This is an optimization exercise on Yosys and OpenROAD, whose aim is small area and a short achievable clock period, not a production implementation. At most, simulation tests tie the RTL to the original design; equivalence was not proved. Not every run is shown, and edits may drop behaviour that the tests do not exercise. For runs 2, 3 and 8 to 11, only the layout was checked, not whether the RTL still works.

Figure 1. Clock distribution (run 1).
(3 px per µm)
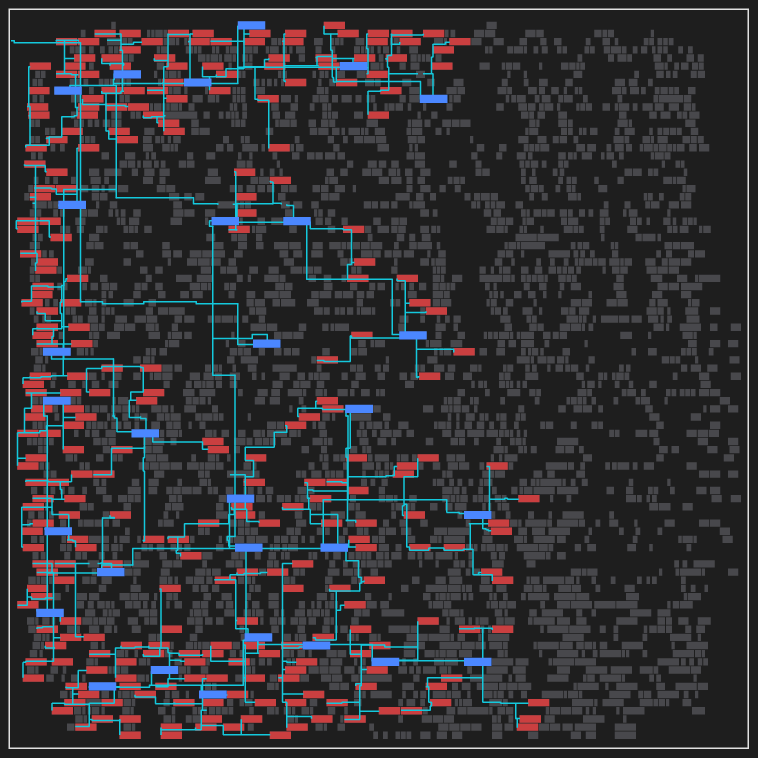
Figure 2. Sequential cells coloured by instance or generate block (run 1).
(2 px per µm) Other cells in grey.
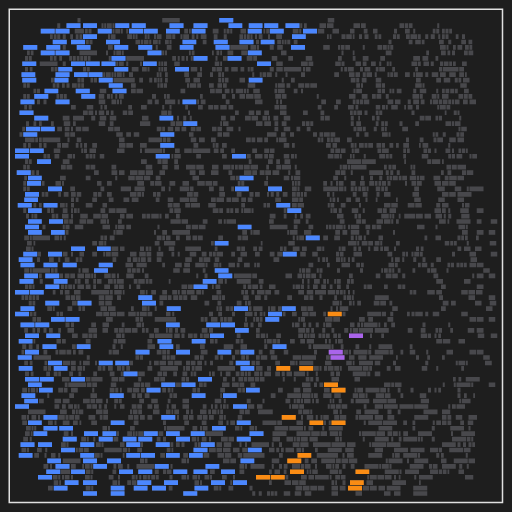
Figure 3. I/O nets highlighted (run 1).
(1.5 px per µm)
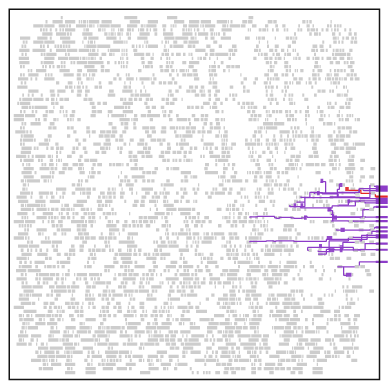
Figure 4. Metal 1 (run 1).
(2 px per µm) Supply wires on this layer in grey.
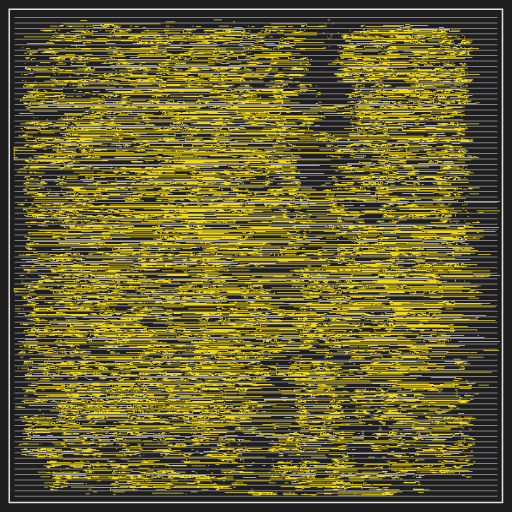
===== flow/config.mk =====
export PLATFORM = sky130hd
export DESIGN_NAME = cpu
export DESIGN_NICKNAME = cpu
export VERILOG_FILES = /design/flow/design.v
export SDC_FILE = /design/flow/constraint.sdc
export NUM_CORES = 4
export LEC_CHECK = 0
export CAP_MARGIN = 20
export CORE_MARGIN = 2
export CORE_UTILIZATION = 40
export PLACE_DENSITY = 0.6
export SLEW_MARGIN = 20

===== flow/constraint.sdc =====
create_clock -name core_clock -period 22.0 [get_ports {clk}]
set_input_delay 4.4000 -clock core_clock [delete_from_list [all_inputs] [get_ports {clk}]]
set_output_delay 4.4000 -clock core_clock [all_outputs]
set_load 0.01 [all_outputs]

===== flow/design.v =====
module full_adder_1bit (A, B, Cin, S, Cout);
    input A, B, Cin;
    output S, Cout;
    wire D;
    assign D = A ^ B;
    assign S = Cin ^ D;
    assign Cout = (Cin & D) | (A & B);
endmodule
module addsub_4bit (Sum, Ovfl, A, B, sub);
	input [3:0] A, B;
	input sub;
	output [3:0] Sum;
	output Ovfl;
    wire c1, c2, c3, c4;
	full_adder_1bit FA1( .A(A[0]), .B(B[0] ^ sub), .Cin(sub), .S(Sum[0]), .Cout(c1));
	full_adder_1bit FA2( .A(A[1]), .B(B[1] ^ sub), .Cin(c1), .S(Sum[1]), .Cout(c2));
	full_adder_1bit FA3( .A(A[2]), .B(B[2] ^ sub), .Cin(c2), .S(Sum[2]), .Cout(c3));
	full_adder_1bit FA4( .A(A[3]), .B(B[3] ^ sub), .Cin(c3), .S(Sum[3]), .Cout(c4));
    assign Ovfl = c4 ^ c3;
endmodule
module CLA_4bit(
    input [3:0] A,   
    input [3:0] B,   
    input Cin,       
    output [3:0] Sum,   
    output Cout,       
    output Ovfl
);
    wire [3:0] G;  
    wire [3:0] P;  
    wire [4:0] C;  
    assign G = A & B;  
    assign P = A ^ B;  
    assign C[0] = Cin;  
    assign C[1] = G[0] | (P[0] & C[0]);
    assign C[2] = G[1] | (P[1] & C[1]);
    assign C[3] = G[2] | (P[2] & C[2]);
    assign C[4] = G[3] | (P[3] & C[3]);
    assign Sum = P ^ C[3:0];  
    assign Cout = C[4];  
    assign Ovfl = C[4] ^ C[3]; 
endmodule
module CLA_16bit(
    input [15:0] A,   
    input [15:0] B,   
    input Cin,        
    output [15:0] Sum,   
    output Cout,        
    output Ovfl
);
wire C1, C2, C3;
CLA_4bit CLA1(
    .A(A[3:0]),
    .B(B[3:0]),
    .Cin(Cin),
    .Sum(Sum[3:0]),
    .Cout(C1),
    .Ovfl()
);
CLA_4bit CLA2(
    .A(A[7:4]),
    .B(B[7:4]),
    .Cin(C1),
    .Sum(Sum[7:4]),
    .Cout(C2),
    .Ovfl() 
);
CLA_4bit CLA3(
    .A(A[11:8]),
    .B(B[11:8]),
    .Cin(C2),
    .Sum(Sum[11:8]),
    .Cout(C3),
    .Ovfl() 
);
CLA_4bit CLA4(
    .A(A[15:12]),
    .B(B[15:12]),
    .Cin(C3),
    .Sum(Sum[15:12]),
    .Cout(Cout),
    .Ovfl(Ovfl)
);
endmodule
module PSA_16bit(Sum, Error, A, B);
    input [15:0] A, B;
    output [15:0] Sum;
    output Error;
    wire O1, O2, O3, O4;
    wire [15:0] checkSum;
    addsub_4bit A1( .A(A[15:12]), .B(B[15:12]), .Sum(checkSum[15:12]), .Ovfl(O1), .sub(1'b0));
    addsub_4bit A2( .A(A[11:8]), .B(B[11:8]), .Sum(checkSum[11:8]), .Ovfl(O2), .sub(1'b0));
    addsub_4bit A3( .A(A[7:4]), .B(B[7:4]), .Sum(checkSum[7:4]), .Ovfl(O3), .sub(1'b0));
    addsub_4bit A4( .A(A[3:0]), .B(B[3:0]), .Sum(checkSum[3:0]), .Ovfl(O4), .sub(1'b0));
    assign Sum[3:0] = (O4 & ~(A[3] ^ B[3])) ? (A[3] ? 4'h1 : 4'h7 ) : checkSum[3:0]; 
    assign Sum[7:4] = (O3 & ~(A[7] ^ B[7])) ? (A[7] ? 4'h1 : 4'h7 ) : checkSum[7:4]; 
    assign Sum[11:8] = (O4 & ~(A[11] ^ B[11])) ? (A[11] ? 4'h1 : 4'h7 ) : checkSum[11:8]; 
    assign Sum[15:12] = (O4 & ~(A[15] ^ B[15])) ? (A[15] ? 4'h1 : 4'h7 ) : checkSum[15:12]; 
    assign Error = O1 | O2 | O3 | O4;
endmodule
module ALU (rd, rs, rt, Opcode, flag_out, flags_in);
    input [15:0] rs, rt;
    input [3:0] Opcode;
    input [2:0] flags_in; 
    output reg [15:0] rd;
    output reg [2:0] flag_out; 
    wire [15:0] Sum;
    wire Ovfl;
    wire [15:0] A_complemented;
    wire [15:0] B_complemented;
    wire [15:0] Sum_intermediate;
    wire [15:0] Cin_intermediate;
    wire Cout;
    assign A_complemented = rs;
    assign B_complemented = Opcode[0] ? ~rt : rt; 
    CLA_16bit CLAADDSUB(.Sum(Sum_intermediate), .A(rs), .B(B_complemented), .Cin(Opcode[0]), .Cout(Cout), .Ovfl(Ovfl));
    assign Sum = (Ovfl & ~(A_complemented[15] ^ B_complemented[15])) ? (A_complemented[15] ? 16'h100 : 16'h7FFF ) : Sum_intermediate; 
    wire [11:0] sum1, sum2;   
    wire [15:0] final_sum;   
    wire [3:0] lower_sum1, upper_sum1, lower_sum2, upper_sum2;
    wire [3:0] lower_final_sum, upper_final_sum, final_upper;
    wire carry1, carry2, carry_out1, carry_out2, final_carry, final_carry2, final_carry3;
    CLA_4bit add_upper_rs_rt(.A(rs[3:0]), .B(rt[3:0]), .Cin(1'b0), .Sum(lower_sum1), .Cout(carry_out1));
    CLA_4bit add_lower_rs_rt(.A(rs[7:4]), .B(rt[7:4]), .Cin(carry_out1), .Sum(lower_sum2), .Cout(carry1));
    CLA_4bit add_upper_rs_rt_2(.A(rs[11:8]), .B(rt[11:8]), .Cin(1'b0), .Sum(upper_sum1), .Cout(carry_out2));
    CLA_4bit add_lower_rs_rt_2(.A(rs[15:12]), .B(rt[15:12]), .Cin(carry_out2), .Sum(upper_sum2), .Cout(carry2));
    assign sum1 = {{3{carry1}}, carry1, lower_sum2, lower_sum1};
    assign sum2 = {{3{carry2}}, carry2, upper_sum2, upper_sum1};
    CLA_4bit add_final_lower(.A(sum1[3:0]), .B(sum2[3:0]), .Cin(1'b0), .Sum(lower_final_sum), .Cout(final_carry));
    CLA_4bit add_final_upper2(.A(sum1[7:4]), .B(sum2[7:4]), .Cin(final_carry), .Sum(upper_final_sum), .Cout(final_carry2));
    CLA_4bit add_final_upper3(.A(sum1[11:8]), .B(sum2[11:8]), .Cin(final_carry2), .Sum(final_upper), .Cout(final_carry3)); 
    assign final_sum = {{4{final_carry3}}, final_upper, upper_final_sum, lower_final_sum};
    wire [15:0] ror_data1, ror_data2, ror_data3, ror_data4;
    assign ror_data1 = rt[0] ? {rs[0], rs[15:1]} : rs;
    assign ror_data2 = rt[1] ? {ror_data1[1:0], ror_data1[15:2]} : ror_data1;
    assign ror_data3 = rt[2] ? {ror_data2[3:0], ror_data2[15:4]} : ror_data2;
    assign ror_data4 = rt[3] ? {ror_data3[7:0], ror_data3[15:8]} : ror_data3;
  wire [15:0] Sum_PADDSB; 
  PSA_16bit PSA(.A(rs), .B(rt), .Sum(Sum_PADDSB), .Error( ));
    wire [15:0] Shift_Out;
    wire [15:0] a, b, c, d;
    assign a = rt[0] ? ( Opcode[0] ? { rs[15], rs[15:1] } : { rs[14:0] , 1'b0 } ) : rs;
    assign b = rt[1] ? ( Opcode[0] ? { {2{a[15]}} , a[15:2] } : { a[13:0] , {2{1'b0}} } ) : a;
    assign c = rt[2] ? ( Opcode[0] ? { {4{b[15]}} , b[15:4] } : { b[11:0] , {4{1'b0}} } ) : b;
    assign d = rt[3] ? ( Opcode[0] ? { {8{c[15]}} , c[15:8] } : { c[7:0] , {8{1'b0}} } ) : c;
    assign Shift_Out = d;
    wire [15:0] temp_addr; 
    wire [15:0] Sum_intermediate_mem;
    wire [16:0] Cout_intermediate_mem;
    assign temp_addr = rs & 16'hFFFE; 
CLA_16bit CLAMEM(.Sum(Sum_intermediate_mem), .A(temp_addr), .B(rt), .Cin(1'b0), .Cout( )); 
    always@(*)begin
        case(Opcode)
            4'b0000: begin  
		    rd = Sum;
    		    flag_out[2] = Sum[15];
    		    flag_out[1] = Ovfl; 
    		    flag_out[0] = Sum == 0 ? 1'b1 : 1'b0; 
	    end 
            4'b0001: begin  
		    rd = Sum;
    		    flag_out[2] = Sum[15];
    		    flag_out[1] = Ovfl; 
    		    flag_out[0] = Sum == 0 ? 1'b1 : 1'b0; 
	    end 
            4'b0010: begin  
		    rd = rs ^ rt; 
		    flag_out = (rd == 0) ? {flags_in[2:1], 1'b1} : flags_in; 
	    end 
            4'b0011: begin  
		    rd = final_sum;
		    flag_out = flags_in;
	    end 
            4'b0100: begin  
		    rd = Shift_Out; 
		    flag_out = (rd == 0) ? {flags_in[2:1], 1'b1} : flags_in; 
	    end 
            4'b0101: begin  
		    rd = Shift_Out; 
		    flag_out = (rd == 0) ? {flags_in[2:1], 1'b1} : flags_in; 
	    end 
            4'b0110: begin  
		    rd = ror_data4; 
		    flag_out = (rd == 0) ? {flags_in[2:1], 1'b1} : flags_in; 
	    end 
            4'b0111: begin  
		    rd = Sum_PADDSB; 
			flag_out = flags_in;
	    end 
            4'b1000: begin  
		    rd = Sum_intermediate_mem;
			flag_out = flags_in;
	    end 
            4'b1001: begin  
		    rd = Sum_intermediate_mem;
			flag_out = flags_in;
	    end 
            default: begin  
 			rd = rs;
		   flag_out = flags_in;
	    end
        endcase
    end
endmodule
module dff (q, d, wen, clk, rst);
    output         q;  
    input          d;  
    input 	   wen;  
    input          clk;  
    input          rst;  
    reg            state;
    assign q = state;
    always @(posedge clk) begin
      state <= rst ? 1'b0 : (wen ? d : state);
    end
endmodule
module BitCell(clk, rst, D, WriteEnable, ReadEnable1, ReadEnable2, Bitline1, Bitline2);
    input clk, rst, D, WriteEnable, ReadEnable1, ReadEnable2;
    output Bitline1, Bitline2;
    wire Read;
    dff DFF(.q(Read), .d(D), .wen(WriteEnable), .clk(clk), .rst(rst));
    assign Bitline1 = ReadEnable1 & Read;
    assign Bitline2 = ReadEnable2 & Read;
endmodule
module Register( clk, rst, D, WriteReg, ReadEnable1, ReadEnable2, Bitline1, Bitline2);
    input clk, rst, ReadEnable1, ReadEnable2, WriteReg;
    input [15:0] D;
    output [15:0] Bitline1, Bitline2;
    BitCell B[15:0] (.clk(clk), .rst(rst), .D(D), .WriteEnable(WriteReg), .ReadEnable1(ReadEnable1), .ReadEnable2(ReadEnable2), .Bitline1(Bitline1), .Bitline2(Bitline2));
endmodule
module ReadDecoder_4_16( RegId, Wordline);
    input [3:0] RegId;
    output [15:0] Wordline;
    assign Wordline[0]  = ~RegId[3] & ~RegId[2] & ~RegId[1] & ~RegId[0];
    assign Wordline[1]  = ~RegId[3] & ~RegId[2] & ~RegId[1] &  RegId[0];
    assign Wordline[2]  = ~RegId[3] & ~RegId[2] &  RegId[1] & ~RegId[0];
    assign Wordline[3]  = ~RegId[3] & ~RegId[2] &  RegId[1] &  RegId[0];
    assign Wordline[4]  = ~RegId[3] &  RegId[2] & ~RegId[1] & ~RegId[0];
    assign Wordline[5]  = ~RegId[3] &  RegId[2] & ~RegId[1] &  RegId[0];
    assign Wordline[6]  = ~RegId[3] &  RegId[2] &  RegId[1] & ~RegId[0];
    assign Wordline[7]  = ~RegId[3] &  RegId[2] &  RegId[1] &  RegId[0];
    assign Wordline[8]  =  RegId[3] & ~RegId[2] & ~RegId[1] & ~RegId[0];
    assign Wordline[9]  =  RegId[3] & ~RegId[2] & ~RegId[1] &  RegId[0];
    assign Wordline[10] =  RegId[3] & ~RegId[2] &  RegId[1] & ~RegId[0];
    assign Wordline[11] =  RegId[3] & ~RegId[2] &  RegId[1] &  RegId[0];
    assign Wordline[12] =  RegId[3] &  RegId[2] & ~RegId[1] & ~RegId[0];
    assign Wordline[13] =  RegId[3] &  RegId[2] & ~RegId[1] &  RegId[0];
    assign Wordline[14] =  RegId[3] &  RegId[2] &  RegId[1] & ~RegId[0];
    assign Wordline[15] =  RegId[3] &  RegId[2] &  RegId[1] &  RegId[0];   
endmodule
module WriteDecoder_4_16(RegId, WriteReg, Wordline);
    input [3:0] RegId;
    output [15:0] Wordline;
    input WriteReg;
    assign Wordline[0]  = (WriteReg) ? (~RegId[3] & ~RegId[2] & ~RegId[1] & ~RegId[0]) : 1'b0;
    assign Wordline[1]  = (WriteReg) ? (~RegId[3] & ~RegId[2] & ~RegId[1] &  RegId[0]) : 1'b0;
    assign Wordline[2]  = (WriteReg) ? (~RegId[3] & ~RegId[2] &  RegId[1] & ~RegId[0]) : 1'b0;
    assign Wordline[3]  = (WriteReg) ? (~RegId[3] & ~RegId[2] &  RegId[1] &  RegId[0]) : 1'b0;
    assign Wordline[4]  = (WriteReg) ? (~RegId[3] &  RegId[2] & ~RegId[1] & ~RegId[0]) : 1'b0;
    assign Wordline[5]  = (WriteReg) ? (~RegId[3] &  RegId[2] & ~RegId[1] &  RegId[0]) : 1'b0;
    assign Wordline[6]  = (WriteReg) ? (~RegId[3] &  RegId[2] &  RegId[1] & ~RegId[0]) : 1'b0;
    assign Wordline[7]  = (WriteReg) ? (~RegId[3] &  RegId[2] &  RegId[1] &  RegId[0]) : 1'b0;
    assign Wordline[8]  = (WriteReg) ? ( RegId[3] & ~RegId[2] & ~RegId[1] & ~RegId[0]) : 1'b0;
    assign Wordline[9]  = (WriteReg) ? ( RegId[3] & ~RegId[2] & ~RegId[1] &  RegId[0]) : 1'b0;
    assign Wordline[10] = (WriteReg) ? ( RegId[3] & ~RegId[2] &  RegId[1] & ~RegId[0]) : 1'b0;
    assign Wordline[11] = (WriteReg) ? ( RegId[3] & ~RegId[2] &  RegId[1] &  RegId[0]) : 1'b0;
    assign Wordline[12] = (WriteReg) ? ( RegId[3] &  RegId[2] & ~RegId[1] & ~RegId[0]) : 1'b0;
    assign Wordline[13] = (WriteReg) ? ( RegId[3] &  RegId[2] & ~RegId[1] &  RegId[0]) : 1'b0;
    assign Wordline[14] = (WriteReg) ? ( RegId[3] &  RegId[2] &  RegId[1] & ~RegId[0]) : 1'b0;
    assign Wordline[15] = (WriteReg) ? ( RegId[3] &  RegId[2] &  RegId[1] &  RegId[0]) : 1'b0;
endmodule
module RegisterFile( clk, rst, SrcReg1, SrcReg2, DstReg, WriteReg, DstData, SrcData1, SrcData2);
    input clk, rst, WriteReg;
    input [3:0] SrcReg1, SrcReg2, DstReg;
    input [15:0] DstData;
    output [15:0] SrcData1, SrcData2;
    wire [15:0] ReadEnable1, ReadEnable2, WriteEnable;
    reg [15:0] bypass1, bypass2;
    wire [255:0] bitlines1, bitlines2;
    integer i;
    ReadDecoder_4_16 RD1( .RegId(SrcReg1), .Wordline(ReadEnable1));
    ReadDecoder_4_16 RD2( .RegId(SrcReg2), .Wordline(ReadEnable2));
    WriteDecoder_4_16 WD( .RegId(DstReg), .WriteReg(WriteReg), .Wordline(WriteEnable));
    Register R[15:0] (.clk(clk), .rst(rst), .D(DstData), .ReadEnable1(ReadEnable1), .ReadEnable2(ReadEnable2), .WriteReg(WriteEnable), .Bitline1(bitlines1), .Bitline2(bitlines2));
    always @(*) begin
        bypass1 = 16'h0000;
        bypass2 = 16'h0000;
        for (i = 0; i < 16; i = i + 1) begin
            bypass1 = bypass1 | bitlines1[16*i +: 16];
            bypass2 = bypass2 | bitlines2[16*i +: 16];
        end
    end
    assign SrcData1 = bypass1;
    assign SrcData2 = bypass2;
endmodule
module Control( opcode, rf_write, dm_write, memtoreg, lb, alu_src, branch );
	input [3:0] opcode;
	output reg rf_write, dm_write, memtoreg;
	output reg [1:0] lb, alu_src;
	output reg [2:0] branch;
	always @(*) begin
        case(opcode)
            4'b0000: begin rf_write = 1; dm_write = 0; memtoreg = 0; lb = 2'b00; alu_src = 2'b00; branch = 3'b000; end
            4'b0001: begin rf_write = 1; dm_write = 0; memtoreg = 0; lb = 2'b00; alu_src = 2'b00; branch = 3'b000; end
            4'b0010: begin rf_write = 1; dm_write = 0; memtoreg = 0; lb = 2'b00; alu_src = 2'b00; branch = 3'b000; end
            4'b0011: begin rf_write = 1; dm_write = 0; memtoreg = 0; lb = 2'b00; alu_src = 2'b00; branch = 3'b000; end
            4'b0100: begin rf_write = 1; dm_write = 0; memtoreg = 0; lb = 2'b00; alu_src = 2'b01; branch = 3'b000; end
            4'b0101: begin rf_write = 1; dm_write = 0; memtoreg = 0; lb = 2'b00; alu_src = 2'b01; branch = 3'b000; end
            4'b0110: begin rf_write = 1; dm_write = 0; memtoreg = 0; lb = 2'b00; alu_src = 2'b01; branch = 3'b000; end
            4'b0111: begin rf_write = 1; dm_write = 0; memtoreg = 0; lb = 2'b00; alu_src = 2'b00; branch = 3'b000; end
            4'b1000: begin rf_write = 1; dm_write = 0; memtoreg = 1; lb = 2'b00; alu_src = 2'b10; branch = 3'b000; end
            4'b1001: begin rf_write = 0; dm_write = 1; memtoreg = 0; lb = 2'b00; alu_src = 2'b10; branch = 3'b000; end
            4'b1010: begin rf_write = 1; dm_write = 0; memtoreg = 0; lb = 2'b01; alu_src = 2'b00; branch = 3'b000; end 
            4'b1011: begin rf_write = 1; dm_write = 0; memtoreg = 0; lb = 2'b11; alu_src = 2'b00; branch = 3'b000; end 
            4'b1100: begin rf_write = 0; dm_write = 0; memtoreg = 0; lb = 2'b00; alu_src = 2'b00; branch = 3'b001; end
            4'b1101: begin rf_write = 0; dm_write = 0; memtoreg = 0; lb = 2'b00; alu_src = 2'b00; branch = 3'b010; end 
            4'b1110: begin rf_write = 1; dm_write = 0; memtoreg = 0; lb = 2'b00; alu_src = 2'b00; branch = 3'b011; end 
            4'b1111: begin rf_write = 0; dm_write = 0; memtoreg = 0; lb = 2'b00; alu_src = 2'b00; branch = 3'b100; end        
            default: begin rf_write = 1; dm_write = 0; memtoreg = 0; lb = 2'b00; alu_src = 2'b00; branch = 3'b000; end
        endcase
    end
endmodule
module PC_control( C, F, I, PC_in, PC_out, Control_PC, PC_jump, took);
    input [2:0] C;  
    input [2:0] F;  
    input [8:0] I;  
    input [15:0] PC_in;  
    output [15:0] PC_out;  
    input [2:0] Control_PC;  
    input [15:0] PC_jump;  
    output took;
    wire Error1, Error2;
    reg flag;
    wire [15:0] PC_next, PC_branch, inc, branch_inc;
    reg [15:0] PC_new;
    assign inc = 2'b10;
    assign branch_inc = { {7{I[8]}}, I} << 1;
    assign PC_out = PC_new;
    wire [15:0] Cout;
    wire [15:0] Cout2;
    full_adder_1bit FA1[15:0]( .A(PC_in), .B(inc), .Cin({Cout[14:0],1'b0}), .S(PC_next), .Cout(Cout));
    full_adder_1bit FA2[15:0]( .A(PC_next), .B(branch_inc), .Cin({Cout2[14:0],1'b0}), .S(PC_branch), .Cout(Cout2));
    always @(*) begin
        case(C)
            3'b000: flag = (~F[0]) ? 1'b1 : 1'b0;
            3'b001: flag = (F[0]) ? 1'b1 : 1'b0;
            3'b010: flag = (~F[0] & ~F[2]) ? 1'b1 : 1'b0;
            3'b011: flag = (F[2]) ? 1'b1 : 1'b0;
            3'b100: flag = (F[0] | (~F[0] & ~F[2])) ? 1'b1 : 1'b0;
            3'b101: flag = (F[2] | F[0]) ? 1'b1 : 1'b0;
            3'b110: flag = (F[1]) ? 1'b1 : 1'b0;
            3'b111: flag = 1'b1;
            default: flag = 1'b0;
        endcase
    end
    always @(*) begin
        case(Control_PC)
	    3'b000: PC_new = PC_next;
            3'b001: PC_new = flag ? PC_branch : PC_next;
	    3'b010: PC_new = flag ? PC_jump : PC_next;
	    3'b011: PC_new = PC_next;
	    3'b100: PC_new = PC_in;
            default: PC_new = PC_next;
        endcase
    end
    assign took = (Control_PC == 3'b001 || Control_PC == 3'b010) & flag;
endmodule
module PC_Register(clk, rst, D, Q, wen);
    input clk, rst, wen;
    input [15:0] D;
    output [15:0] Q;
    wire [15:0] D2;
    dff DFF1[15:0](.q(Q), .d(D), .wen(wen), .clk(clk), .rst(rst));
endmodule
module Flag_Register(clk, rst, D, Q);
    input clk, rst;
    input [2:0] D;
    output [2:0] Q;
    dff N(.q(Q[2]), .d(D[2]), .wen(1'b1), .clk(clk), .rst(rst));
    dff V(.q(Q[1]), .d(D[1]), .wen(1'b1), .clk(clk), .rst(rst));
    dff Z(.q(Q[0]), .d(D[0]), .wen(1'b1), .clk(clk), .rst(rst));
endmodule
module cpu( clk, rst_n, hlt, pc, imem_data, dmem_addr, dmem_wdata, dmem_we, dmem_rdata);
    input clk, rst_n;
    output hlt;
    output [15:0] pc;
    input [15:0] imem_data;
    output [15:0] dmem_addr, dmem_wdata;
    output dmem_we;
    input [15:0] dmem_rdata;
    wire [15:0] inst;
    wire [15:0] holder1;
    wire [15:0] dm_data_out;
    wire dm_write; 
    wire [3:0] rf_read_reg1, rf_read_reg2, rf_write_reg;
    wire [15:0] rf_data_in, rf_data_out1, rf_data_out2, lb_input;
    wire rf_write;
    wire [2:0] flags, flags_r;
    wire [15:0] pc_new, pc_out;
    wire memtoreg;
    wire [1:0] alu_src,lb;
    wire [2:0] branch;
    wire [15:0] alu_result;
    wire [15:0] alu_input;
    wire dm_read;
    wire rst;
    assign rst = !rst_n;
    assign dm_read = (inst[15:12] == 4'b1000);
    PC_Register PC(.clk(clk), .rst(rst), .D(pc_out), .Q(pc), .wen(1'b1));
    assign inst = imem_data;
    Control CM( .opcode(inst[15:12]), .rf_write(rf_write), .dm_write(dm_write), .memtoreg(memtoreg), .lb(lb), .alu_src(alu_src),. branch(branch) );
    assign rf_read_reg1 = lb[0] ? inst[11:8] : inst[7:4] ;
    assign rf_read_reg2 = dm_write ? inst[11:8] :inst[3:0];
    assign rf_write_reg = inst[11:8];
    RegisterFile RF( .clk(clk), .rst(rst), .SrcReg1(rf_read_reg1), .SrcReg2(rf_read_reg2), .DstReg(rf_write_reg), 
	.WriteReg(rf_write), .DstData(rf_data_in), .SrcData1(rf_data_out1), .SrcData2(rf_data_out2));
    assign alu_input = alu_src[0] ? { {12{1'b0}}, inst[3:0] } :  
	(alu_src[1]) ? { {12{inst[3]}}, inst[3:0] } << 1 : rf_data_out2;
    ALU lu (.Opcode(inst[15:12]), .rs(rf_data_out1), .rt(alu_input), .flag_out(flags), .rd(alu_result), .flags_in(flags_r));
    Flag_Register FG(.clk(clk), .rst(rst), .D(flags), .Q(flags_r));
    assign dmem_addr = alu_result;
    assign dmem_wdata = rf_data_out2;
    assign dmem_we = dm_write & ~rst;
    assign dm_data_out = dm_write ? 16'h0000 : dmem_rdata;
    assign lb_input = lb[1] ? ((rf_data_out1 & 16'h00FF) | inst[7:0] << 8)  : ((rf_data_out1 & 16'hFF00) | inst[7:0] );
    assign rf_data_in = memtoreg ? dm_data_out : lb[0] ? lb_input : (branch[1] & branch[0]) ? pc_out : alu_result;
    PC_control PCC(.C(inst[11:9]), .F(flags), .I(inst[8:0]), .PC_in(pc), .PC_out(pc_out), .Control_PC(branch), .PC_jump(rf_data_out1));
    assign hlt = branch[2];
endmodule

===== flow/run.sh =====
#!/bin/bash
# synth_recipe.tcl (not shown) runs the flow's synth.tcl, then flattens the netlist and writes it again
# the make line also repeats each setting of config.mk as NAME=value (left out here)
make -C /OpenROAD-flow-scripts/flow DESIGN_CONFIG=/design/flow/config.mk WORK_HOME=/design/flow/orfs CLKGATE_MAP_FILE= SYNTH_SCRIPT=/design/flow/synth_recipe.tcl finish

==> run_results.csv, run 1 <==
group,metric,value,unit
run_status,status,"finished clean",
clocking,post_cts_resized,0,
logic_synthesis,ys_ff_latch,275,
placement,dp_worst_setup_slack,0.630,ns
clocking,cts_tree,"done",
final_layout,register_area,5510,µm²
placement,dpl-instance-area,25100,µm²
setup_path,worst_setup_path_start_kind,"input pin",
detailed_routing,top_layer_used,"met5",
floorplan,taps,765,
detailed_routing,firstDrtPassIters,12,
clocking,cts_sinks,275,
setup_path,timing.rr.end,"RF.R[4].B[10].DFF.state",
setup_path,endpoint,"dmem_addr[10]",
setup_path,crit_cells,36,
setup_path,critPathKind,"in2out",
logic_synthesis,yosys.area.top_type_share,0.235,
timing,max_clock_freq,46.6,MHz
detailed_routing,wl_per_cell,36.4,µm
clocking,htreeDepth,1,
final_layout,drive_above_1_share,0.120,
setup_path,crit_arrival,17.07,ns
setup_path,cp_max_fo,17,
final_layout,buffers,241,
timing,rsz0062_at_grt,"no",
final_layout,multi_input_area_share,0.626,
final_layout,clk_share,0.0388,
final_layout,layout.nets,3102,
About Figure 1:
cyan -> clock wires  # length 3920 µm
red -> flip-flops  # count 275
blue -> clock drivers  # count 29
routed clock nets = 30
clk_skew: 0.0161 ns

About Figure 2:
purple -> FG  # placed flops 3
blue -> RF  # placed flops 256
orange -> PC  # placed flops 16, where south
die area: 60400 µm²
Final Core Density: 0.453
final non-filler cell total: 3749

About Figure 3:
red -> hlt  # bits 1, direction output, edge east, end cells 1, buffers 1, wire 19.9 µm
purple -> dmem_addr  # bits 16, direction output, edge east, end cells 16, buffers 16, wire 787 µm
I/O pin count: 84
Port Buf Inserts: 83

About Figure 4:
share of all routed wire = 36%
wire length on this layer = 49.6 mm
longest straight run = 92.5 µm
main direction = horizontal
nets with wire on the layer = 2952
met1 Use GR: 0.521
WL final: 137 mm

[run 1: registers in the layout (all words and copies together) (netlist names)]
| register | count |
|---|---|
| RF.R.B.DFF.state | 256 |
| PC.DFF1.state | 16 |
| FG.N.state | 1 |
| FG.V.state | 1 |
| FG.Z.state | 1 |
[run 1: how the worst min path moves through the flow]
| stage | to | slack (ns) | depth (start not counted) |
|---|---|---|---|
| 6_report | FG.V.state | 0.48 | 2 |
| 5_1_grt | PC.DFF1[14].state | 0.51 | 2 |
| 4_1_cts | FG.V.state | 0.49 | 2 |
| 3_5_place_dp | FG.V.state | 0.47 | 2 |
| 3_3_place_gp | FG.V.state | 0.47 | 2 |
| 2_1_floorplan | FG.V.state | 0.45 | 2 |
[run 1: kinds of logic after synthesis]
logic type,count (synthesis),share of synthesized area
mux,191,0.0866
flops,275,0.235
xor+xnor,18,0.00674
compound gates,1052,0.305
fa+ha+maj,110,0.0826
simple gates,962,0.212
buf+inv,381,0.0719
## Run 2: files that changed since run 1, shown whole
==> flow/design.v <==
module cpu( clk, rst_n, hlt, pc, imem_data, dmem_addr, dmem_wdata, dmem_we, dmem_rdata);
    input clk, rst_n;
    output hlt;
    output [15:0] pc;
    input [15:0] imem_data;
    output [15:0] dmem_addr, dmem_wdata;
    output dmem_we;
    input [15:0] dmem_rdata;
    wire [15:0] inst = imem_data;
    wire [3:0] op = inst[15:12];
    wire rst = ~rst_n;
    wire op_add  = (op == 4'h0);
    wire op_sub  = (op == 4'h1);
    wire op_xor  = (op == 4'h2);
    wire op_red  = (op == 4'h3);
    wire op_sll  = (op == 4'h4);
    wire op_sra  = (op == 4'h5);
    wire op_ror  = (op == 4'h6);
    wire op_padd = (op == 4'h7);
    wire op_lw   = (op == 4'h8);
    wire op_sw   = (op == 4'h9);
    wire op_llb  = (op == 4'hA);
    wire op_lhb  = (op == 4'hB);
    wire op_b    = (op == 4'hC);
    wire op_br   = (op == 4'hD);
    wire op_pcs  = (op == 4'hE);
    wire op_hlt  = (op == 4'hF);
    wire op_mem  = op_lw | op_sw;
    wire op_sh   = op_sll | op_sra | op_ror;
    reg [15:0] pc_r;
    reg [2:0] flags_r;    
    reg [255:0] rf;
    wire [3:0] rr1 = (op_llb | op_lhb) ? inst[11:8] : inst[7:4];
    wire [3:0] rr2 = op_sw ? inst[11:8] : inst[3:0];
    reg [15:0] rs, rtr;
    integer i;
    always @(*) begin
        rs = 16'h0000;
        rtr = 16'h0000;
        for (i = 0; i < 16; i = i + 1) begin
            rs  = rs  | (rf[16*i +: 16] & {16{rr1 == i}});
            rtr = rtr | (rf[16*i +: 16] & {16{rr2 == i}});
        end
    end
    wire [15:0] imm_mem = {{11{inst[3]}}, inst[3:0], 1'b0};
    wire [15:0] rt = op_sh ? {12'h000, inst[3:0]} : op_mem ? imm_mem : rtr;
    wire sub = op_sub;
    wire [15:0] A = op_mem ? {rs[15:1], 1'b0} : rs;
    wire [15:0] B = sub ? ~rt : rt;
    wire k4  = ~op_padd;
    wire k8  = ~(op_padd | op_red);
    wire k12 = ~op_padd;
    wire [18:0] xa = {A[15:12], k12, A[11:8], k8, A[7:4], k4, A[3:0]};
    wire [18:0] xb = {B[15:12], 1'b0, B[11:8], 1'b0, B[7:4], 1'b0, B[3:0]};
    wire [19:0] xs = xa + xb + {18'b0, sub};
    wire [15:0] S = {xs[18:15], xs[13:10], xs[8:5], xs[3:0]};
    wire ovf = (A[15] == B[15]) & (S[15] != A[15]);
    wire [15:0] addsat = ovf ? (A[15] ? 16'h0100 : 16'h7FFF) : S;
    wire ov0 = (A[3] == B[3]) & (S[3] != A[3]);
    wire ov1 = (A[7] == B[7]) & (S[7] != A[7]);
    wire [15:0] padd;
    assign padd[3:0]   = (ov0 & ~(A[3]  ^ B[3]))  ? (A[3]  ? 4'h1 : 4'h7) : S[3:0];
    assign padd[7:4]   = (ov1 & ~(A[7]  ^ B[7]))  ? (A[7]  ? 4'h1 : 4'h7) : S[7:4];
    assign padd[11:8]  = (ov0 & ~(A[11] ^ B[11])) ? (A[11] ? 4'h1 : 4'h7) : S[11:8];
    assign padd[15:12] = (ov0 & ~(A[15] ^ B[15])) ? (A[15] ? 4'h1 : 4'h7) : S[15:12];
    wire c1 = xs[9];
    wire c2 = xs[19];
    wire [12:0] redsum = {1'b0, {4{c1}}, S[7:0]} + {1'b0, {4{c2}}, S[15:8]};
    wire [15:0] red = {{4{redsum[12]}}, redsum[11:0]};
    wire [3:0] n = inst[3:0];
    wire [3:0] rot = op_sll ? (4'd0 - n) : n;
    wire [31:0] rr = {rs, rs} >> rot;
    reg [15:0] sh;
    integer j;
    always @(*) begin
        for (j = 0; j < 16; j = j + 1) begin
            if (op_sll && (j < n))
                sh[j] = 1'b0;
            else if (op_sra && (j > 15 - n))
                sh[j] = rs[15];
            else
                sh[j] = rr[j];
        end
    end
    reg [15:0] rd;
    always @(*) begin
        case (op)
            4'h0, 4'h1: rd = addsat;
            4'h2: rd = rs ^ rtr;
            4'h3: rd = red;
            4'h4, 4'h5, 4'h6: rd = sh;
            4'h7: rd = padd;
            4'h8, 4'h9: rd = S;
            default: rd = rs;
        endcase
    end
    reg [2:0] flags;
    always @(*) begin
        if (op_add | op_sub)
            flags = {~ovf & S[15], ovf, ~ovf & (S == 16'h0000)};
        else if (op_xor | op_sh)
            flags = {flags_r[2:1], flags_r[0] | (rd == 16'h0000)};
        else
            flags = flags_r;
    end
    wire [15:0] pc_next = {pc_r[15:1] + 15'd1, pc_r[0]};
    wire [15:0] pc_br = {pc_r[15:1] + {{6{inst[8]}}, inst[8:0]} + 15'd1, pc_r[0]};
    wire fN = flags_r[2], fV = flags_r[1], fZ = flags_r[0];
    reg cond;
    always @(*) begin
        case (inst[11:9])
            3'b000: cond = ~fZ;
            3'b001: cond = fZ;
            3'b010: cond = ~fZ & ~fN;
            3'b011: cond = fN;
            3'b100: cond = fZ | ~fN;
            3'b101: cond = fN | fZ;
            3'b110: cond = fV;
            default: cond = 1'b1;
        endcase
    end
    wire [15:0] pc_new = (op_b & cond) ? pc_br :
                         (op_br & cond) ? rs :
                         op_hlt ? pc_r : pc_next;
    wire rf_we = ~(op_sw | op_b | op_br | op_hlt);
    wire [15:0] wdata = op_lw ? dmem_rdata :
                        op_llb ? {rs[15:8], inst[7:0]} :
                        op_lhb ? {inst[7:0], rs[7:0]} :
                        op_pcs ? pc_next : rd;
    integer k;
    always @(posedge clk) begin
        pc_r <= rst ? 16'h0000 : pc_new;
        flags_r <= rst ? 3'b000 : flags;
        for (k = 0; k < 16; k = k + 1)
            if (rst)
                rf[16*k +: 16] <= 16'h0000;
            else if (rf_we && inst[11:8] == k)
                rf[16*k +: 16] <= wdata;
    end
    assign pc = pc_r;
    assign hlt = op_hlt;
    assign dmem_addr = rd;
    assign dmem_wdata = rtr;
    assign dmem_we = op_sw & rst_n;
endmodule
Figure 5. Layout detail (run 2).
Window x 40 to 80, y 161 to 201 µm. Cells in grey, sequential cells in the stronger grey; small squares are vias.
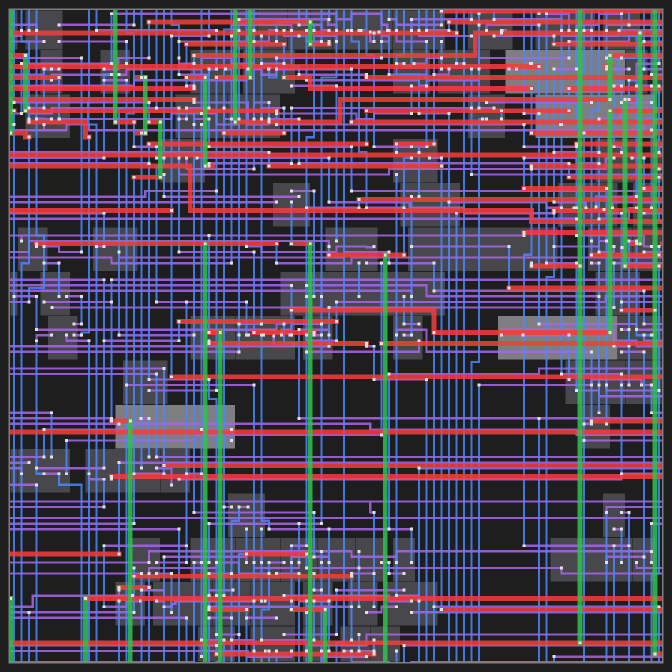
purple -> metal 1
blue -> metal 2
red -> metal 3
green -> metal 4
most frequent = nand2_1 (10), a22oi_1 (9)
cells with their middle in the window = 78
sequential cells in the window = 4
netlist names of flops here include = rf (4)

Figure 6. Clock distribution (run 2).
(3 px per µm)
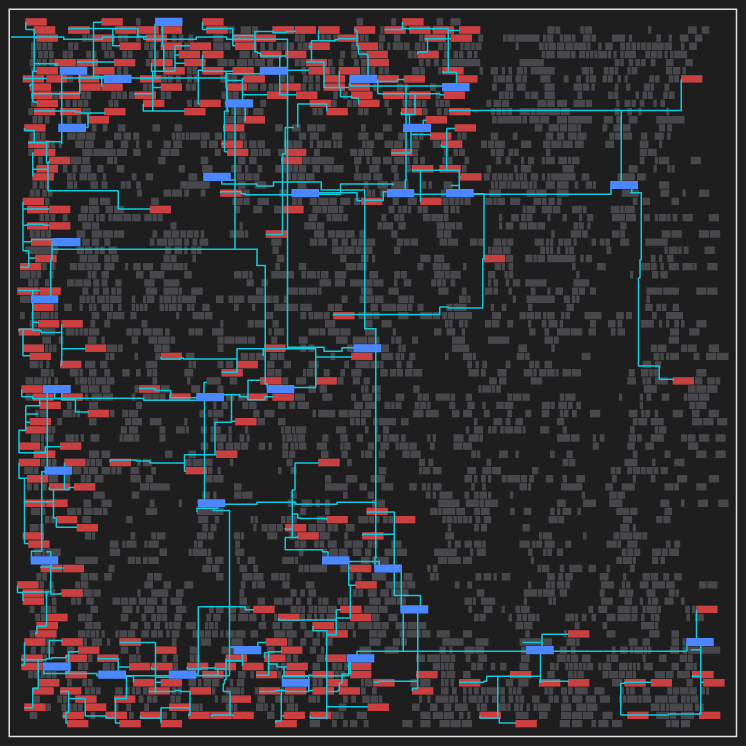
red -> flip-flops  # count 275
blue -> clock drivers  # count 34
cyan -> clock wires  # length 4310 µm
routed clock nets = 35
clk_skew: 0.0358 ns
Worst-Skew Late Latency: 0.57 ns

Figure 7. Metal 1 (run 2).
(2 px per µm) Supply wires on this layer in grey.
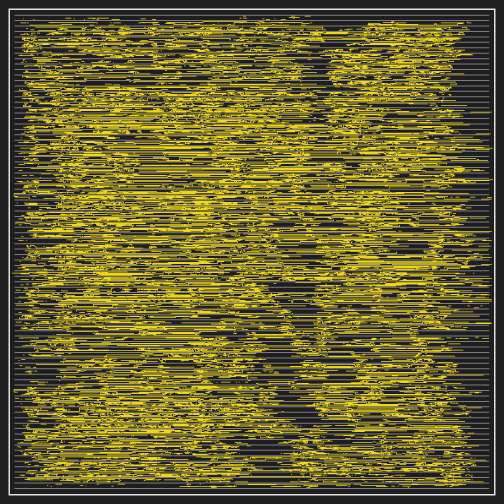
longest straight run = 77.3 µm
nets with wire on the layer = 2847
wire length on this layer = 49.8 mm
share of all routed wire = 36%
WL final: 138 mm
vias: 26800
met1 Use GR: 0.534

==> run_results.csv, run 2 <==
group,metric,value,unit
run_status,status,"finished clean",
logic_synthesis,muxShareOfSynthArea,0.0798,
min_path,hold_end,"rf[68]",
timing,rsz0062_at_grt,"no",
final_layout,register_area,5510,µm²
setup_path,critPathKind,"in2out",
clocking,post_cts_resized,0,
placement,dp_worst_setup_slack,4.04,ns
logic_synthesis,ys_ff_latch,275,
logic_synthesis,yosys.area.top_type_share,0.243,
final_layout,reg_top3,"rf x256, pc_r x16, flags_r x3",
final_layout,stdcell_count,3700,
floorplan,io_pins,84,
floorplan,die_area,58500,µm²
final_layout,largest_reg_flops,256,
floorplan,taps,756,
detailed_routing,top_layer_used,"met5",
setup_path,endpoint,"dmem_addr[9]",
setup_path,crit_arrival,14.13,ns
clocking,cts_sinks,275,
logic_synthesis,synth_xor_area_frac,0.0271,
final_layout,drive_above_1_share,0.108,
logic_synthesis,synth_compound_area_frac,0.311,
setup_path,timing.rr.end,"rf[61]",
clocking,cts_tree,"done",
setup_path,worst_setup_path_start_kind,"input pin",
clocking,htreeDepth,2,
final_layout,postLayoutCoreUtil,0.450,
timing,max_clock_freq,54.0,MHz
final_layout,layout.nets,3000,
==> run 2: cell types whose count changed in the layout (fill, tap and decap cells not counted), sizes merged, moves of 26 or more <==
| cell | delta |
|---|---|
| a211oi | -40 |
| a22oi | -27 |
| a31oi | -50 |
| buf | -54 |
| fa | -71 |
| mux2i | -30 |
| nand3 | +64 |
| nor2 | -37 |
| nor3 | -29 |
| o21ai | +43 |
| o31a | +26 |
| xnor2 | +29 |
==> run 2: critical path: stages <==
cell,delay [ns]
clkdlybuf4s50_1,0.46
buf_4,0.36
and3b_4,0.92
buf_4,0.46
mux2i_1,0.89
o21ai_0,0.33
nor4_4,0.53
inv_1,0.26
ha_1,0.41
and3_1,0.20
nand4_1,0.16
nor4_1,0.57
o21ai_0,0.35
a21oi_1,0.36
a31oi_1,0.16
ha_1,0.36
o21ai_0,0.10
o21ai_0,0.13
a21oi_1,0.26
o21ai_0,0.13
a21oi_1,0.25
nor2b_1,0.11
o31ai_1,0.48
a22o_1,0.23
a31oi_1,0.05
a32oi_1,0.49
clkdlybuf4s50_1,0.65
## Run 3: what changed since run 2
--- a/flow/design.v
+++ b/flow/design.v
@@ -132,10 +132,8 @@
         pc_r <= rst ? 16'h0000 : pc_new;
         flags_r <= rst ? 3'b000 : flags;
         for (k = 0; k < 16; k = k + 1)
-            if (rst)
-                rf[16*k +: 16] <= 16'h0000;
-            else if (rf_we && inst[11:8] == k)
-                rf[16*k +: 16] <= wdata;
+            if (rst | (rf_we && inst[11:8] == k))
+                rf[16*k +: 16] <= wdata & {16{rst_n}};
     end
     assign pc = pc_r;
     assign hlt = op_hlt;
--- a/flow/config.mk
+++ b/flow/config.mk
@@ -5,6 +5,7 @@
 export SDC_FILE = /design/flow/constraint.sdc
 export NUM_CORES = 4
 export LEC_CHECK = 0
+export ABC_AREA = 1
 export CAP_MARGIN = 20
 export CORE_MARGIN = 2
 export CORE_UTILIZATION = 40
Figure 8. I/O nets highlighted (run 3).
(1.5 px per µm)
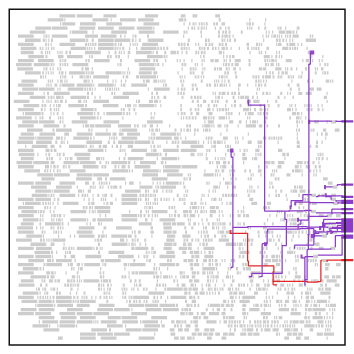
red -> hlt  # bits 1, direction output, edge east, end cells 1, buffers 1, wire 126 µm
purple -> dmem_addr  # bits 16, direction output, edge east, end cells 16, buffers 16, wire 937 µm

Figure 9. Metal 1 (run 3).
(2 px per µm) Supply wires on this layer in grey.
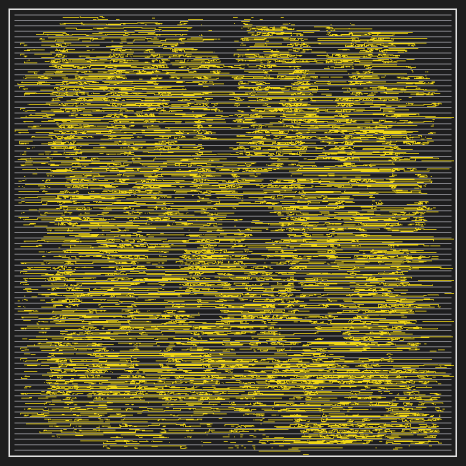
wire length on this layer = 34.3 mm
longest straight run = 85.6 µm
share of all routed wire = 38%
nets with wire on the layer = 2503
main direction = horizontal
met1 Use GR: 0.441
vias: 19600

Figure 10. Clock distribution (run 3).
(3 px per µm)
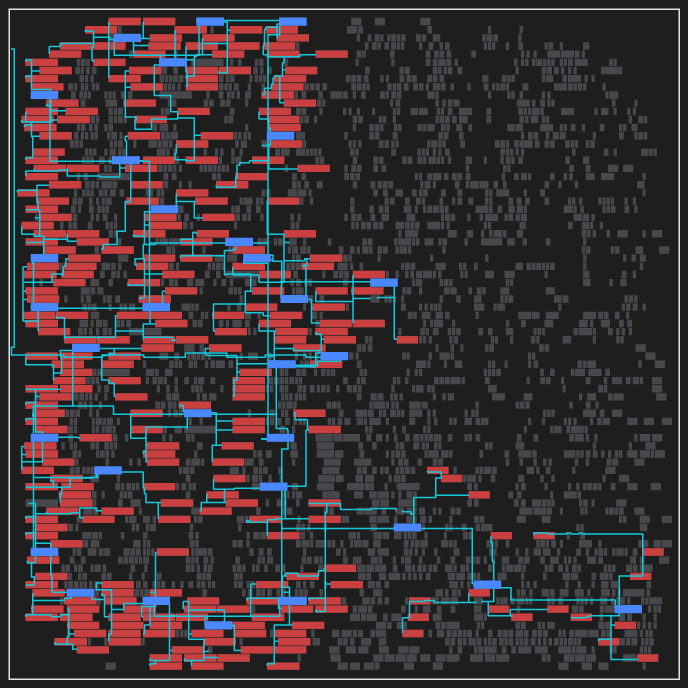
blue -> clock drivers  # count 31
red -> flip-flops  # count 275
cyan -> clock wires  # length 3740 µm
routed clock nets = 32
Worst-Skew Late Latency: 0.59 ns

==> run_results.csv, run 3 <==
group,metric,value,unit
min_path,hold_end,"flags_r[2]",
detailed_routing,wl_per_cell,28.0,µm
placement,dp_worst_setup_slack,4.29,ns
floorplan,die_area,49600,µm²
placement,numPortBuffers,83,
timing,finClkSkew,0.0324,ns
clocking,cts_tree,"done",
floorplan,io_pins,84,
setup_path,cp_common_cell,"nand2_1",
detailed_routing,wirelength,90.5,mm
logic_synthesis,muxShareOfSynthArea,0,
logic_synthesis,synth_xor_area_frac,0.0178,
setup_path,endpoint,"dmem_addr[14]",
final_layout,drive_above_1_share,0.0760,
setup_path,timing.rr.end,"rf[62]",
detailed_routing,top_layer_used,"met4",
final_layout,stdcell_count,3232,
final_layout,layout.nets,2673,
clocking,cts_sinks,275,
final_layout,largest_reg_flops,256,
setup_path,cp_max_fo,12,
setup_path,worst_setup_path_start_kind,"input pin",
min_path,holdPathStages,2,
final_layout,reg_top3,"rf x256, pc_r x16, flags_r x3",
setup_path,crit_arrival,13.66,ns
setup_path,endpoint_kind,"primary output",
clocking,post_cts_resized,0,
logic_synthesis,synth_top_family_by_area,"simple AND/OR/NAND/NOR gates",
final_layout,top_register,"rf",
run_status,status,"finished clean",
logic_synthesis,synthAdderAreaFrac,0.0312,
setup_path,slowest_delay,0.89,ns
setup_path,crit_slowest_cell,"clkdlybuf4s50_1",
logic_synthesis,ys_ff_latch,275,
final_layout,register_area,8070,µm²
setup_path,critPathKind,"in2out",
logic_synthesis,yosys.area.top_type_share,0.401,
-- run 3: final cells by class --
cell class,count,share of cell area
multi-input combinational,1874,0.443
inverter,290,0.0500
timing repair buffer,121,0.0509
tap,615,0.0352
clock buffer,32,0.0357
clock inverter,25,0.0158
sequential,275,0.370
-- run 3: cells by family after synthesis --
| logic type | after synthesis |
|---|---|
| fa+ha+maj | 46 |
| compound gates | 464 |
| xor+xnor | 39 |
| simple gates | 1325 |
| buf+inv | 381 |
| flops | 275 |
-- run 3: stage by stage --
step                instance area [µm²]   util
floorplan                         19200      -
global placement                  20700  0.435
detailed placement                20700  0.435
CTS                               21800  0.459
global route                      21800  0.459
finish                            21800  0.459
-- run 3: worst max-delay path: cells and delay by family --
kind | cells | cell delay, ns
compound gates | 9 | 1.78
simple gates | 23 | 3.41
buf+inv | 11 | 2.81
fa+ha+maj | 2 | 0.66
xor+xnor | 2 | 0.56
==> run 4: a larger rewrite; changed files in full <==
==> flow/design.v <==
module cpu( clk, rst_n, hlt, pc, imem_data, dmem_addr, dmem_wdata, dmem_we, dmem_rdata);
    input clk, rst_n;
    output hlt;
    output [15:0] pc;
    input [15:0] imem_data;
    output [15:0] dmem_addr, dmem_wdata;
    output dmem_we;
    input [15:0] dmem_rdata;
    wire [15:0] inst = imem_data;
    wire [3:0] op = inst[15:12];
    wire rst = ~rst_n;
    wire op_add  = (op == 4'h0);
    wire op_sub  = (op == 4'h1);
    wire op_xor  = (op == 4'h2);
    wire op_red  = (op == 4'h3);
    wire op_sll  = (op == 4'h4);
    wire op_sra  = (op == 4'h5);
    wire op_ror  = (op == 4'h6);
    wire op_padd = (op == 4'h7);
    wire op_lw   = (op == 4'h8);
    wire op_sw   = (op == 4'h9);
    wire op_llb  = (op == 4'hA);
    wire op_lhb  = (op == 4'hB);
    wire op_b    = (op == 4'hC);
    wire op_br   = (op == 4'hD);
    wire op_pcs  = (op == 4'hE);
    wire op_hlt  = (op == 4'hF);
    wire op_mem  = op_lw | op_sw;
    wire op_sh   = op_sll | op_sra | op_ror;
    reg [15:0] pc_r;
    reg [2:0] flags_r;    
    reg [255:0] rf;
    wire [3:0] rr1 = (op_llb | op_lhb) ? inst[11:8] : inst[7:4];
    wire [3:0] rr2 = op_sw ? inst[11:8] : inst[3:0];
    wire [15:0] rs, rtr;
    wire [15:0] sel1, sel2;
    genvar d;
    generate for (d = 0; d < 16; d = d + 1) begin : dec
        assign sel1[d] = (rr1 == d);
        assign sel2[d] = (rr2 == d);
    end endgenerate
    rdport RP1 (.rf(rf), .sel(sel1), .q(rs));
    rdport RP2 (.rf(rf), .sel(sel2), .q(rtr));
    wire [15:0] rd;
    wire [2:0] flags;
    alu ALU0 (.inst(inst), .rs(rs), .rtr(rtr), .flags_r(flags_r), .rd(rd), .flags(flags));
    wire [15:0] ci, cb;
    wire [14:0] pn, pb;
    assign ci[0] = 1'b1;
    assign cb[0] = 1'b1;
    genvar g;
    generate for (g = 0; g < 15; g = g + 1) begin : pcadd
        wire bb = inst[g < 9 ? g : 8];
        assign pn[g] = pc_r[g+1] ^ ci[g];
        assign ci[g+1] = pc_r[g+1] & ci[g];
        assign pb[g] = pc_r[g+1] ^ bb ^ cb[g];
        assign cb[g+1] = (pc_r[g+1] & bb) | (pc_r[g+1] & cb[g]) | (bb & cb[g]);
    end endgenerate
    wire [15:0] pc_next = {pn, pc_r[0]};
    wire [15:0] pc_br = {pb, pc_r[0]};
    wire fN = flags_r[2], fV = flags_r[1], fZ = flags_r[0];
    reg cond;
    always @(*) begin
        case (inst[11:9])
            3'b000: cond = ~fZ;
            3'b001: cond = fZ;
            3'b010: cond = ~fZ & ~fN;
            3'b011: cond = fN;
            3'b100: cond = fZ | ~fN;
            3'b101: cond = fN | fZ;
            3'b110: cond = fV;
            default: cond = 1'b1;
        endcase
    end
    wire [15:0] pc_new = (op_b & cond) ? pc_br :
                         (op_br & cond) ? rs :
                         op_hlt ? pc_r : pc_next;
    wire rf_we = ~(op_sw | op_b | op_br | op_hlt);
    wire [15:0] wdata = op_lw ? dmem_rdata :
                        op_llb ? {rs[15:8], inst[7:0]} :
                        op_lhb ? {inst[7:0], rs[7:0]} :
                        op_pcs ? pc_next : rd;
    integer k;
    always @(posedge clk) begin
        pc_r <= rst ? 16'h0000 : pc_new;
        flags_r <= rst ? 3'b000 : flags;
        for (k = 0; k < 16; k = k + 1)
            if (rst | (rf_we && inst[11:8] == k))
                rf[16*k +: 16] <= wdata & {16{rst_n}};
    end
    assign pc = pc_r;
    assign hlt = op_hlt;
    assign dmem_addr = rd;
    assign dmem_wdata = rtr;
    assign dmem_we = op_sw & rst_n;
endmodule
module rdport(rf, sel, q);
    input [255:0] rf;
    input [15:0] sel;
    output reg [15:0] q;
    integer i;
    always @(*) begin
        q = 16'h0000;
        for (i = 0; i < 16; i = i + 1)
            q = q | (rf[16*i +: 16] & {16{sel[i]}});
    end
endmodule
module alu(inst, rs, rtr, flags_r, rd, flags);
    input [15:0] inst, rs, rtr;
    input [2:0] flags_r;
    output reg [15:0] rd;
    output reg [2:0] flags;
    wire [3:0] op = inst[15:12];
    wire op_add  = (op == 4'h0);
    wire op_sub  = (op == 4'h1);
    wire op_xor  = (op == 4'h2);
    wire op_red  = (op == 4'h3);
    wire op_sll  = (op == 4'h4);
    wire op_sra  = (op == 4'h5);
    wire op_ror  = (op == 4'h6);
    wire op_padd = (op == 4'h7);
    wire op_lw   = (op == 4'h8);
    wire op_sw   = (op == 4'h9);
    wire op_mem  = op_lw | op_sw;
    wire op_sh   = op_sll | op_sra | op_ror;
    wire sub = op_sub;
    wire [15:0] A = op_mem ? {rs[15:1], 1'b0} : rs;
    wire [15:0] Bsrc = op_mem ? {{11{inst[3]}}, inst[3:0], 1'b0} : rtr;
    wire [15:0] B = sub ? ~Bsrc : Bsrc;
    wire [15:0] S = A + B + {15'b0, sub};
    wire ovf = (A[15] == B[15]) & (S[15] != A[15]);
    wire [15:0] addsat = ovf ? (A[15] ? 16'h0100 : 16'h7FFF) : S;
    wire [3:0] n0 = rs[3:0] + rtr[3:0];
    wire [3:0] n1 = rs[7:4] + rtr[7:4];
    wire [3:0] n2 = rs[11:8] + rtr[11:8];
    wire [3:0] n3 = rs[15:12] + rtr[15:12];
    wire ov0 = (rs[3] == rtr[3]) & (n0[3] != rs[3]);
    wire ov1 = (rs[7] == rtr[7]) & (n1[3] != rs[7]);
    wire [15:0] padd;
    assign padd[3:0]   = ov0 ? (rs[3] ? 4'h1 : 4'h7) : n0;
    assign padd[7:4]   = ov1 ? (rs[7] ? 4'h1 : 4'h7) : n1;
    assign padd[11:8]  = (ov0 & ~(rs[11] ^ rtr[11])) ? (rs[11] ? 4'h1 : 4'h7) : n2;
    assign padd[15:12] = (ov0 & ~(rs[15] ^ rtr[15])) ? (rs[15] ? 4'h1 : 4'h7) : n3;
    wire [9:0] X = {2'b0, rs[7:0]} + {2'b0, rtr[7:0]} + {2'b0, rs[15:8]} + {2'b0, rtr[15:8]};
    wire [8:0] lo9 = {1'b0, rs[7:0]} + {1'b0, rtr[7:0]};
    wire [8:0] hi9 = {1'b0, rs[15:8]} + {1'b0, rtr[15:8]};
    wire c1 = lo9[8];
    wire c2 = hi9[8];
    wire kk = X[8] ^ c1 ^ c2;
    wire [4:0] T = {4'b0, kk} + (c1 ? 5'd15 : 5'd0) + (c2 ? 5'd15 : 5'd0);
    wire [15:0] red = {{4{T[4]}}, T[3:0], X[7:0]};
    wire [3:0] n = inst[3:0];
    wire [3:0] rot = op_sll ? (4'd0 - n) : n;
    wire [31:0] rr = {rs, rs} >> rot;
    reg [15:0] sh;
    integer j;
    always @(*) begin
        for (j = 0; j < 16; j = j + 1) begin
            if (op_sll && (j < n))
                sh[j] = 1'b0;
            else if (op_sra && (j > 15 - n))
                sh[j] = rs[15];
            else
                sh[j] = rr[j];
        end
    end
    always @(*) begin
        case (op)
            4'h0, 4'h1: rd = addsat;
            4'h2: rd = rs ^ rtr;
            4'h3: rd = red;
            4'h4, 4'h5, 4'h6: rd = sh;
            4'h7: rd = padd;
            4'h8, 4'h9: rd = S;
            default: rd = rs;
        endcase
    end
    always @(*) begin
        if (op_add | op_sub)
            flags = {~ovf & S[15], ovf, ~ovf & (S == 16'h0000)};
        else if (op_xor | op_sh)
            flags = {flags_r[2:1], flags_r[0] | (rd == 16'h0000)};
        else
            flags = flags_r;
    end
endmodule
==> flow/config.mk <==
export PLATFORM = sky130hd
export DESIGN_NAME = cpu
export DESIGN_NICKNAME = cpu
export VERILOG_FILES = /design/flow/design.v
export SDC_FILE = /design/flow/constraint.sdc
export NUM_CORES = 4
export LEC_CHECK = 0
export ABC_AREA = 1
export CAP_MARGIN = 20
export CORE_MARGIN = 2
export CORE_UTILIZATION = 40
export PLACE_DENSITY = 0.6
export SLEW_MARGIN = 20
export SYNTH_HIERARCHICAL = 1
Figure 11. Clock distribution (run 4).
(3 px per µm)
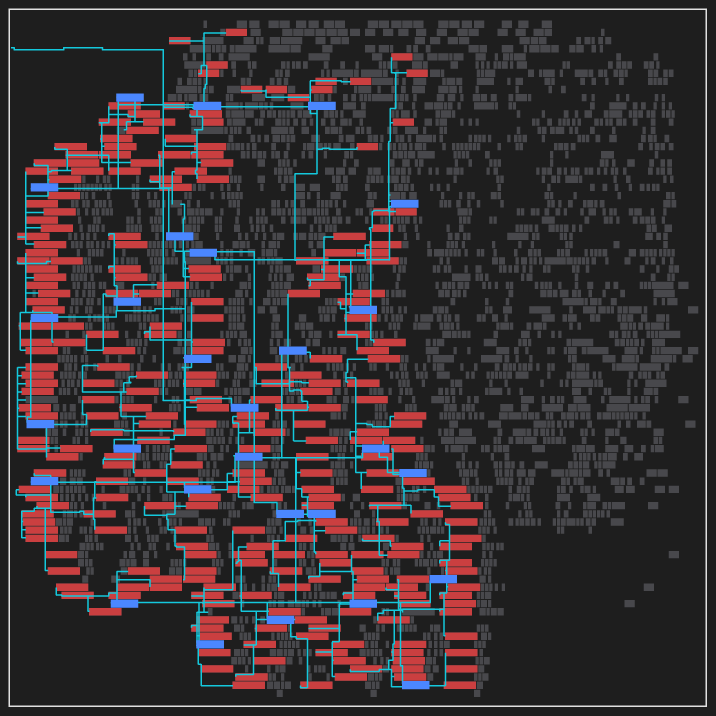
red -> flip-flops  # count 275
cyan -> clock wires  # length 3510 µm
blue -> clock drivers  # count 28
routed clock nets = 29
clk_skew: 0.0267 ns

Figure 12. I/O nets highlighted (run 4).
(1.5 px per µm)
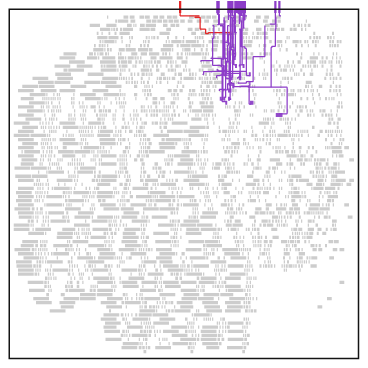
purple -> dmem_addr  # bits 16, direction output, edge north, end cells 16, buffers 16, wire 1040 µm
red -> hlt  # bits 1, direction output, edge north, end cells 1, buffers 1, wire 51.5 µm

Figure 13. Layout detail (run 4).
Window x 38 to 78, y 154 to 194 µm. Cells in grey, sequential cells in the stronger grey; small squares are vias.
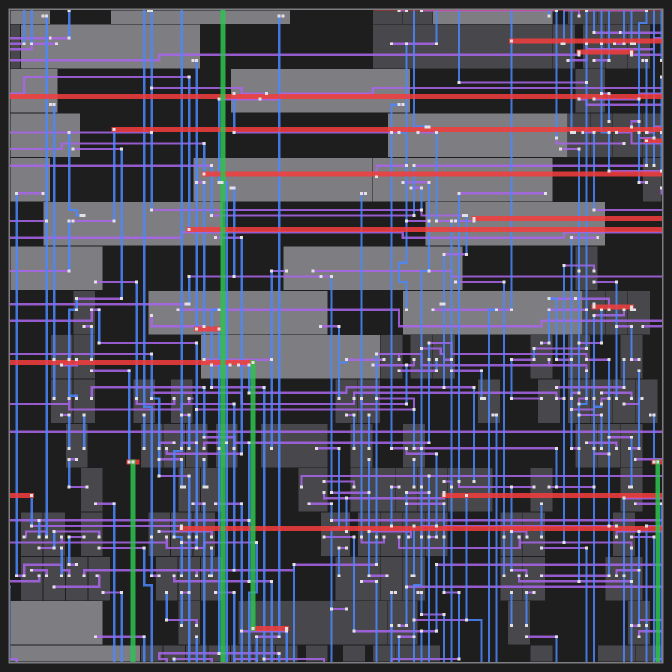
blue -> metal 2
purple -> metal 1
green -> metal 4
red -> metal 3
netlist names of flops here include = rf (13)
cells with their middle in the window = 102
sequential cells in the window = 13
most frequent = nand2_1 (57), inv_1 (16), edfxtp_1 (13)

==> run_results.csv, run 4 <==
group,metric,value,unit
detailed_routing,top_layer_used,"met4",
clocking,post_cts_resized,0,
final_layout,drive_above_1_share,0.0941,
final_layout,postLayoutCoreUtil,0.449,
setup_path,endpoint_kind,"primary output",
setup_path,timing.rr.end,"pc_r[15]",
final_layout,largest_reg_flops,256,
placement,dpl-instance-area,22000,µm²
run_status,status,"finished clean",
clocking,insertion_delay,0.57,ns
final_layout,stdcell_area,23100,µm²
placement,numPortBuffers,83,
final_layout,register_area,8070,µm²
logic_synthesis,synth_xor_area_frac,0.0118,
logic_synthesis,synth_top_family_by_area,"simple AND/OR/NAND/NOR gates",
detailed_routing,wl_per_cell,21.2,µm
final_layout,layout.nets,3058,
placement,dp_worst_setup_slack,5.82,ns
detailed_routing,firstDrtPassIters,5,
min_path,hold_end,"pc_r[0]",
min_path,holdPathStages,2,
detailed_routing,vias,19500,
## run 4: modules after synthesis, one instance, submodules excluded
module,area [µm²],times used,cells
rdport,2620,2,592
cpu,10600,1,758
alu,4970,1,925
## run 4: final cells by class
type	count	share of cell area
clock inverters	21	0.0112
repair buffers	149	0.0579
multi-input cells	2055	0.443
well taps	680	0.0369
inverters	424	0.0693
flip-flops and latches	275	0.350
diodes	1	0.000109
clock buffers	30	0.0316
## run 4: worst register-to-register path, stage by stage, from the launching register on
cell     delay, ns
dfxtp_1       0.38
inv_1         0.09
ha_1          0.14
inv_1         0.04
fa_1          0.38
fa_1          0.39
fa_1          0.39
fa_1          0.39
fa_1          0.39
fa_1          0.39
fa_1          0.39
fa_1          0.39
fa_1          0.39
fa_1          0.39
fa_1          0.39
fa_1          0.40
fa_1          0.39
xnor2_1       0.18
xor2_1        0.17
nand3_1       0.09
nand2_1       0.09
inv_1         0.04
a21oi_1       0.12
## Run 5: what changed since run 4
--- a/flow/config.mk
+++ b/flow/config.mk
@@ -10,5 +10,6 @@
 export CORE_MARGIN = 2
 export CORE_UTILIZATION = 40
 export PLACE_DENSITY = 0.6
+export SETUP_SLACK_MARGIN = 5
 export SLEW_MARGIN = 20
 export SYNTH_HIERARCHICAL = 1
Figure 14. Metal 1 (run 5).
(2 px per µm) Supply wires on this layer in grey.
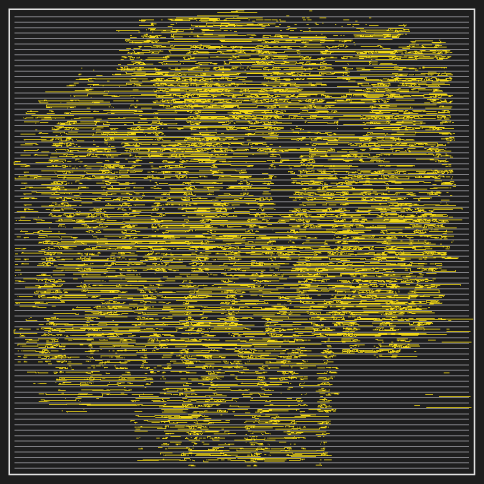
longest straight run = 75.4 µm
main direction = horizontal
share of all routed wire = 38%
met1 Use GR: 0.340
vias: 19500
WL final: 77.0 mm

==> run_results.csv, run 5 <==
group,metric,value,unit
setup_path,critPathKind,"in2out",
logic_synthesis,muxShareOfSynthArea,0,
logic_synthesis,ys_ff_latch,275,
final_layout,seq_cells,275,
final_layout,multi_input_area_share,0.443,
logic_synthesis,synth_xor_area_frac,0.0118,
detailed_routing,wl_per_cell,21.2,µm
final_layout,register_area,8070,µm²
final_layout,largest_class,"multi-input combinational cells",
placement,numPortBuffers,83,
final_layout,sh_seq_area,0.350,
logic_synthesis,synthSimpleGateAreaFrac,0.342,
clocking,htreeDepth,1,
clocking,insertion_delay,0.57,ns
final_layout,top_register,"rf",
setup_path,crit_arrival,11.92,ns
setup_path,slowest_delay,0.87,ns
setup_path,crit_slowest_cell,"nor2_1",
setup_path,worst_setup_path_start_kind,"input pin",
timing,max_clock_freq,61.3,MHz
final_layout,buffers,149,
clocking,cts_tree,"done",
clocking,cts_sinks,275,
detailed_routing,firstDrtPassIters,5,
clocking,post_cts_resized,0,
setup_path,endpoint_kind,"primary output",
logic_synthesis,synth_top_family_by_area,"simple AND/OR/NAND/NOR gates",
setup_path,cp_common_cell,"nand2_1",
floorplan,die_area,53800,µm²
logic_synthesis,synth_compound_area_frac,0.0681,
final_layout,n_clock_buffer,30,
timing,rsz0062_at_grt,"no",
final_layout,antenna-diode-count,1,
run_status,status,"finished clean",
timing,finClkSkew,0.0267,ns
setup_path,cp_max_fo,22,
logic_synthesis,synthAdderAreaFrac,0.0671,
final_layout,buffer_area_frac,0.0579,
logic_synthesis,yosys.area.top_type_share,0.370,
setup_path,worst_path_dominant_cell_family,"simple AND/OR/NAND/NOR gates",
floorplan,taps,680,
final_layout,drive_above_1_share,0.0941,
final_layout,reg_top3,"rf x256, pc_r x16, flags_r x3",
## run 5: cell counts in the layout (fill, tap and decap cells not counted)
Identical to the previous run, type by type.
## run 5: path summary, 6_finish.rpt
path                 start            to  slack [ns]  depth (start not counted)
max          imem_data[15]  dmem_addr[3]        5.68                         29
min                pc_r[0]       pc_r[0]        0.55                          2
max reg2reg        pc_r[1]      pc_r[15]       15.51                         22
min reg2reg        pc_r[0]       pc_r[0]        0.55                          2
## run 5: worst min-delay path, cell delays in order (launching register included)
cell	delay [ns]
dfxtp_1	0.32
inv_1	0.11
a21oi_1	0.07
## run 5: per-stage QoR
step / instances / hold slack, ns / area (µm²) / worst slack [ns] / util
3_3_place_gp: 3582 / 0.533 / 22000 / 6.00 / 0.429
4_1_cts: 3634 / 0.545 / 23000 / 5.82 / 0.449
6_report: 3635 / 0.549 / 23100 / 5.68 / 0.449
5_1_grt: 3635 / 0.561 / 23100 / 5.14 / 0.449
3_5_place_dp: 3583 / 0.535 / 22000 / 5.82 / 0.430
2_1_floorplan: 2867 / 0.488 / 20800 / 8.92 / -
## Run 6: what changed since run 5
--- a/flow/config.mk
+++ b/flow/config.mk
@@ -5,7 +5,6 @@
 export SDC_FILE = /design/flow/constraint.sdc
 export NUM_CORES = 4
 export LEC_CHECK = 0
-export ABC_AREA = 1
 export CAP_MARGIN = 20
 export CORE_MARGIN = 2
 export CORE_UTILIZATION = 40
Figure 15. Clock distribution (run 6).
(3 px per µm)
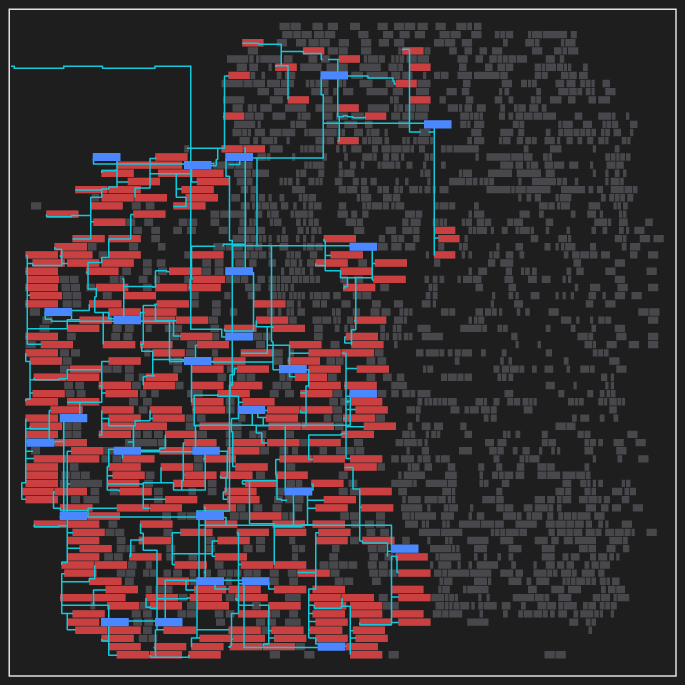
cyan -> clock wires  # length 3370 µm
red -> flip-flops  # count 275
blue -> clock drivers  # count 27
routed clock nets = 28
clk_skew: 0.0286 ns

Figure 16. I/O nets highlighted (run 6).
(1.5 px per µm)
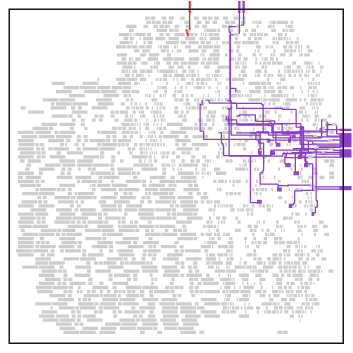
red -> hlt  # bits 1, direction output, edge north, end cells 1, buffers 1, wire 16.2 µm
purple -> dmem_addr  # bits 16, direction output, edge 14 east, 2 north, end cells 16, buffers 17, wire 1610 µm

Figure 17. Metal 1 (run 6).
(2 px per µm) Supply wires on this layer in grey.
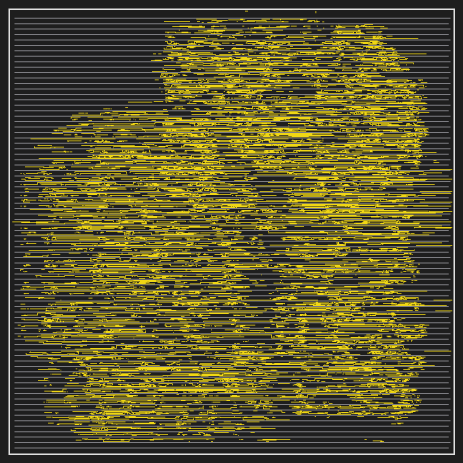
main direction = horizontal
nets with wire on the layer = 1885
share of all routed wire = 39%
longest straight run = 76.4 µm
wire length on this layer = 30.3 mm
vias: 17100
met1 Use GR: 0.402

==> run_results.csv, run 6 <==
group,metric,value,unit
final_layout,largest_reg_flops,256,
setup_path,cp_common_cell,"buf_4",
logic_synthesis,ys_ff_latch,275,
timing,whs,0.568,ns
final_layout,top_register,"rf",
final_layout,stdcell_count,2482,
run_status,status,"finished clean",
setup_path,worst_path_dominant_cell_family,"buffers and inverters",
setup_path,cp_max_fo,31,
setup_path,crit_slowest_cell,"clkdlybuf4s50_1",
final_layout,stdcell_area,21500,µm²
final_layout,register_area,8070,µm²
timing,finalWorstSetupSlack,5.39,ns
logic_synthesis,synth_xor_area_frac,0.0185,
floorplan,die_area,49200,µm²
setup_path,crit_arrival,12.21,ns
clocking,htreeDepth,1,
setup_path,path_buf_inv,7,
logic_synthesis,muxShareOfSynthArea,0.0368,
final_layout,drive_above_1_share,0.118,
setup_path,endpoint_kind,"primary output",
placement,dpl-instance-area,20400,µm²
timing,rsz0062_at_grt,"no",
floorplan,io_pins,84,
logic_synthesis,yosys.area.top_type_share,0.405,
setup_path,reg2regPathDepth,20,
placement,numPortBuffers,83,
logic_synthesis,synth_compound_area_frac,0.267,
final_layout,postLayoutCoreUtil,0.460,
logic_synthesis,synthSimpleGateAreaFrac,0.120,
==> run 6: cell types whose count changed after synthesis, sizes merged, moves of 31 or more <==
cell	delta
nand3	-154
o21ai	-37
mux2i	+31
a221oi	+135
clkbuf	+43
inv	-361
a22o	+144
nor2	-43
nand2	-1142
==> run 6: worst paths after layout <==
check             slack (ns)      endpoint     startpoint
hold / removal          0.57       pc_r[0]        pc_r[0]
hold reg to reg         0.57       pc_r[0]        pc_r[0]
setup reg to reg       15.23        rf[63]         rf[93]
setup / recovery        5.39  dmem_addr[9]  imem_data[13]
==> run 6: Yosys stat by module (local to each module, per instance) <==
module | flops+latches | cells
cpu | 275 | 659
alu | 0 | 790
rdport | 0 | 176
==> run 6: layout make-up <==
cell class | count | area share
clock inverter | 23 | 0.0109
timing repair buffer | 175 | 0.0708
inverter | 62 | 0.0110
sequential | 275 | 0.376
clock buffer | 27 | 0.0315
multi-input combinational | 1313 | 0.464
tap | 607 | 0.0354
==> run 6: what timing repair did <==
item	in CTS	in global routing
pin swaps	1	1
setup endpoints to repair	1	2
gates cloned	0	0
hold endpoints to repair	0	0
gates resized for setup	0	12
setup buffers	1	2
## Run 7: what changed since run 6
==> flow/flow/run.sh (new file) <==
#!/bin/bash
# Standard layout; the port buffers are buf_4 cells.
set -euo pipefail
export BUFFER_PORTS_ARGS="-buffer_cell sky130_fd_sc_hd__buf_4"
bash standard.sh > standard.log 2>&1
==> flow/standard.sh (new file) <==
#!/bin/bash
# synth_recipe.tcl (not shown) runs the flow's synth.tcl, then flattens the netlist and writes it again
# the make line also repeats each setting of config.mk as NAME=value (left out here)
make -C /OpenROAD-flow-scripts/flow DESIGN_CONFIG=/design/flow/config.mk WORK_HOME=/design/flow/orfs CLKGATE_MAP_FILE= SYNTH_SCRIPT=/design/flow/synth_recipe.tcl "${@:-finish}"
removed: flow/run.sh
Figure 18. Metal 1 (run 7).
(2 px per µm) Supply wires on this layer in grey.
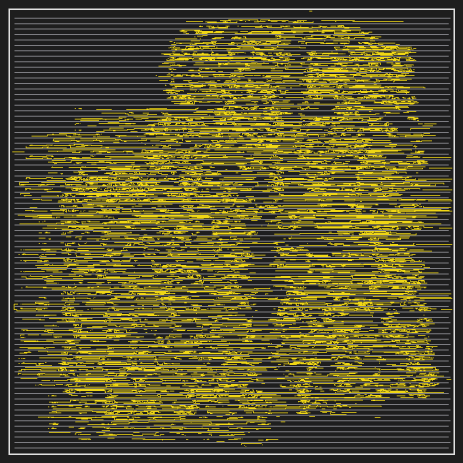
nets with wire on the layer = 1866
wire length on this layer = 30.3 mm
share of all routed wire = 39%
vias: 17000
met1 Use GR: 0.405

Figure 19. Clock distribution (run 7).
(3 px per µm)
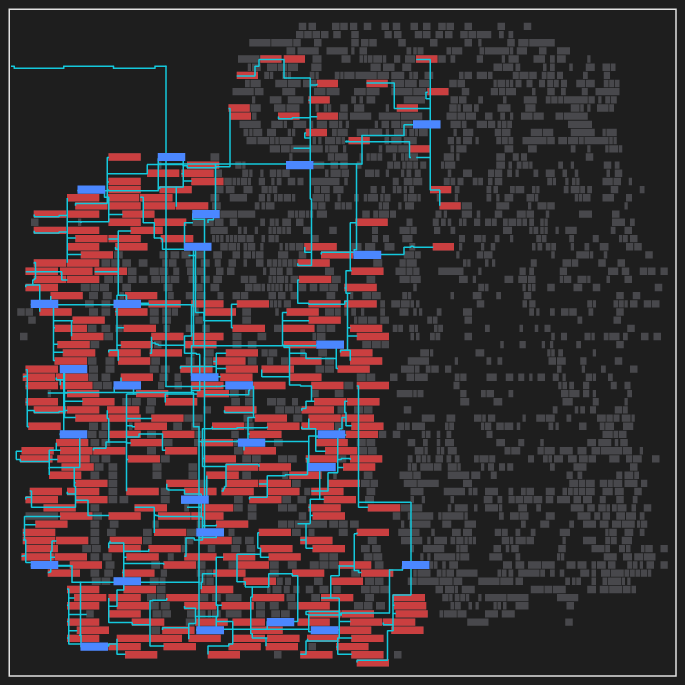
red -> flip-flops  # count 275
blue -> clock drivers  # count 27
cyan -> clock wires  # length 3400 µm
routed clock nets = 28
Worst-Skew Late Latency: 0.57 ns

Figure 20. I/O nets highlighted (run 7).
(1.5 px per µm)
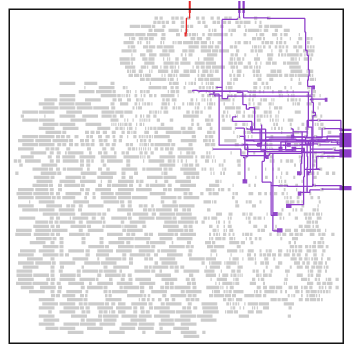
purple -> dmem_addr  # bits 16, direction output, edge 14 east, 2 north, end cells 16, buffers 18, wire 1800 µm
red -> hlt  # bits 1, direction output, edge north, end cells 1, buffers 1, wire 16.6 µm

==> run_results.csv, run 7 <==
group,metric,value,unit
run_status,status,"finished clean",
timing,rsz0062_at_grt,"no",
final_layout,n_all_inverters,62,
timing,finalWorstSetupSlack,5.53,ns
clocking,cts_buffer_depth,3,
final_layout,clk_share,0.0414,
final_layout,buffer_area_frac,0.0576,
placement,dp.cells,2419,
detailed_routing,firstDrtPassIters,19,
final_layout,largest_reg_flops,256,
floorplan,die_area,49200,µm²
final_layout,seq_cells,275,
setup_path,worst_setup_path_start_kind,"input pin",
final_layout,sh_seq_area,0.383,
final_layout,multi_input_area_share,0.471,
clocking,cts_sinks,275,
setup_path,critPathKind,"in2out",
timing,max_clock_freq,60.7,MHz
timing,finClkSkew,0.0169,ns
detailed_routing,wirelength,78.4,mm
floorplan,taps,607,
final_layout,stdcell_count,2468,
final_layout,reg_top3,"rf x256, pc_r x16, flags_r x3",
detailed_routing,wl_per_cell,31.8,µm
final_layout,layout.nets,1966,
final_layout,buffers,162,
final_layout,stdcell_area,21100,µm²
final_layout,multi_input_gates,1313,
placement,dpl-instance-area,20200,µm²
timing,timing.slew.headroom,0.232,
logic_synthesis,ys_ff_latch,275,
final_layout,n_clock_buffer,31,
final_layout,register_area,8070,µm²
detailed_routing,top_layer_used,"met5",
setup_path,endpoint_kind,"primary output",
clocking,htreeDepth,1,
placement,dp_worst_setup_slack,5.47,ns
clocking,cts_tree,"done",
clocking,cts_setup_buffers,0,
timing,whs,0.585,ns
final_layout,drive_above_1_share,0.147,
final_layout,top_register,"rf",
final_layout,postLayoutCoreUtil,0.452,
floorplan,io_pins,84,
## run 7: critical path, cell delays in order
cell and delay (ns):
buf_4 0.42, nand2_1 0.13, or2_2 0.50, a31oi_1 0.46, nor2_1 0.11, buf_4 0.23, a22o_1 0.22, a221oi_1 0.27
nand4_1 0.78, inv_1 0.66, fa_1 0.51, fa_1 0.51, inv_1 0.04, ha_1 0.31, o21a_1 0.11, nor2_1 0.14
mux2_2 0.38, o311ai_0 0.35, o2111ai_1 0.23, nand2b_1 0.23, a2111oi_0 0.34, a32oi_1 0.38, buf_4 0.29
## run 7: kinds of logic after synthesis
kind of cell               count (synthesis)  share of synthesized area
adders and majority gates                 91                     0.0735
buffers and inverters                    213                     0.0586
and+or+nand+nor                          458                      0.120
DFF                                      275                      0.426
xor gates and xnor gates                  40                     0.0185
AOI/OAI and AO/OA                        667                      0.267
muxes                                     57                     0.0368
## run 7: worst paths after layout
kind	startpoint	endpoint	slack, ns	cells after the start
worst min register to register	pc_r[0]	pc_r[0]	0.59	2
worst min-delay path	pc_r[0]	pc_r[0]	0.59	2
worst max-delay path	imem_data[15]	dmem_addr[9]	5.53	23
worst max register to register	rf[87]	rf[31]	14.70	19
## Run 8: what changed since run 7
--- a/flow/design.v
+++ b/flow/design.v
@@ -127,43 +127,39 @@
     wire [15:0] A = op_mem ? {rs[15:1], 1'b0} : rs;
     wire [15:0] Bsrc = op_mem ? {{11{inst[3]}}, inst[3:0], 1'b0} : rtr;
     wire [15:0] B = sub ? ~Bsrc : Bsrc;
-    wire [15:0] S = A + B + {15'b0, sub};
+    wire k4  = ~op_padd;
+    wire k8  = ~(op_padd | op_red);
+    wire k12 = ~op_padd;
+    wire [18:0] xa = {A[15:12], k12, A[11:8], k8, A[7:4], k4, A[3:0]};
+    wire [18:0] xb = {B[15:12], 1'b0, B[11:8], 1'b0, B[7:4], 1'b0, B[3:0]};
+    wire [19:0] xs = xa + xb + {18'b0, sub};
+    wire [15:0] S = {xs[18:15], xs[13:10], xs[8:5], xs[3:0]};
     wire ovf = (A[15] == B[15]) & (S[15] != A[15]);
     wire [15:0] addsat = ovf ? (A[15] ? 16'h0100 : 16'h7FFF) : S;
-    wire [3:0] n0 = rs[3:0] + rtr[3:0];
-    wire [3:0] n1 = rs[7:4] + rtr[7:4];
-    wire [3:0] n2 = rs[11:8] + rtr[11:8];
-    wire [3:0] n3 = rs[15:12] + rtr[15:12];
-    wire ov0 = (rs[3] == rtr[3]) & (n0[3] != rs[3]);
-    wire ov1 = (rs[7] == rtr[7]) & (n1[3] != rs[7]);
+    wire ov0 = (A[3] == B[3]) & (S[3] != A[3]);
+    wire ov1 = (A[7] == B[7]) & (S[7] != A[7]);
     wire [15:0] padd;
-    assign padd[3:0]   = ov0 ? (rs[3] ? 4'h1 : 4'h7) : n0;
-    assign padd[7:4]   = ov1 ? (rs[7] ? 4'h1 : 4'h7) : n1;
-    assign padd[11:8]  = (ov0 & ~(rs[11] ^ rtr[11])) ? (rs[11] ? 4'h1 : 4'h7) : n2;
-    assign padd[15:12] = (ov0 & ~(rs[15] ^ rtr[15])) ? (rs[15] ? 4'h1 : 4'h7) : n3;
-    wire [9:0] X = {2'b0, rs[7:0]} + {2'b0, rtr[7:0]} + {2'b0, rs[15:8]} + {2'b0, rtr[15:8]};
-    wire [8:0] lo9 = {1'b0, rs[7:0]} + {1'b0, rtr[7:0]};
-    wire [8:0] hi9 = {1'b0, rs[15:8]} + {1'b0, rtr[15:8]};
-    wire c1 = lo9[8];
-    wire c2 = hi9[8];
-    wire kk = X[8] ^ c1 ^ c2;
+    assign padd[3:0]   = ov0 ? (A[3] ? 4'h1 : 4'h7) : S[3:0];
+    assign padd[7:4]   = ov1 ? (A[7] ? 4'h1 : 4'h7) : S[7:4];
+    assign padd[11:8]  = (ov0 & ~(A[11] ^ B[11])) ? (A[11] ? 4'h1 : 4'h7) : S[11:8];
+    assign padd[15:12] = (ov0 & ~(A[15] ^ B[15])) ? (A[15] ? 4'h1 : 4'h7) : S[15:12];
+    wire c1 = xs[9];
+    wire c2 = xs[19];
+    wire [8:0] ab = {1'b0, S[7:0]} + {1'b0, S[15:8]};
+    wire kk = ab[8];
     wire [4:0] T = {4'b0, kk} + (c1 ? 5'd15 : 5'd0) + (c2 ? 5'd15 : 5'd0);
-    wire [15:0] red = {{4{T[4]}}, T[3:0], X[7:0]};
+    wire [15:0] red = {{4{T[4]}}, T[3:0], ab[7:0]};
     wire [3:0] n = inst[3:0];
-    wire [3:0] rot = op_sll ? (4'd0 - n) : n;
-    wire [31:0] rr = {rs, rs} >> rot;
-    reg [15:0] sh;
-    integer j;
-    always @(*) begin
-        for (j = 0; j < 16; j = j + 1) begin
-            if (op_sll && (j < n))
-                sh[j] = 1'b0;
-            else if (op_sra && (j > 15 - n))
-                sh[j] = rs[15];
-            else
-                sh[j] = rr[j];
-        end
-    end
+    wire [3:0] r = op_sll ? (4'd0 - n) : n;
+    wire [15:0] s1 = r[0] ? {rs[0],   rs[15:1]} : rs;
+    wire [15:0] s2 = r[1] ? {s1[1:0], s1[15:2]} : s1;
+    wire [15:0] s3 = r[2] ? {s2[3:0], s2[15:4]} : s2;
+    wire [15:0] s4 = r[3] ? {s3[7:0], s3[15:8]} : s3;
+    wire [15:0] lowm = ~(16'hFFFF << n);
+    wire [15:0] him  = ~(16'hFFFF >> n);
+    wire [15:0] kill = ({16{op_sll}} & lowm) | ({16{op_sra}} & him);
+    wire [15:0] fill = {16{op_sra & rs[15]}} & him;
+    wire [15:0] sh = (s4 & ~kill) | fill;
     always @(*) begin
         case (op)
             4'h0, 4'h1: rd = addsat;
==> flow/run.sh (new file) <==
#!/bin/bash
# synth_recipe.tcl (not shown) runs the flow's synth.tcl, then flattens the netlist and writes it again
# the make line also repeats each setting of config.mk as NAME=value (left out here)
make -C /OpenROAD-flow-scripts/flow DESIGN_CONFIG=/design/flow/config.mk WORK_HOME=/design/flow/orfs CLKGATE_MAP_FILE= SYNTH_SCRIPT=/design/flow/synth_recipe.tcl finish
removed: flow/flow/run.sh
removed: flow/standard.sh
Figure 21. Metal 1 (run 8).
(2 px per µm) Supply wires on this layer in grey.
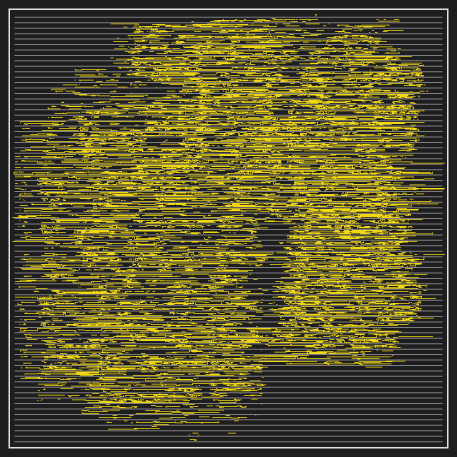
main direction = horizontal
nets with wire on the layer = 1805
longest straight run = 68.1 µm
wire length on this layer = 30.9 mm
met1 Use GR: 0.431
vias: 17200
WL final: 78.7 mm

Figure 22. Clock distribution (run 8).
(3 px per µm)
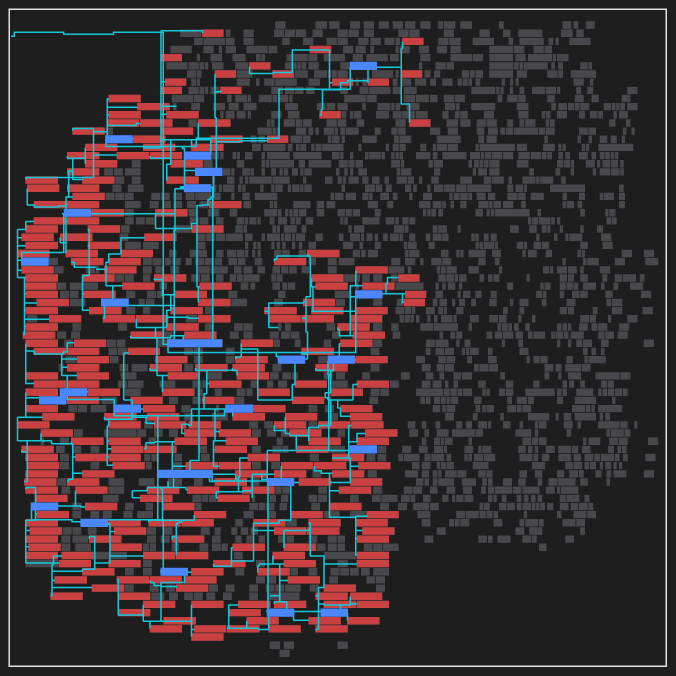
blue -> clock drivers  # count 26
red -> flip-flops  # count 275
cyan -> clock wires  # length 3260 µm
routed clock nets = 27
clk_skew: 0.0123 ns
Worst-Skew Late Latency: 0.56 ns

Figure 23. Layout detail (run 8).
Window x 35 to 75, y 144 to 184 µm. Cells in grey, sequential cells in the stronger grey; small squares are vias.
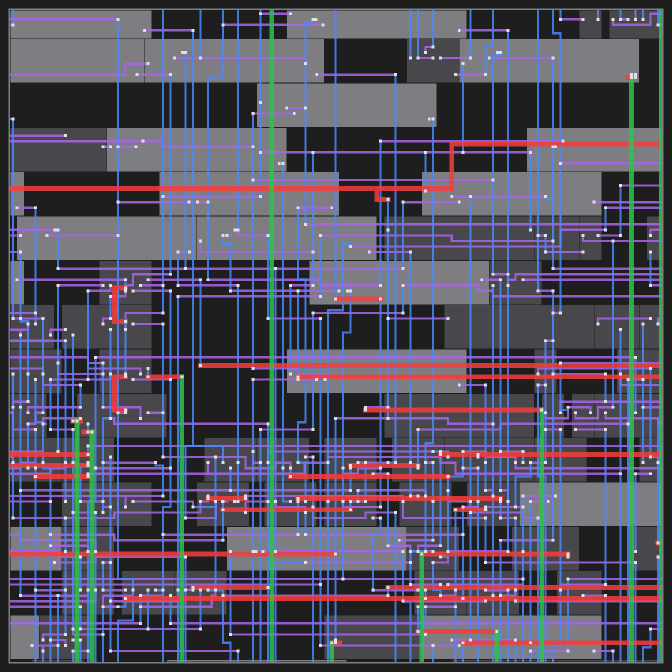
purple -> metal 1
blue -> metal 2
red -> metal 3
green -> metal 4
sequential cells in the window = 17
most frequent = edfxtp_1 (17), a22o_1 (15), a221oi_1 (10)
netlist names of flops here include = rf (17)
cells with their middle in the window = 69

==> run_results.csv, run 8 <==
group,metric,value,unit
placement,numPortBuffers,83,
timing,rsz0062_at_grt,"yes",
run_status,status,"finished clean",
timing,timing.slew.headroom,0.236,
setup_path,cp-startpoint,"imem_data[15]",
timing,max_clock_freq,59.6,MHz
final_layout,reg_top3,"rf x256, pc_r x16, flags_r x3",
floorplan,io_pins,84,
setup_path,reg2reg_slack,13.53,ns
setup_path,reg2regPathDepth,32,
detailed_routing,wl_per_cell,32.3,µm
final_layout,layout.nets,1909,
detailed_routing,firstDrtPassIters,6,
min_path,holdPathStages,2,
setup_path,critPathKind,"in2out",
floorplan,die_area,47800,µm²
placement,dp_worst_setup_slack,2.86,ns
logic_synthesis,synthSimpleGateAreaFrac,0.115,
final_layout,postLayoutCoreUtil,0.482,
logic_synthesis,yosys.area.top_type_share,0.418,
logic_synthesis,muxShareOfSynthArea,0.0520,
setup_path,crit_arrival,12.38,ns
clocking,htreeDepth,1,
placement,dpl-instance-area,19800,µm²
setup_path,cp_common_cell,"buf_4",
clocking,cts_setup_buffers,34,
clocking,cts_sinks,275,
timing,whs,0.632,ns
clocking,cts_tree,"done",
setup_path,crit_slowest_cell,"o41ai_1",
placement,dp.cells,2330,
clocking,post_cts_resized,110,
setup_path,r2r_start,"rf[82]",
min_path,hold_end,"pc_r[0]",
logic_synthesis,synth_compound_area_frac,0.264,
setup_path,worst_setup_path_start_kind,"input pin",
setup_path,endpoint_kind,"primary output",
==> run 8: cell count changes after synthesis, sizes merged, moves of 8 or more <==
| cell | delta |
|---|---|
| clkbuf | +13 |
| fa | -14 |
| ha | -16 |
| inv | -29 |
| mux2i | +8 |
| nor3 | -13 |
| o21ai | -9 |
| xnor2 | +11 |
==> run 8: final cells by class <==
| class | count | area (µm²) |
|---|---|---|
| antenna | 1 | 2.50 |
| clock buffer | 28 | 658 |
| clock inverter | 19 | 230 |
| fill | 4181 | 23500 |
| inverter | 35 | 131 |
| multi-input combinational | 1263 | 10100 |
| sequential | 275 | 8070 |
| tap | 600 | 751 |
| timing repair buffer | 213 | 1940 |
==> run 8: Yosys stat by module, one instance, submodules excluded <==
module	cell area, µm²	flops+latches	cells
rdport	1480	0	176
alu	4890	0	720
cpu	10600	275	661
## Run 9: what changed since run 8
--- a/flow/config.mk
+++ b/flow/config.mk
@@ -8,6 +8,7 @@
 export CAP_MARGIN = 20
 export CORE_MARGIN = 2
 export CORE_UTILIZATION = 40
+export CTS_BUF_LIST = sky130_fd_sc_hd__clkbuf_4 sky130_fd_sc_hd__clkbuf_8
 export PLACE_DENSITY = 0.6
 export SETUP_SLACK_MARGIN = 5
 export SLEW_MARGIN = 20
Figure 24. Layout detail (run 9).
Window x 35 to 75, y 144 to 184 µm. Cells in grey, sequential cells in the stronger grey; small squares are vias.
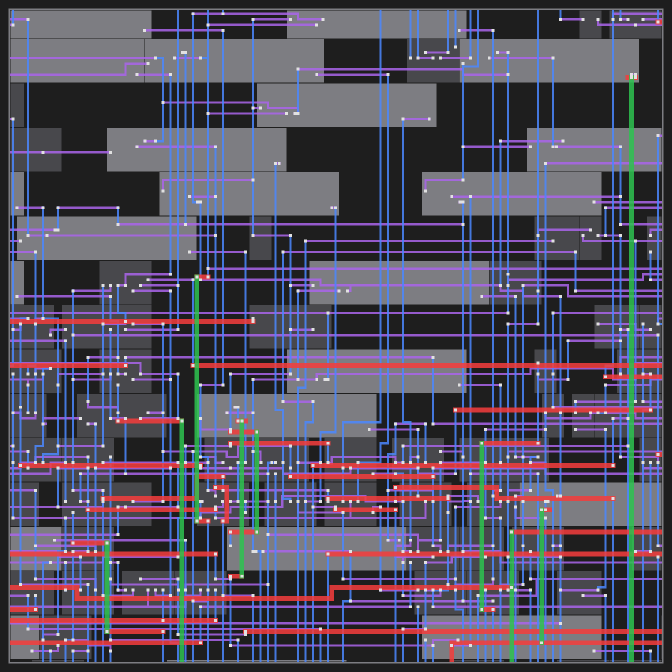
blue -> metal 2
purple -> metal 1
green -> metal 4
red -> metal 3
cells with their middle in the window = 68
sequential cells in the window = 17
most frequent = edfxtp_1 (17), a22o_1 (15), a221oi_1 (10)
netlist names of flops here include = rf (17)

Figure 25. I/O nets highlighted (run 9).
(1.5 px per µm)
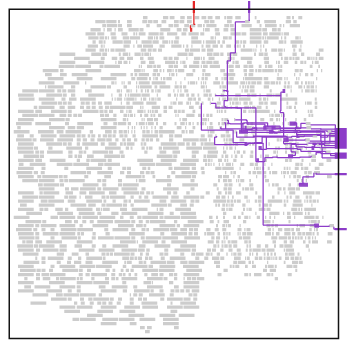
purple -> dmem_addr  # bits 16, direction output, edge 15 east, 1 north, end cells 16, buffers 16, wire 1300 µm
red -> hlt  # bits 1, direction output, edge north, end cells 1, buffers 1, wire 12.3 µm

Figure 26. Metal 1 (run 9).
(2 px per µm) Supply wires on this layer in grey.
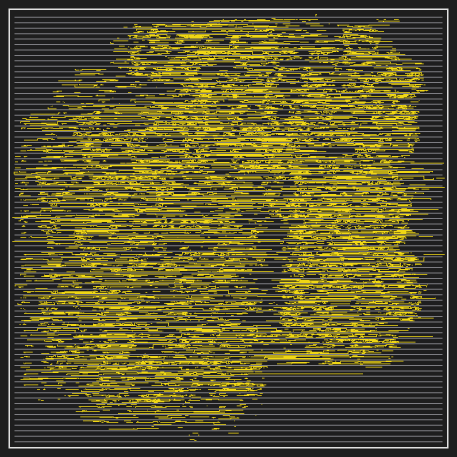
longest straight run = 72.2 µm
wire length on this layer = 30.5 mm
nets with wire on the layer = 1821
share of all routed wire = 39%
main direction = horizontal
met1 Use GR: 0.429
WL final: 78.5 mm
vias: 17000

==> run_results.csv, run 9 <==
group,metric,value,unit
setup_path,crit_slowest_cell,"a221oi_1",
final_layout,top_register,"rf",
floorplan,die_area,47800,µm²
placement,dpl-instance-area,19800,µm²
detailed_routing,wl_per_cell,31.8,µm
run_status,status,"finished clean",
setup_path,worst_setup_path_start_kind,"input pin",
clocking,cts_buffer_depth,3,
setup_path,reg2reg_slack,13.41,ns
setup_path,endpoint,"dmem_addr[10]",
clocking,cts_sinks,275,
final_layout,largest_reg_flops,256,
final_layout,postLayoutCoreUtil,0.480,
timing,whs,0.631,ns
timing,rsz0062_at_grt,"yes",
setup_path,worst_path_dominant_cell_family,"compound AO/OA/AOI/OAI gates",
timing,finalWorstSetupSlack,5.10,ns
setup_path,endpoint_kind,"primary output",
min_path,worstHoldStart,"pc_r[0]",
logic_synthesis,yosys.area.top_type_share,0.418,
timing,max_clock_freq,59.2,MHz
final_layout,stdcell_count,2466,
setup_path,cp_max_fo,16,
timing,finClkSkew,0.0331,ns
setup_path,reg2regPathDepth,28,
setup_path,cp-startpoint,"imem_data[15]",
detailed_routing,firstDrtPassIters,6,
clocking,cts_setup_buffers,36,
final_layout,layout.nets,1926,
logic_synthesis,ys_ff_latch,275,
min_path,holdPathStages,2,
clocking,htreeDepth,2,
==> run 9: cell types whose count changed in the layout (fill, tap and decap cells not counted), moves of 3 or more <==
cell	previous run	this run
clkbuf_8	0	43
clkbuf_16	26	0
clkbuf_4	0	16
bufinv_16	5	1
clkinv_1	12	16
buf_4	118	121
==> run 9: final cells by class <==
| cell class | instances | area (µm²) |
|---|---|---|
| Timing Repair Buffer | 214 | 1930 |
| Tap cell | 600 | 751 |
| Fill cell | 4238 | 23600 |
| Antenna cell | 2 | 5.00 |
| Clock buffer | 59 | 712 |
| Multi-Input combinational cell | 1263 | 10100 |
| Inverter | 35 | 131 |
| Sequential cell | 275 | 8070 |
| Clock inverter | 18 | 118 |
==> run 9: kinds of logic (layout without fill, tap and decap cells) <==
group	Yosys count	in the layout	synth area share
AOI/OAI and AO/OA	637	637	0.264
xor gates and xnor gates	55	55	0.0262
adders and majority gates	61	61	0.0496
buffers and inverters	197	326	0.0559
DFF	275	275	0.438
muxes	75	75	0.0520
other	0	2	0
and+or+nand+nor	433	435	0.115
## Run 10: what changed since run 9
==> flow/flow/run.sh (new file) <==
#!/bin/bash
# Standard layout, with repair_timing aiming for extra setup slack.
set -euo pipefail
export SETUP_SLACK_MARGIN=9
bash standard.sh > standard.log 2>&1
==> flow/standard.sh (new file) <==
#!/bin/bash
# synth_recipe.tcl (not shown) runs the flow's synth.tcl, then flattens the netlist and writes it again
# the make line also repeats each setting of config.mk as NAME=value (left out here)
make -C /OpenROAD-flow-scripts/flow DESIGN_CONFIG=/design/flow/config.mk WORK_HOME=/design/flow/orfs CLKGATE_MAP_FILE= SYNTH_SCRIPT=/design/flow/synth_recipe.tcl "${@:-finish}"
--- a/flow/config.mk
+++ b/flow/config.mk
@@ -8,8 +8,6 @@
 export CAP_MARGIN = 20
 export CORE_MARGIN = 2
 export CORE_UTILIZATION = 40
-export CTS_BUF_LIST = sky130_fd_sc_hd__clkbuf_4 sky130_fd_sc_hd__clkbuf_8
 export PLACE_DENSITY = 0.6
-export SETUP_SLACK_MARGIN = 5
 export SLEW_MARGIN = 20
 export SYNTH_HIERARCHICAL = 1
removed: flow/run.sh
Figure 27. Clock distribution (run 10).
(3 px per µm)
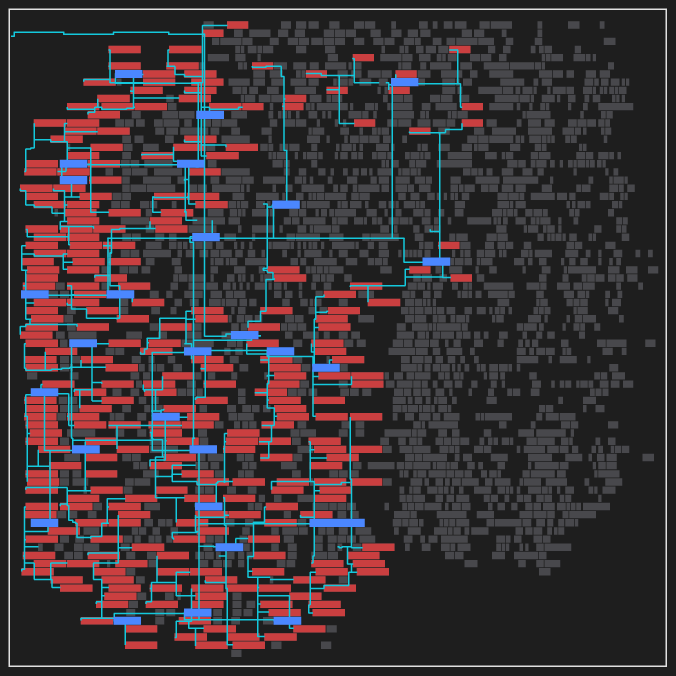
blue -> clock drivers  # count 28
red -> flip-flops  # count 275
cyan -> clock wires  # length 3390 µm
routed clock nets = 29
Worst-Skew Late Latency: 0.58 ns
clk_skew: 0.0127 ns

Figure 28. I/O nets highlighted (run 10).
(1.5 px per µm)
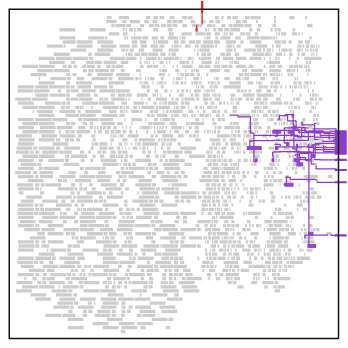
purple -> dmem_addr  # bits 16, direction output, edge east, end cells 16, buffers 16, wire 849 µm
red -> hlt  # bits 1, direction output, edge north, end cells 1, buffers 1, wire 12.5 µm

Figure 29. Layout detail (run 10).
Window x 35 to 75, y 144 to 184 µm. Cells in grey, sequential cells in the stronger grey; small squares are vias.
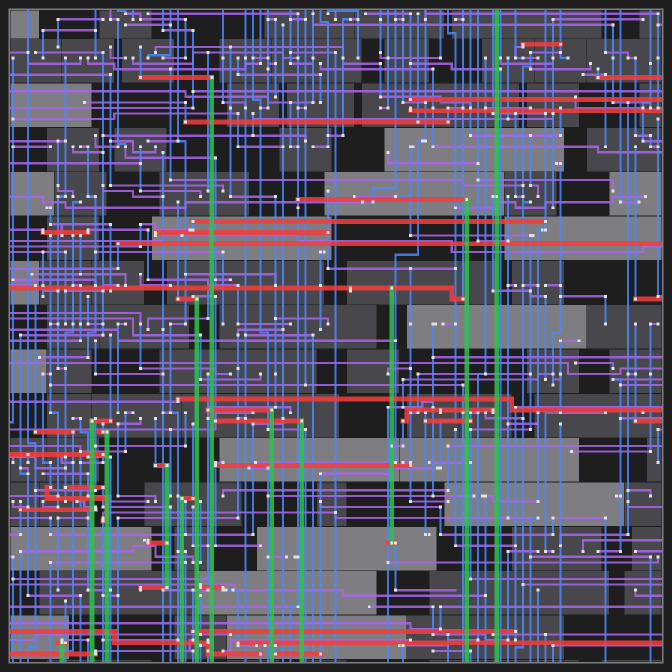
green -> metal 4
red -> metal 3
purple -> metal 1
blue -> metal 2
sequential cells in the window = 12
cells with their middle in the window = 71
most frequent = a22o_1 (24), edfxtp_1 (12), a221oi_2 (9)
netlist names of flops here include = rf (12)

==> run_results.csv, run 10 <==
group,metric,value,unit
detailed_routing,firstDrtPassIters,6,
clocking,htreeDepth,1,
logic_synthesis,ys_ff_latch,275,
setup_path,path_buf_inv,6,
logic_synthesis,synthSimpleGateAreaFrac,0.115,
detailed_routing,wirelength,80.7,mm
final_layout,drive_above_1_share,0.263,
setup_path,cp_common_cell,"fa_2",
logic_synthesis,muxShareOfSynthArea,0.0520,
clocking,cts_tree,"done",
final_layout,postLayoutCoreUtil,0.510,
placement,numPortBuffers,83,
final_layout,stdcell_count,2519,
detailed_routing,wl_per_cell,32.0,µm
setup_path,worst_setup_path_start_kind,"input pin",
final_layout,nFillCells,4097,
setup_path,crit_slowest_cell,"fa_2",
floorplan,die_area,47800,µm²
final_layout,top_register,"rf",
final_layout,largest_reg_flops,256,
floorplan,coreArea,45400,µm²
logic_synthesis,synth_compound_area_frac,0.264,
floorplan,io_pins,84,
final_layout,stdcell_area,23100,µm²
setup_path,endpoint_kind,"primary output",
logic_synthesis,synth_xor_area_frac,0.0262,
timing,max_clock_freq,61.0,MHz
placement,dp.cells,2341,
final_layout,layout.nets,1992,
timing,finalWorstSetupSlack,5.62,ns
final_layout,reg_top3,"rf x256, pc_r x16, flags_r x3",
setup_path,cp_max_fo,16,
timing,whs,0.586,ns
setup_path,slowest_delay,0.55,ns
detailed_routing,vias,17400,
setup_path,worst_path_dominant_cell_family,"compound AO/OA/AOI/OAI gates",
clocking,cts_setup_buffers,93,
logic_synthesis,yosys.area.top_type_share,0.418,
placement,dpl-instance-area,20100,µm²
run_status,status,"finished clean",
clocking,cts_buffer_depth,3,
timing,timing.slew.headroom,0.214,
setup_path,crit_arrival,11.98,ns
final_layout,antenna-diode-count,0,
clocking,post_cts_resized,218,
==> run 10: final timing paths <==
check	start	endpoint	slack, ns	cells past startpoint
worst min register to register	pc_r[0]	pc_r[0]	0.59	2
worst max-delay path	imem_data[10]	dmem_addr[10]	5.62	38
worst min-delay path	pc_r[0]	pc_r[0]	0.59	2
worst max register to register	rf[86]	rf[252]	14.01	37
==> run 10: layout make-up <==
| cell class | instances | area (µm²) | area share |
|---|---|---|---|
| clock inverters | 17 | 144 | 0.00622 |
| well taps | 600 | 751 | 0.0325 |
| inverters | 35 | 131 | 0.00568 |
| repair buffers | 293 | 2520 | 0.109 |
| multi-input cells | 1264 | 10800 | 0.466 |
| clock buffers | 35 | 727 | 0.0314 |
| flip-flops and latches | 275 | 8070 | 0.349 |
==> run 10: layer usage <==
metal,vias to the layer above,track usage,share of wire
met4,2,0.171,0.066
li1,7297,-,-
met3,274,0.0586,0.099
met2,1179,0.527,0.46
met5,-,0.0125,0.00095
met1,8663,0.422,0.38
## Run 11: what changed since run 10
--- a/flow/design.v
+++ b/flow/design.v
@@ -30,14 +30,13 @@
     reg [15:0] pc_r;
     reg [2:0] flags_r;    
     reg [255:0] rf;
-    wire [3:0] rr1 = (op_llb | op_lhb) ? inst[11:8] : inst[7:4];
-    wire [3:0] rr2 = op_sw ? inst[11:8] : inst[3:0];
+    wire m2 = op_sw | op_llb | op_lhb;
     wire [15:0] rs, rtr;
     wire [15:0] sel1, sel2;
     genvar d;
     generate for (d = 0; d < 16; d = d + 1) begin : dec
-        assign sel1[d] = (rr1 == d);
-        assign sel2[d] = (rr2 == d);
+        assign sel1[d] = (inst[7:4] == d);
+        assign sel2[d] = m2 ? (inst[11:8] == d) : (inst[3:0] == d);
     end endgenerate
     rdport RP1 (.rf(rf), .sel(sel1), .q(rs));
     rdport RP2 (.rf(rf), .sel(sel2), .q(rtr));
@@ -77,8 +76,8 @@
                          op_hlt ? pc_r : pc_next;
     wire rf_we = ~(op_sw | op_b | op_br | op_hlt);
     wire [15:0] wdata = op_lw ? dmem_rdata :
-                        op_llb ? {rs[15:8], inst[7:0]} :
-                        op_lhb ? {inst[7:0], rs[7:0]} :
+                        op_llb ? {rtr[15:8], inst[7:0]} :
+                        op_lhb ? {inst[7:0], rtr[7:0]} :
                         op_pcs ? pc_next : rd;
     integer k;
     always @(posedge clk) begin
@@ -168,6 +167,7 @@
             4'h4, 4'h5, 4'h6: rd = sh;
             4'h7: rd = padd;
             4'h8, 4'h9: rd = S;
+            4'hA, 4'hB: rd = rtr;
             default: rd = rs;
         endcase
     end
==> flow/run.sh (new file) <==
#!/bin/bash
# synth_recipe.tcl (not shown) runs the flow's synth.tcl, then flattens the netlist and writes it again
# the make line also repeats each setting of config.mk as NAME=value (left out here)
make -C /OpenROAD-flow-scripts/flow DESIGN_CONFIG=/design/flow/config.mk WORK_HOME=/design/flow/orfs CLKGATE_MAP_FILE= SYNTH_SCRIPT=/design/flow/synth_recipe.tcl finish
==> flow/config.mk (replaced) <==
export PLATFORM = sky130hd
export DESIGN_NAME = cpu
export DESIGN_NICKNAME = cpu
export VERILOG_FILES = /design/flow/design.v
export SDC_FILE = /design/flow/constraint.sdc
export NUM_CORES = 4
export LEC_CHECK = 0
export CAP_MARGIN = 0
export CORE_MARGIN = 2
export CORE_UTILIZATION = 65
export CTS_BUF_LIST = sky130_fd_sc_hd__clkbuf_8
export PLACE_DENSITY = 0.75
export SETUP_SLACK_MARGIN = 5
export SLEW_MARGIN = 0
export SYNTH_HIERARCHICAL = 1
removed: flow/flow/run.sh
removed: flow/standard.sh
Figure 30. Clock distribution (run 11).
(4 px per µm)
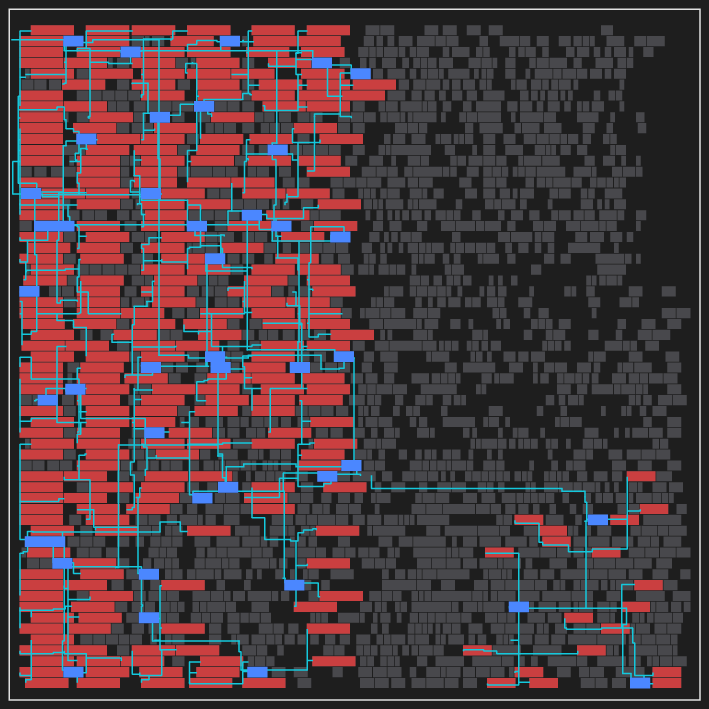
blue -> clock drivers  # count 42
cyan -> clock wires  # length 3440 µm
red -> flip-flops  # count 275
routed clock nets = 43
Worst-Skew Late Latency: 0.59 ns
clk_skew: 0.0405 ns

Figure 31. Layout detail (run 11).
Window x 23 to 63, y 109 to 149 µm. Cells in grey, sequential cells in the stronger grey; small squares are vias.
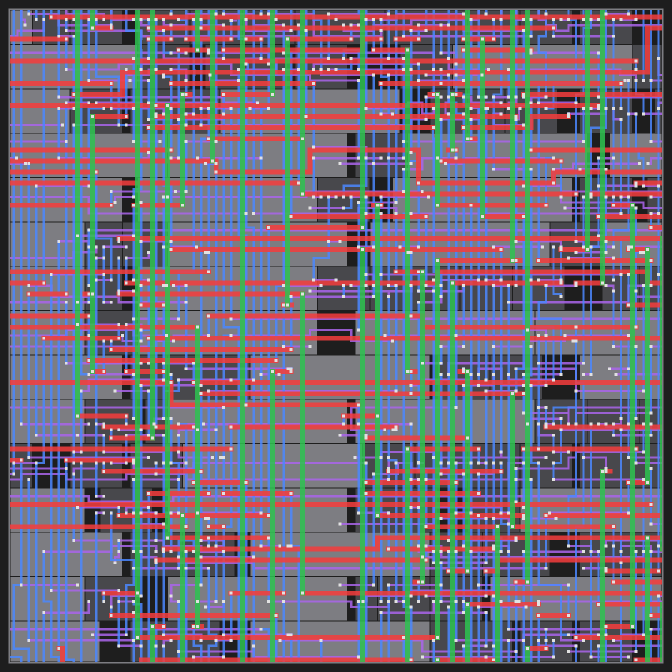
green -> metal 4
red -> metal 3
purple -> metal 1
blue -> metal 2
most frequent = edfxtp_1 (28), a22o_1 (23), a221oi_1 (21)
netlist names of flops here include = rf (28)
sequential cells in the window = 28
cells with their middle in the window = 94

Figure 32. Metal 1 (run 11).
(3 px per µm) Supply wires on this layer in grey.
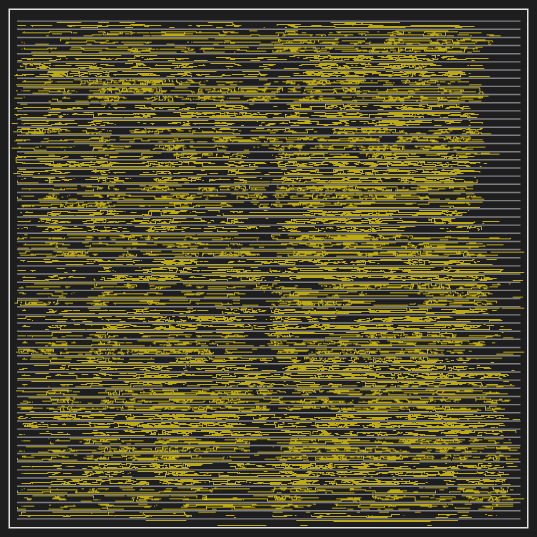
longest straight run = 78.7 µm
share of all routed wire = 32%
nets with wire on the layer = 1797
met1 Use GR: 0.601
WL final: 74.0 mm
vias: 17800

==> run_results.csv, run 11 <==
group,metric,value,unit
run_status,status,"finished clean",
clocking,cts_setup_buffers,8,
detailed_routing,firstDrtPassIters,10,
global_route,grt-busiest-layer,"met2",
floorplan,die_area,29700,µm²
detailed_routing,met2_length,31.7,mm
setup_path,worst_path_dominant_cell_family,"compound AO/OA/AOI/OAI gates",
floorplan,coreArea,27900,µm²
detailed_routing,wl_per_cell,33.5,µm
placement,dp_worst_setup_slack,4.47,ns
placement,dp.cells,2104,
timing,whs,0.557,ns
setup_path,critPathKind,"in2out",
clocking,post_cts_resized,7,
logic_synthesis,synth_compound_area_frac,0.269,
global_route,met3_usage,0.179,
timing,max_clock_freq,59.9,MHz
clocking,cts_sinks,275,
setup_path,endpoint_kind,"primary output",
setup_path,reg2reg_slack,14.08,ns
detailed_routing,top_layer_used,"met5",
global_route,use_met2,0.739,
setup_path,cp_max_fo,16,
logic_synthesis,muxShareOfSynthArea,0.0551,
final_layout,postLayoutCoreUtil,0.746,
setup_path,slowest_delay,0.72,ns
timing,finalWorstSetupSlack,5.30,ns
final_layout,stdcell_count,2209,
logic_synthesis,synth_top_family_by_area,"compound AO/OA/AOI/OAI gates",
clocking,cts_buffer_depth,3,
logic_synthesis,synthAdderAreaFrac,0.0467,
placement,dpl-instance-area,19700,µm²
logic_synthesis,yosys.area.top_type_share,0.417,
final_layout,register_area,8070,µm²
setup_path,path_buf_inv,3,
setup_path,worst_setup_path_start_kind,"input pin",
setup_path,crit_arrival,12.30,ns
floorplan,io_pins,84,
final_layout,stdcell_area,20800,µm²
timing,rsz0062_at_grt,"no",
final_layout,top_register,"rf",
setup_path,reg2regPathDepth,30,
logic_synthesis,ys_ff_latch,275,
run 11: cell count changes after synthesis, moves of 14 or more:
cell | previous run | this run
nor2_1 | 136 | 115
a211oi_1 | 11 | 25
nand2_1 | 113 | 70
mux2i_1 | 39 | 53
clkbuf_1 | 89 | 103
o31ai_1 | 4 | 18
nand3_1 | 22 | 38
run 11: worst max path at each step:
stage	startpoint	end	slack, ns	cells past startpoint
after global placement	imem_data[15]	dmem_addr[13]	4.76	38
after floorplan	imem_data[14]	dmem_addr[13]	6.67	35
final	imem_data[5]	dmem_addr[8]	5.30	30
after detailed placement	imem_data[15]	dmem_addr[14]	4.47	37
after global routing	imem_data[14]	dmem_addr[15]	4.98	40
after CTS	imem_data[15]	dmem_addr[13]	5.01	38
run 11: area by class of cell:
type                            instances  share of cell area
Multi-Input combinational cell       1237               0.458
Tap cell                              378              0.0228
Clock inverter                         32             0.00752
Inverter                               32             0.00578
Sequential cell                       275               0.388
Clock buffer                           43              0.0285
Timing Repair Buffer                  210              0.0887
Antenna cell                            2            0.000241

==> screenshots <==
I/O nets highlighted.
picture 1
(1.5 px per µm)
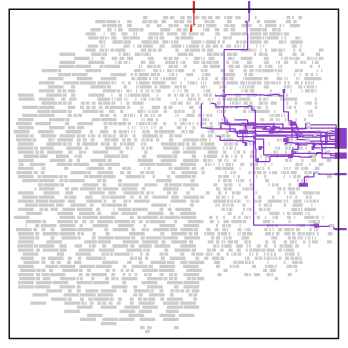
picture 2
(2 px per µm)
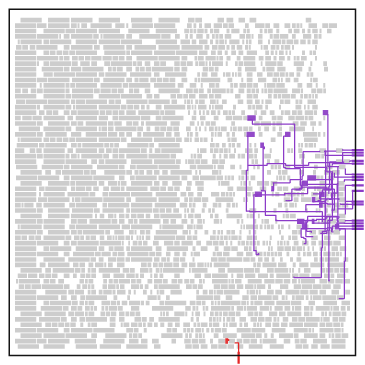
picture 3
(1.5 px per µm)
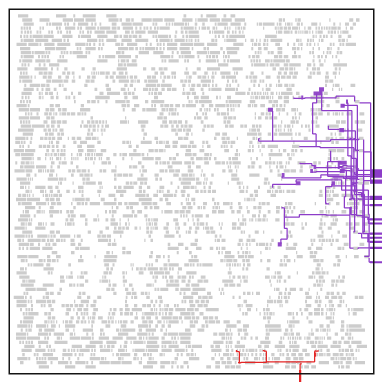
picture 3: run 2
picture 1: run 8
picture 2: run 11
- largest die: picture 3

static timing again, ports no longer ideal:
How much do the figures lean on ideal ports? The routed layouts below were timed once more, with nothing changed but the port constraints. Step 1 assumes that a clkbuf_16 drives the clock port and a buf_2 every other input. Step 2 moves the port delays by t, midway between the first and last clock arrival at a register: inputs arrive t later, outputs are due t later. That takes back most of the time a late clock gives input paths. a / b / c = ideal / step 1 / step 2; a / b = the first two.
| run | shift t [ns] | setup WS [ns] | slew at the worst register clock pin (ns) | worst slew at a driven data input, ns | pins driven straight from the clock port |
|---|---|---|---|---|---|
| run 1 | 0.667 | 0.531 / 0.509 / 0.509 | 0.07 / 0.07 | 0.12 | 1 |
| run 2 | 0.614 | 3.469 / 3.437 / 3.437 | 0.08 / 0.08 | 0.08 | 1 |
| run 3 | 0.624 | 3.943 / 3.856 / 3.856 | 0.07 / 0.07 | 0.11 | 1 |
| run 4 | 0.615 | 5.678 / 5.655 / 5.655 | 0.07 / 0.07 | 0.08 | 1 |
| run 5 | 0.615 | 5.678 / 5.655 / 5.655 | 0.07 / 0.07 | 0.08 | 1 |
| run 6 | 0.624 | 5.394 / 5.367 / 5.367 | 0.07 / 0.07 | 0.05 | 1 |
| run 7 | 0.617 | 5.533 / 5.500 / 5.500 | 0.07 / 0.07 | 0.04 | 1 |
| run 8 | 0.604 | 5.221 / 5.198 / 5.198 | 0.07 / 0.07 | 0.05 | 1 |
| run 9 | 0.615 | 5.099 / 5.075 / 5.075 | 0.07 / 0.07 | 0.05 | 1 |
| run 10 | 0.625 | 5.616 / 5.560 / 5.560 | 0.07 / 0.07 | 0.08 | 1 |
| run 11 | 0.625 | 5.301 / 5.285 / 5.285 | 0.07 / 0.07 | 0.07 | 1 |
After both steps every run listed still meets setup and hold. The setup slack of run 3, which loses most, moves by -0.087 ns with the drivers and by -0.087 ns with both steps.
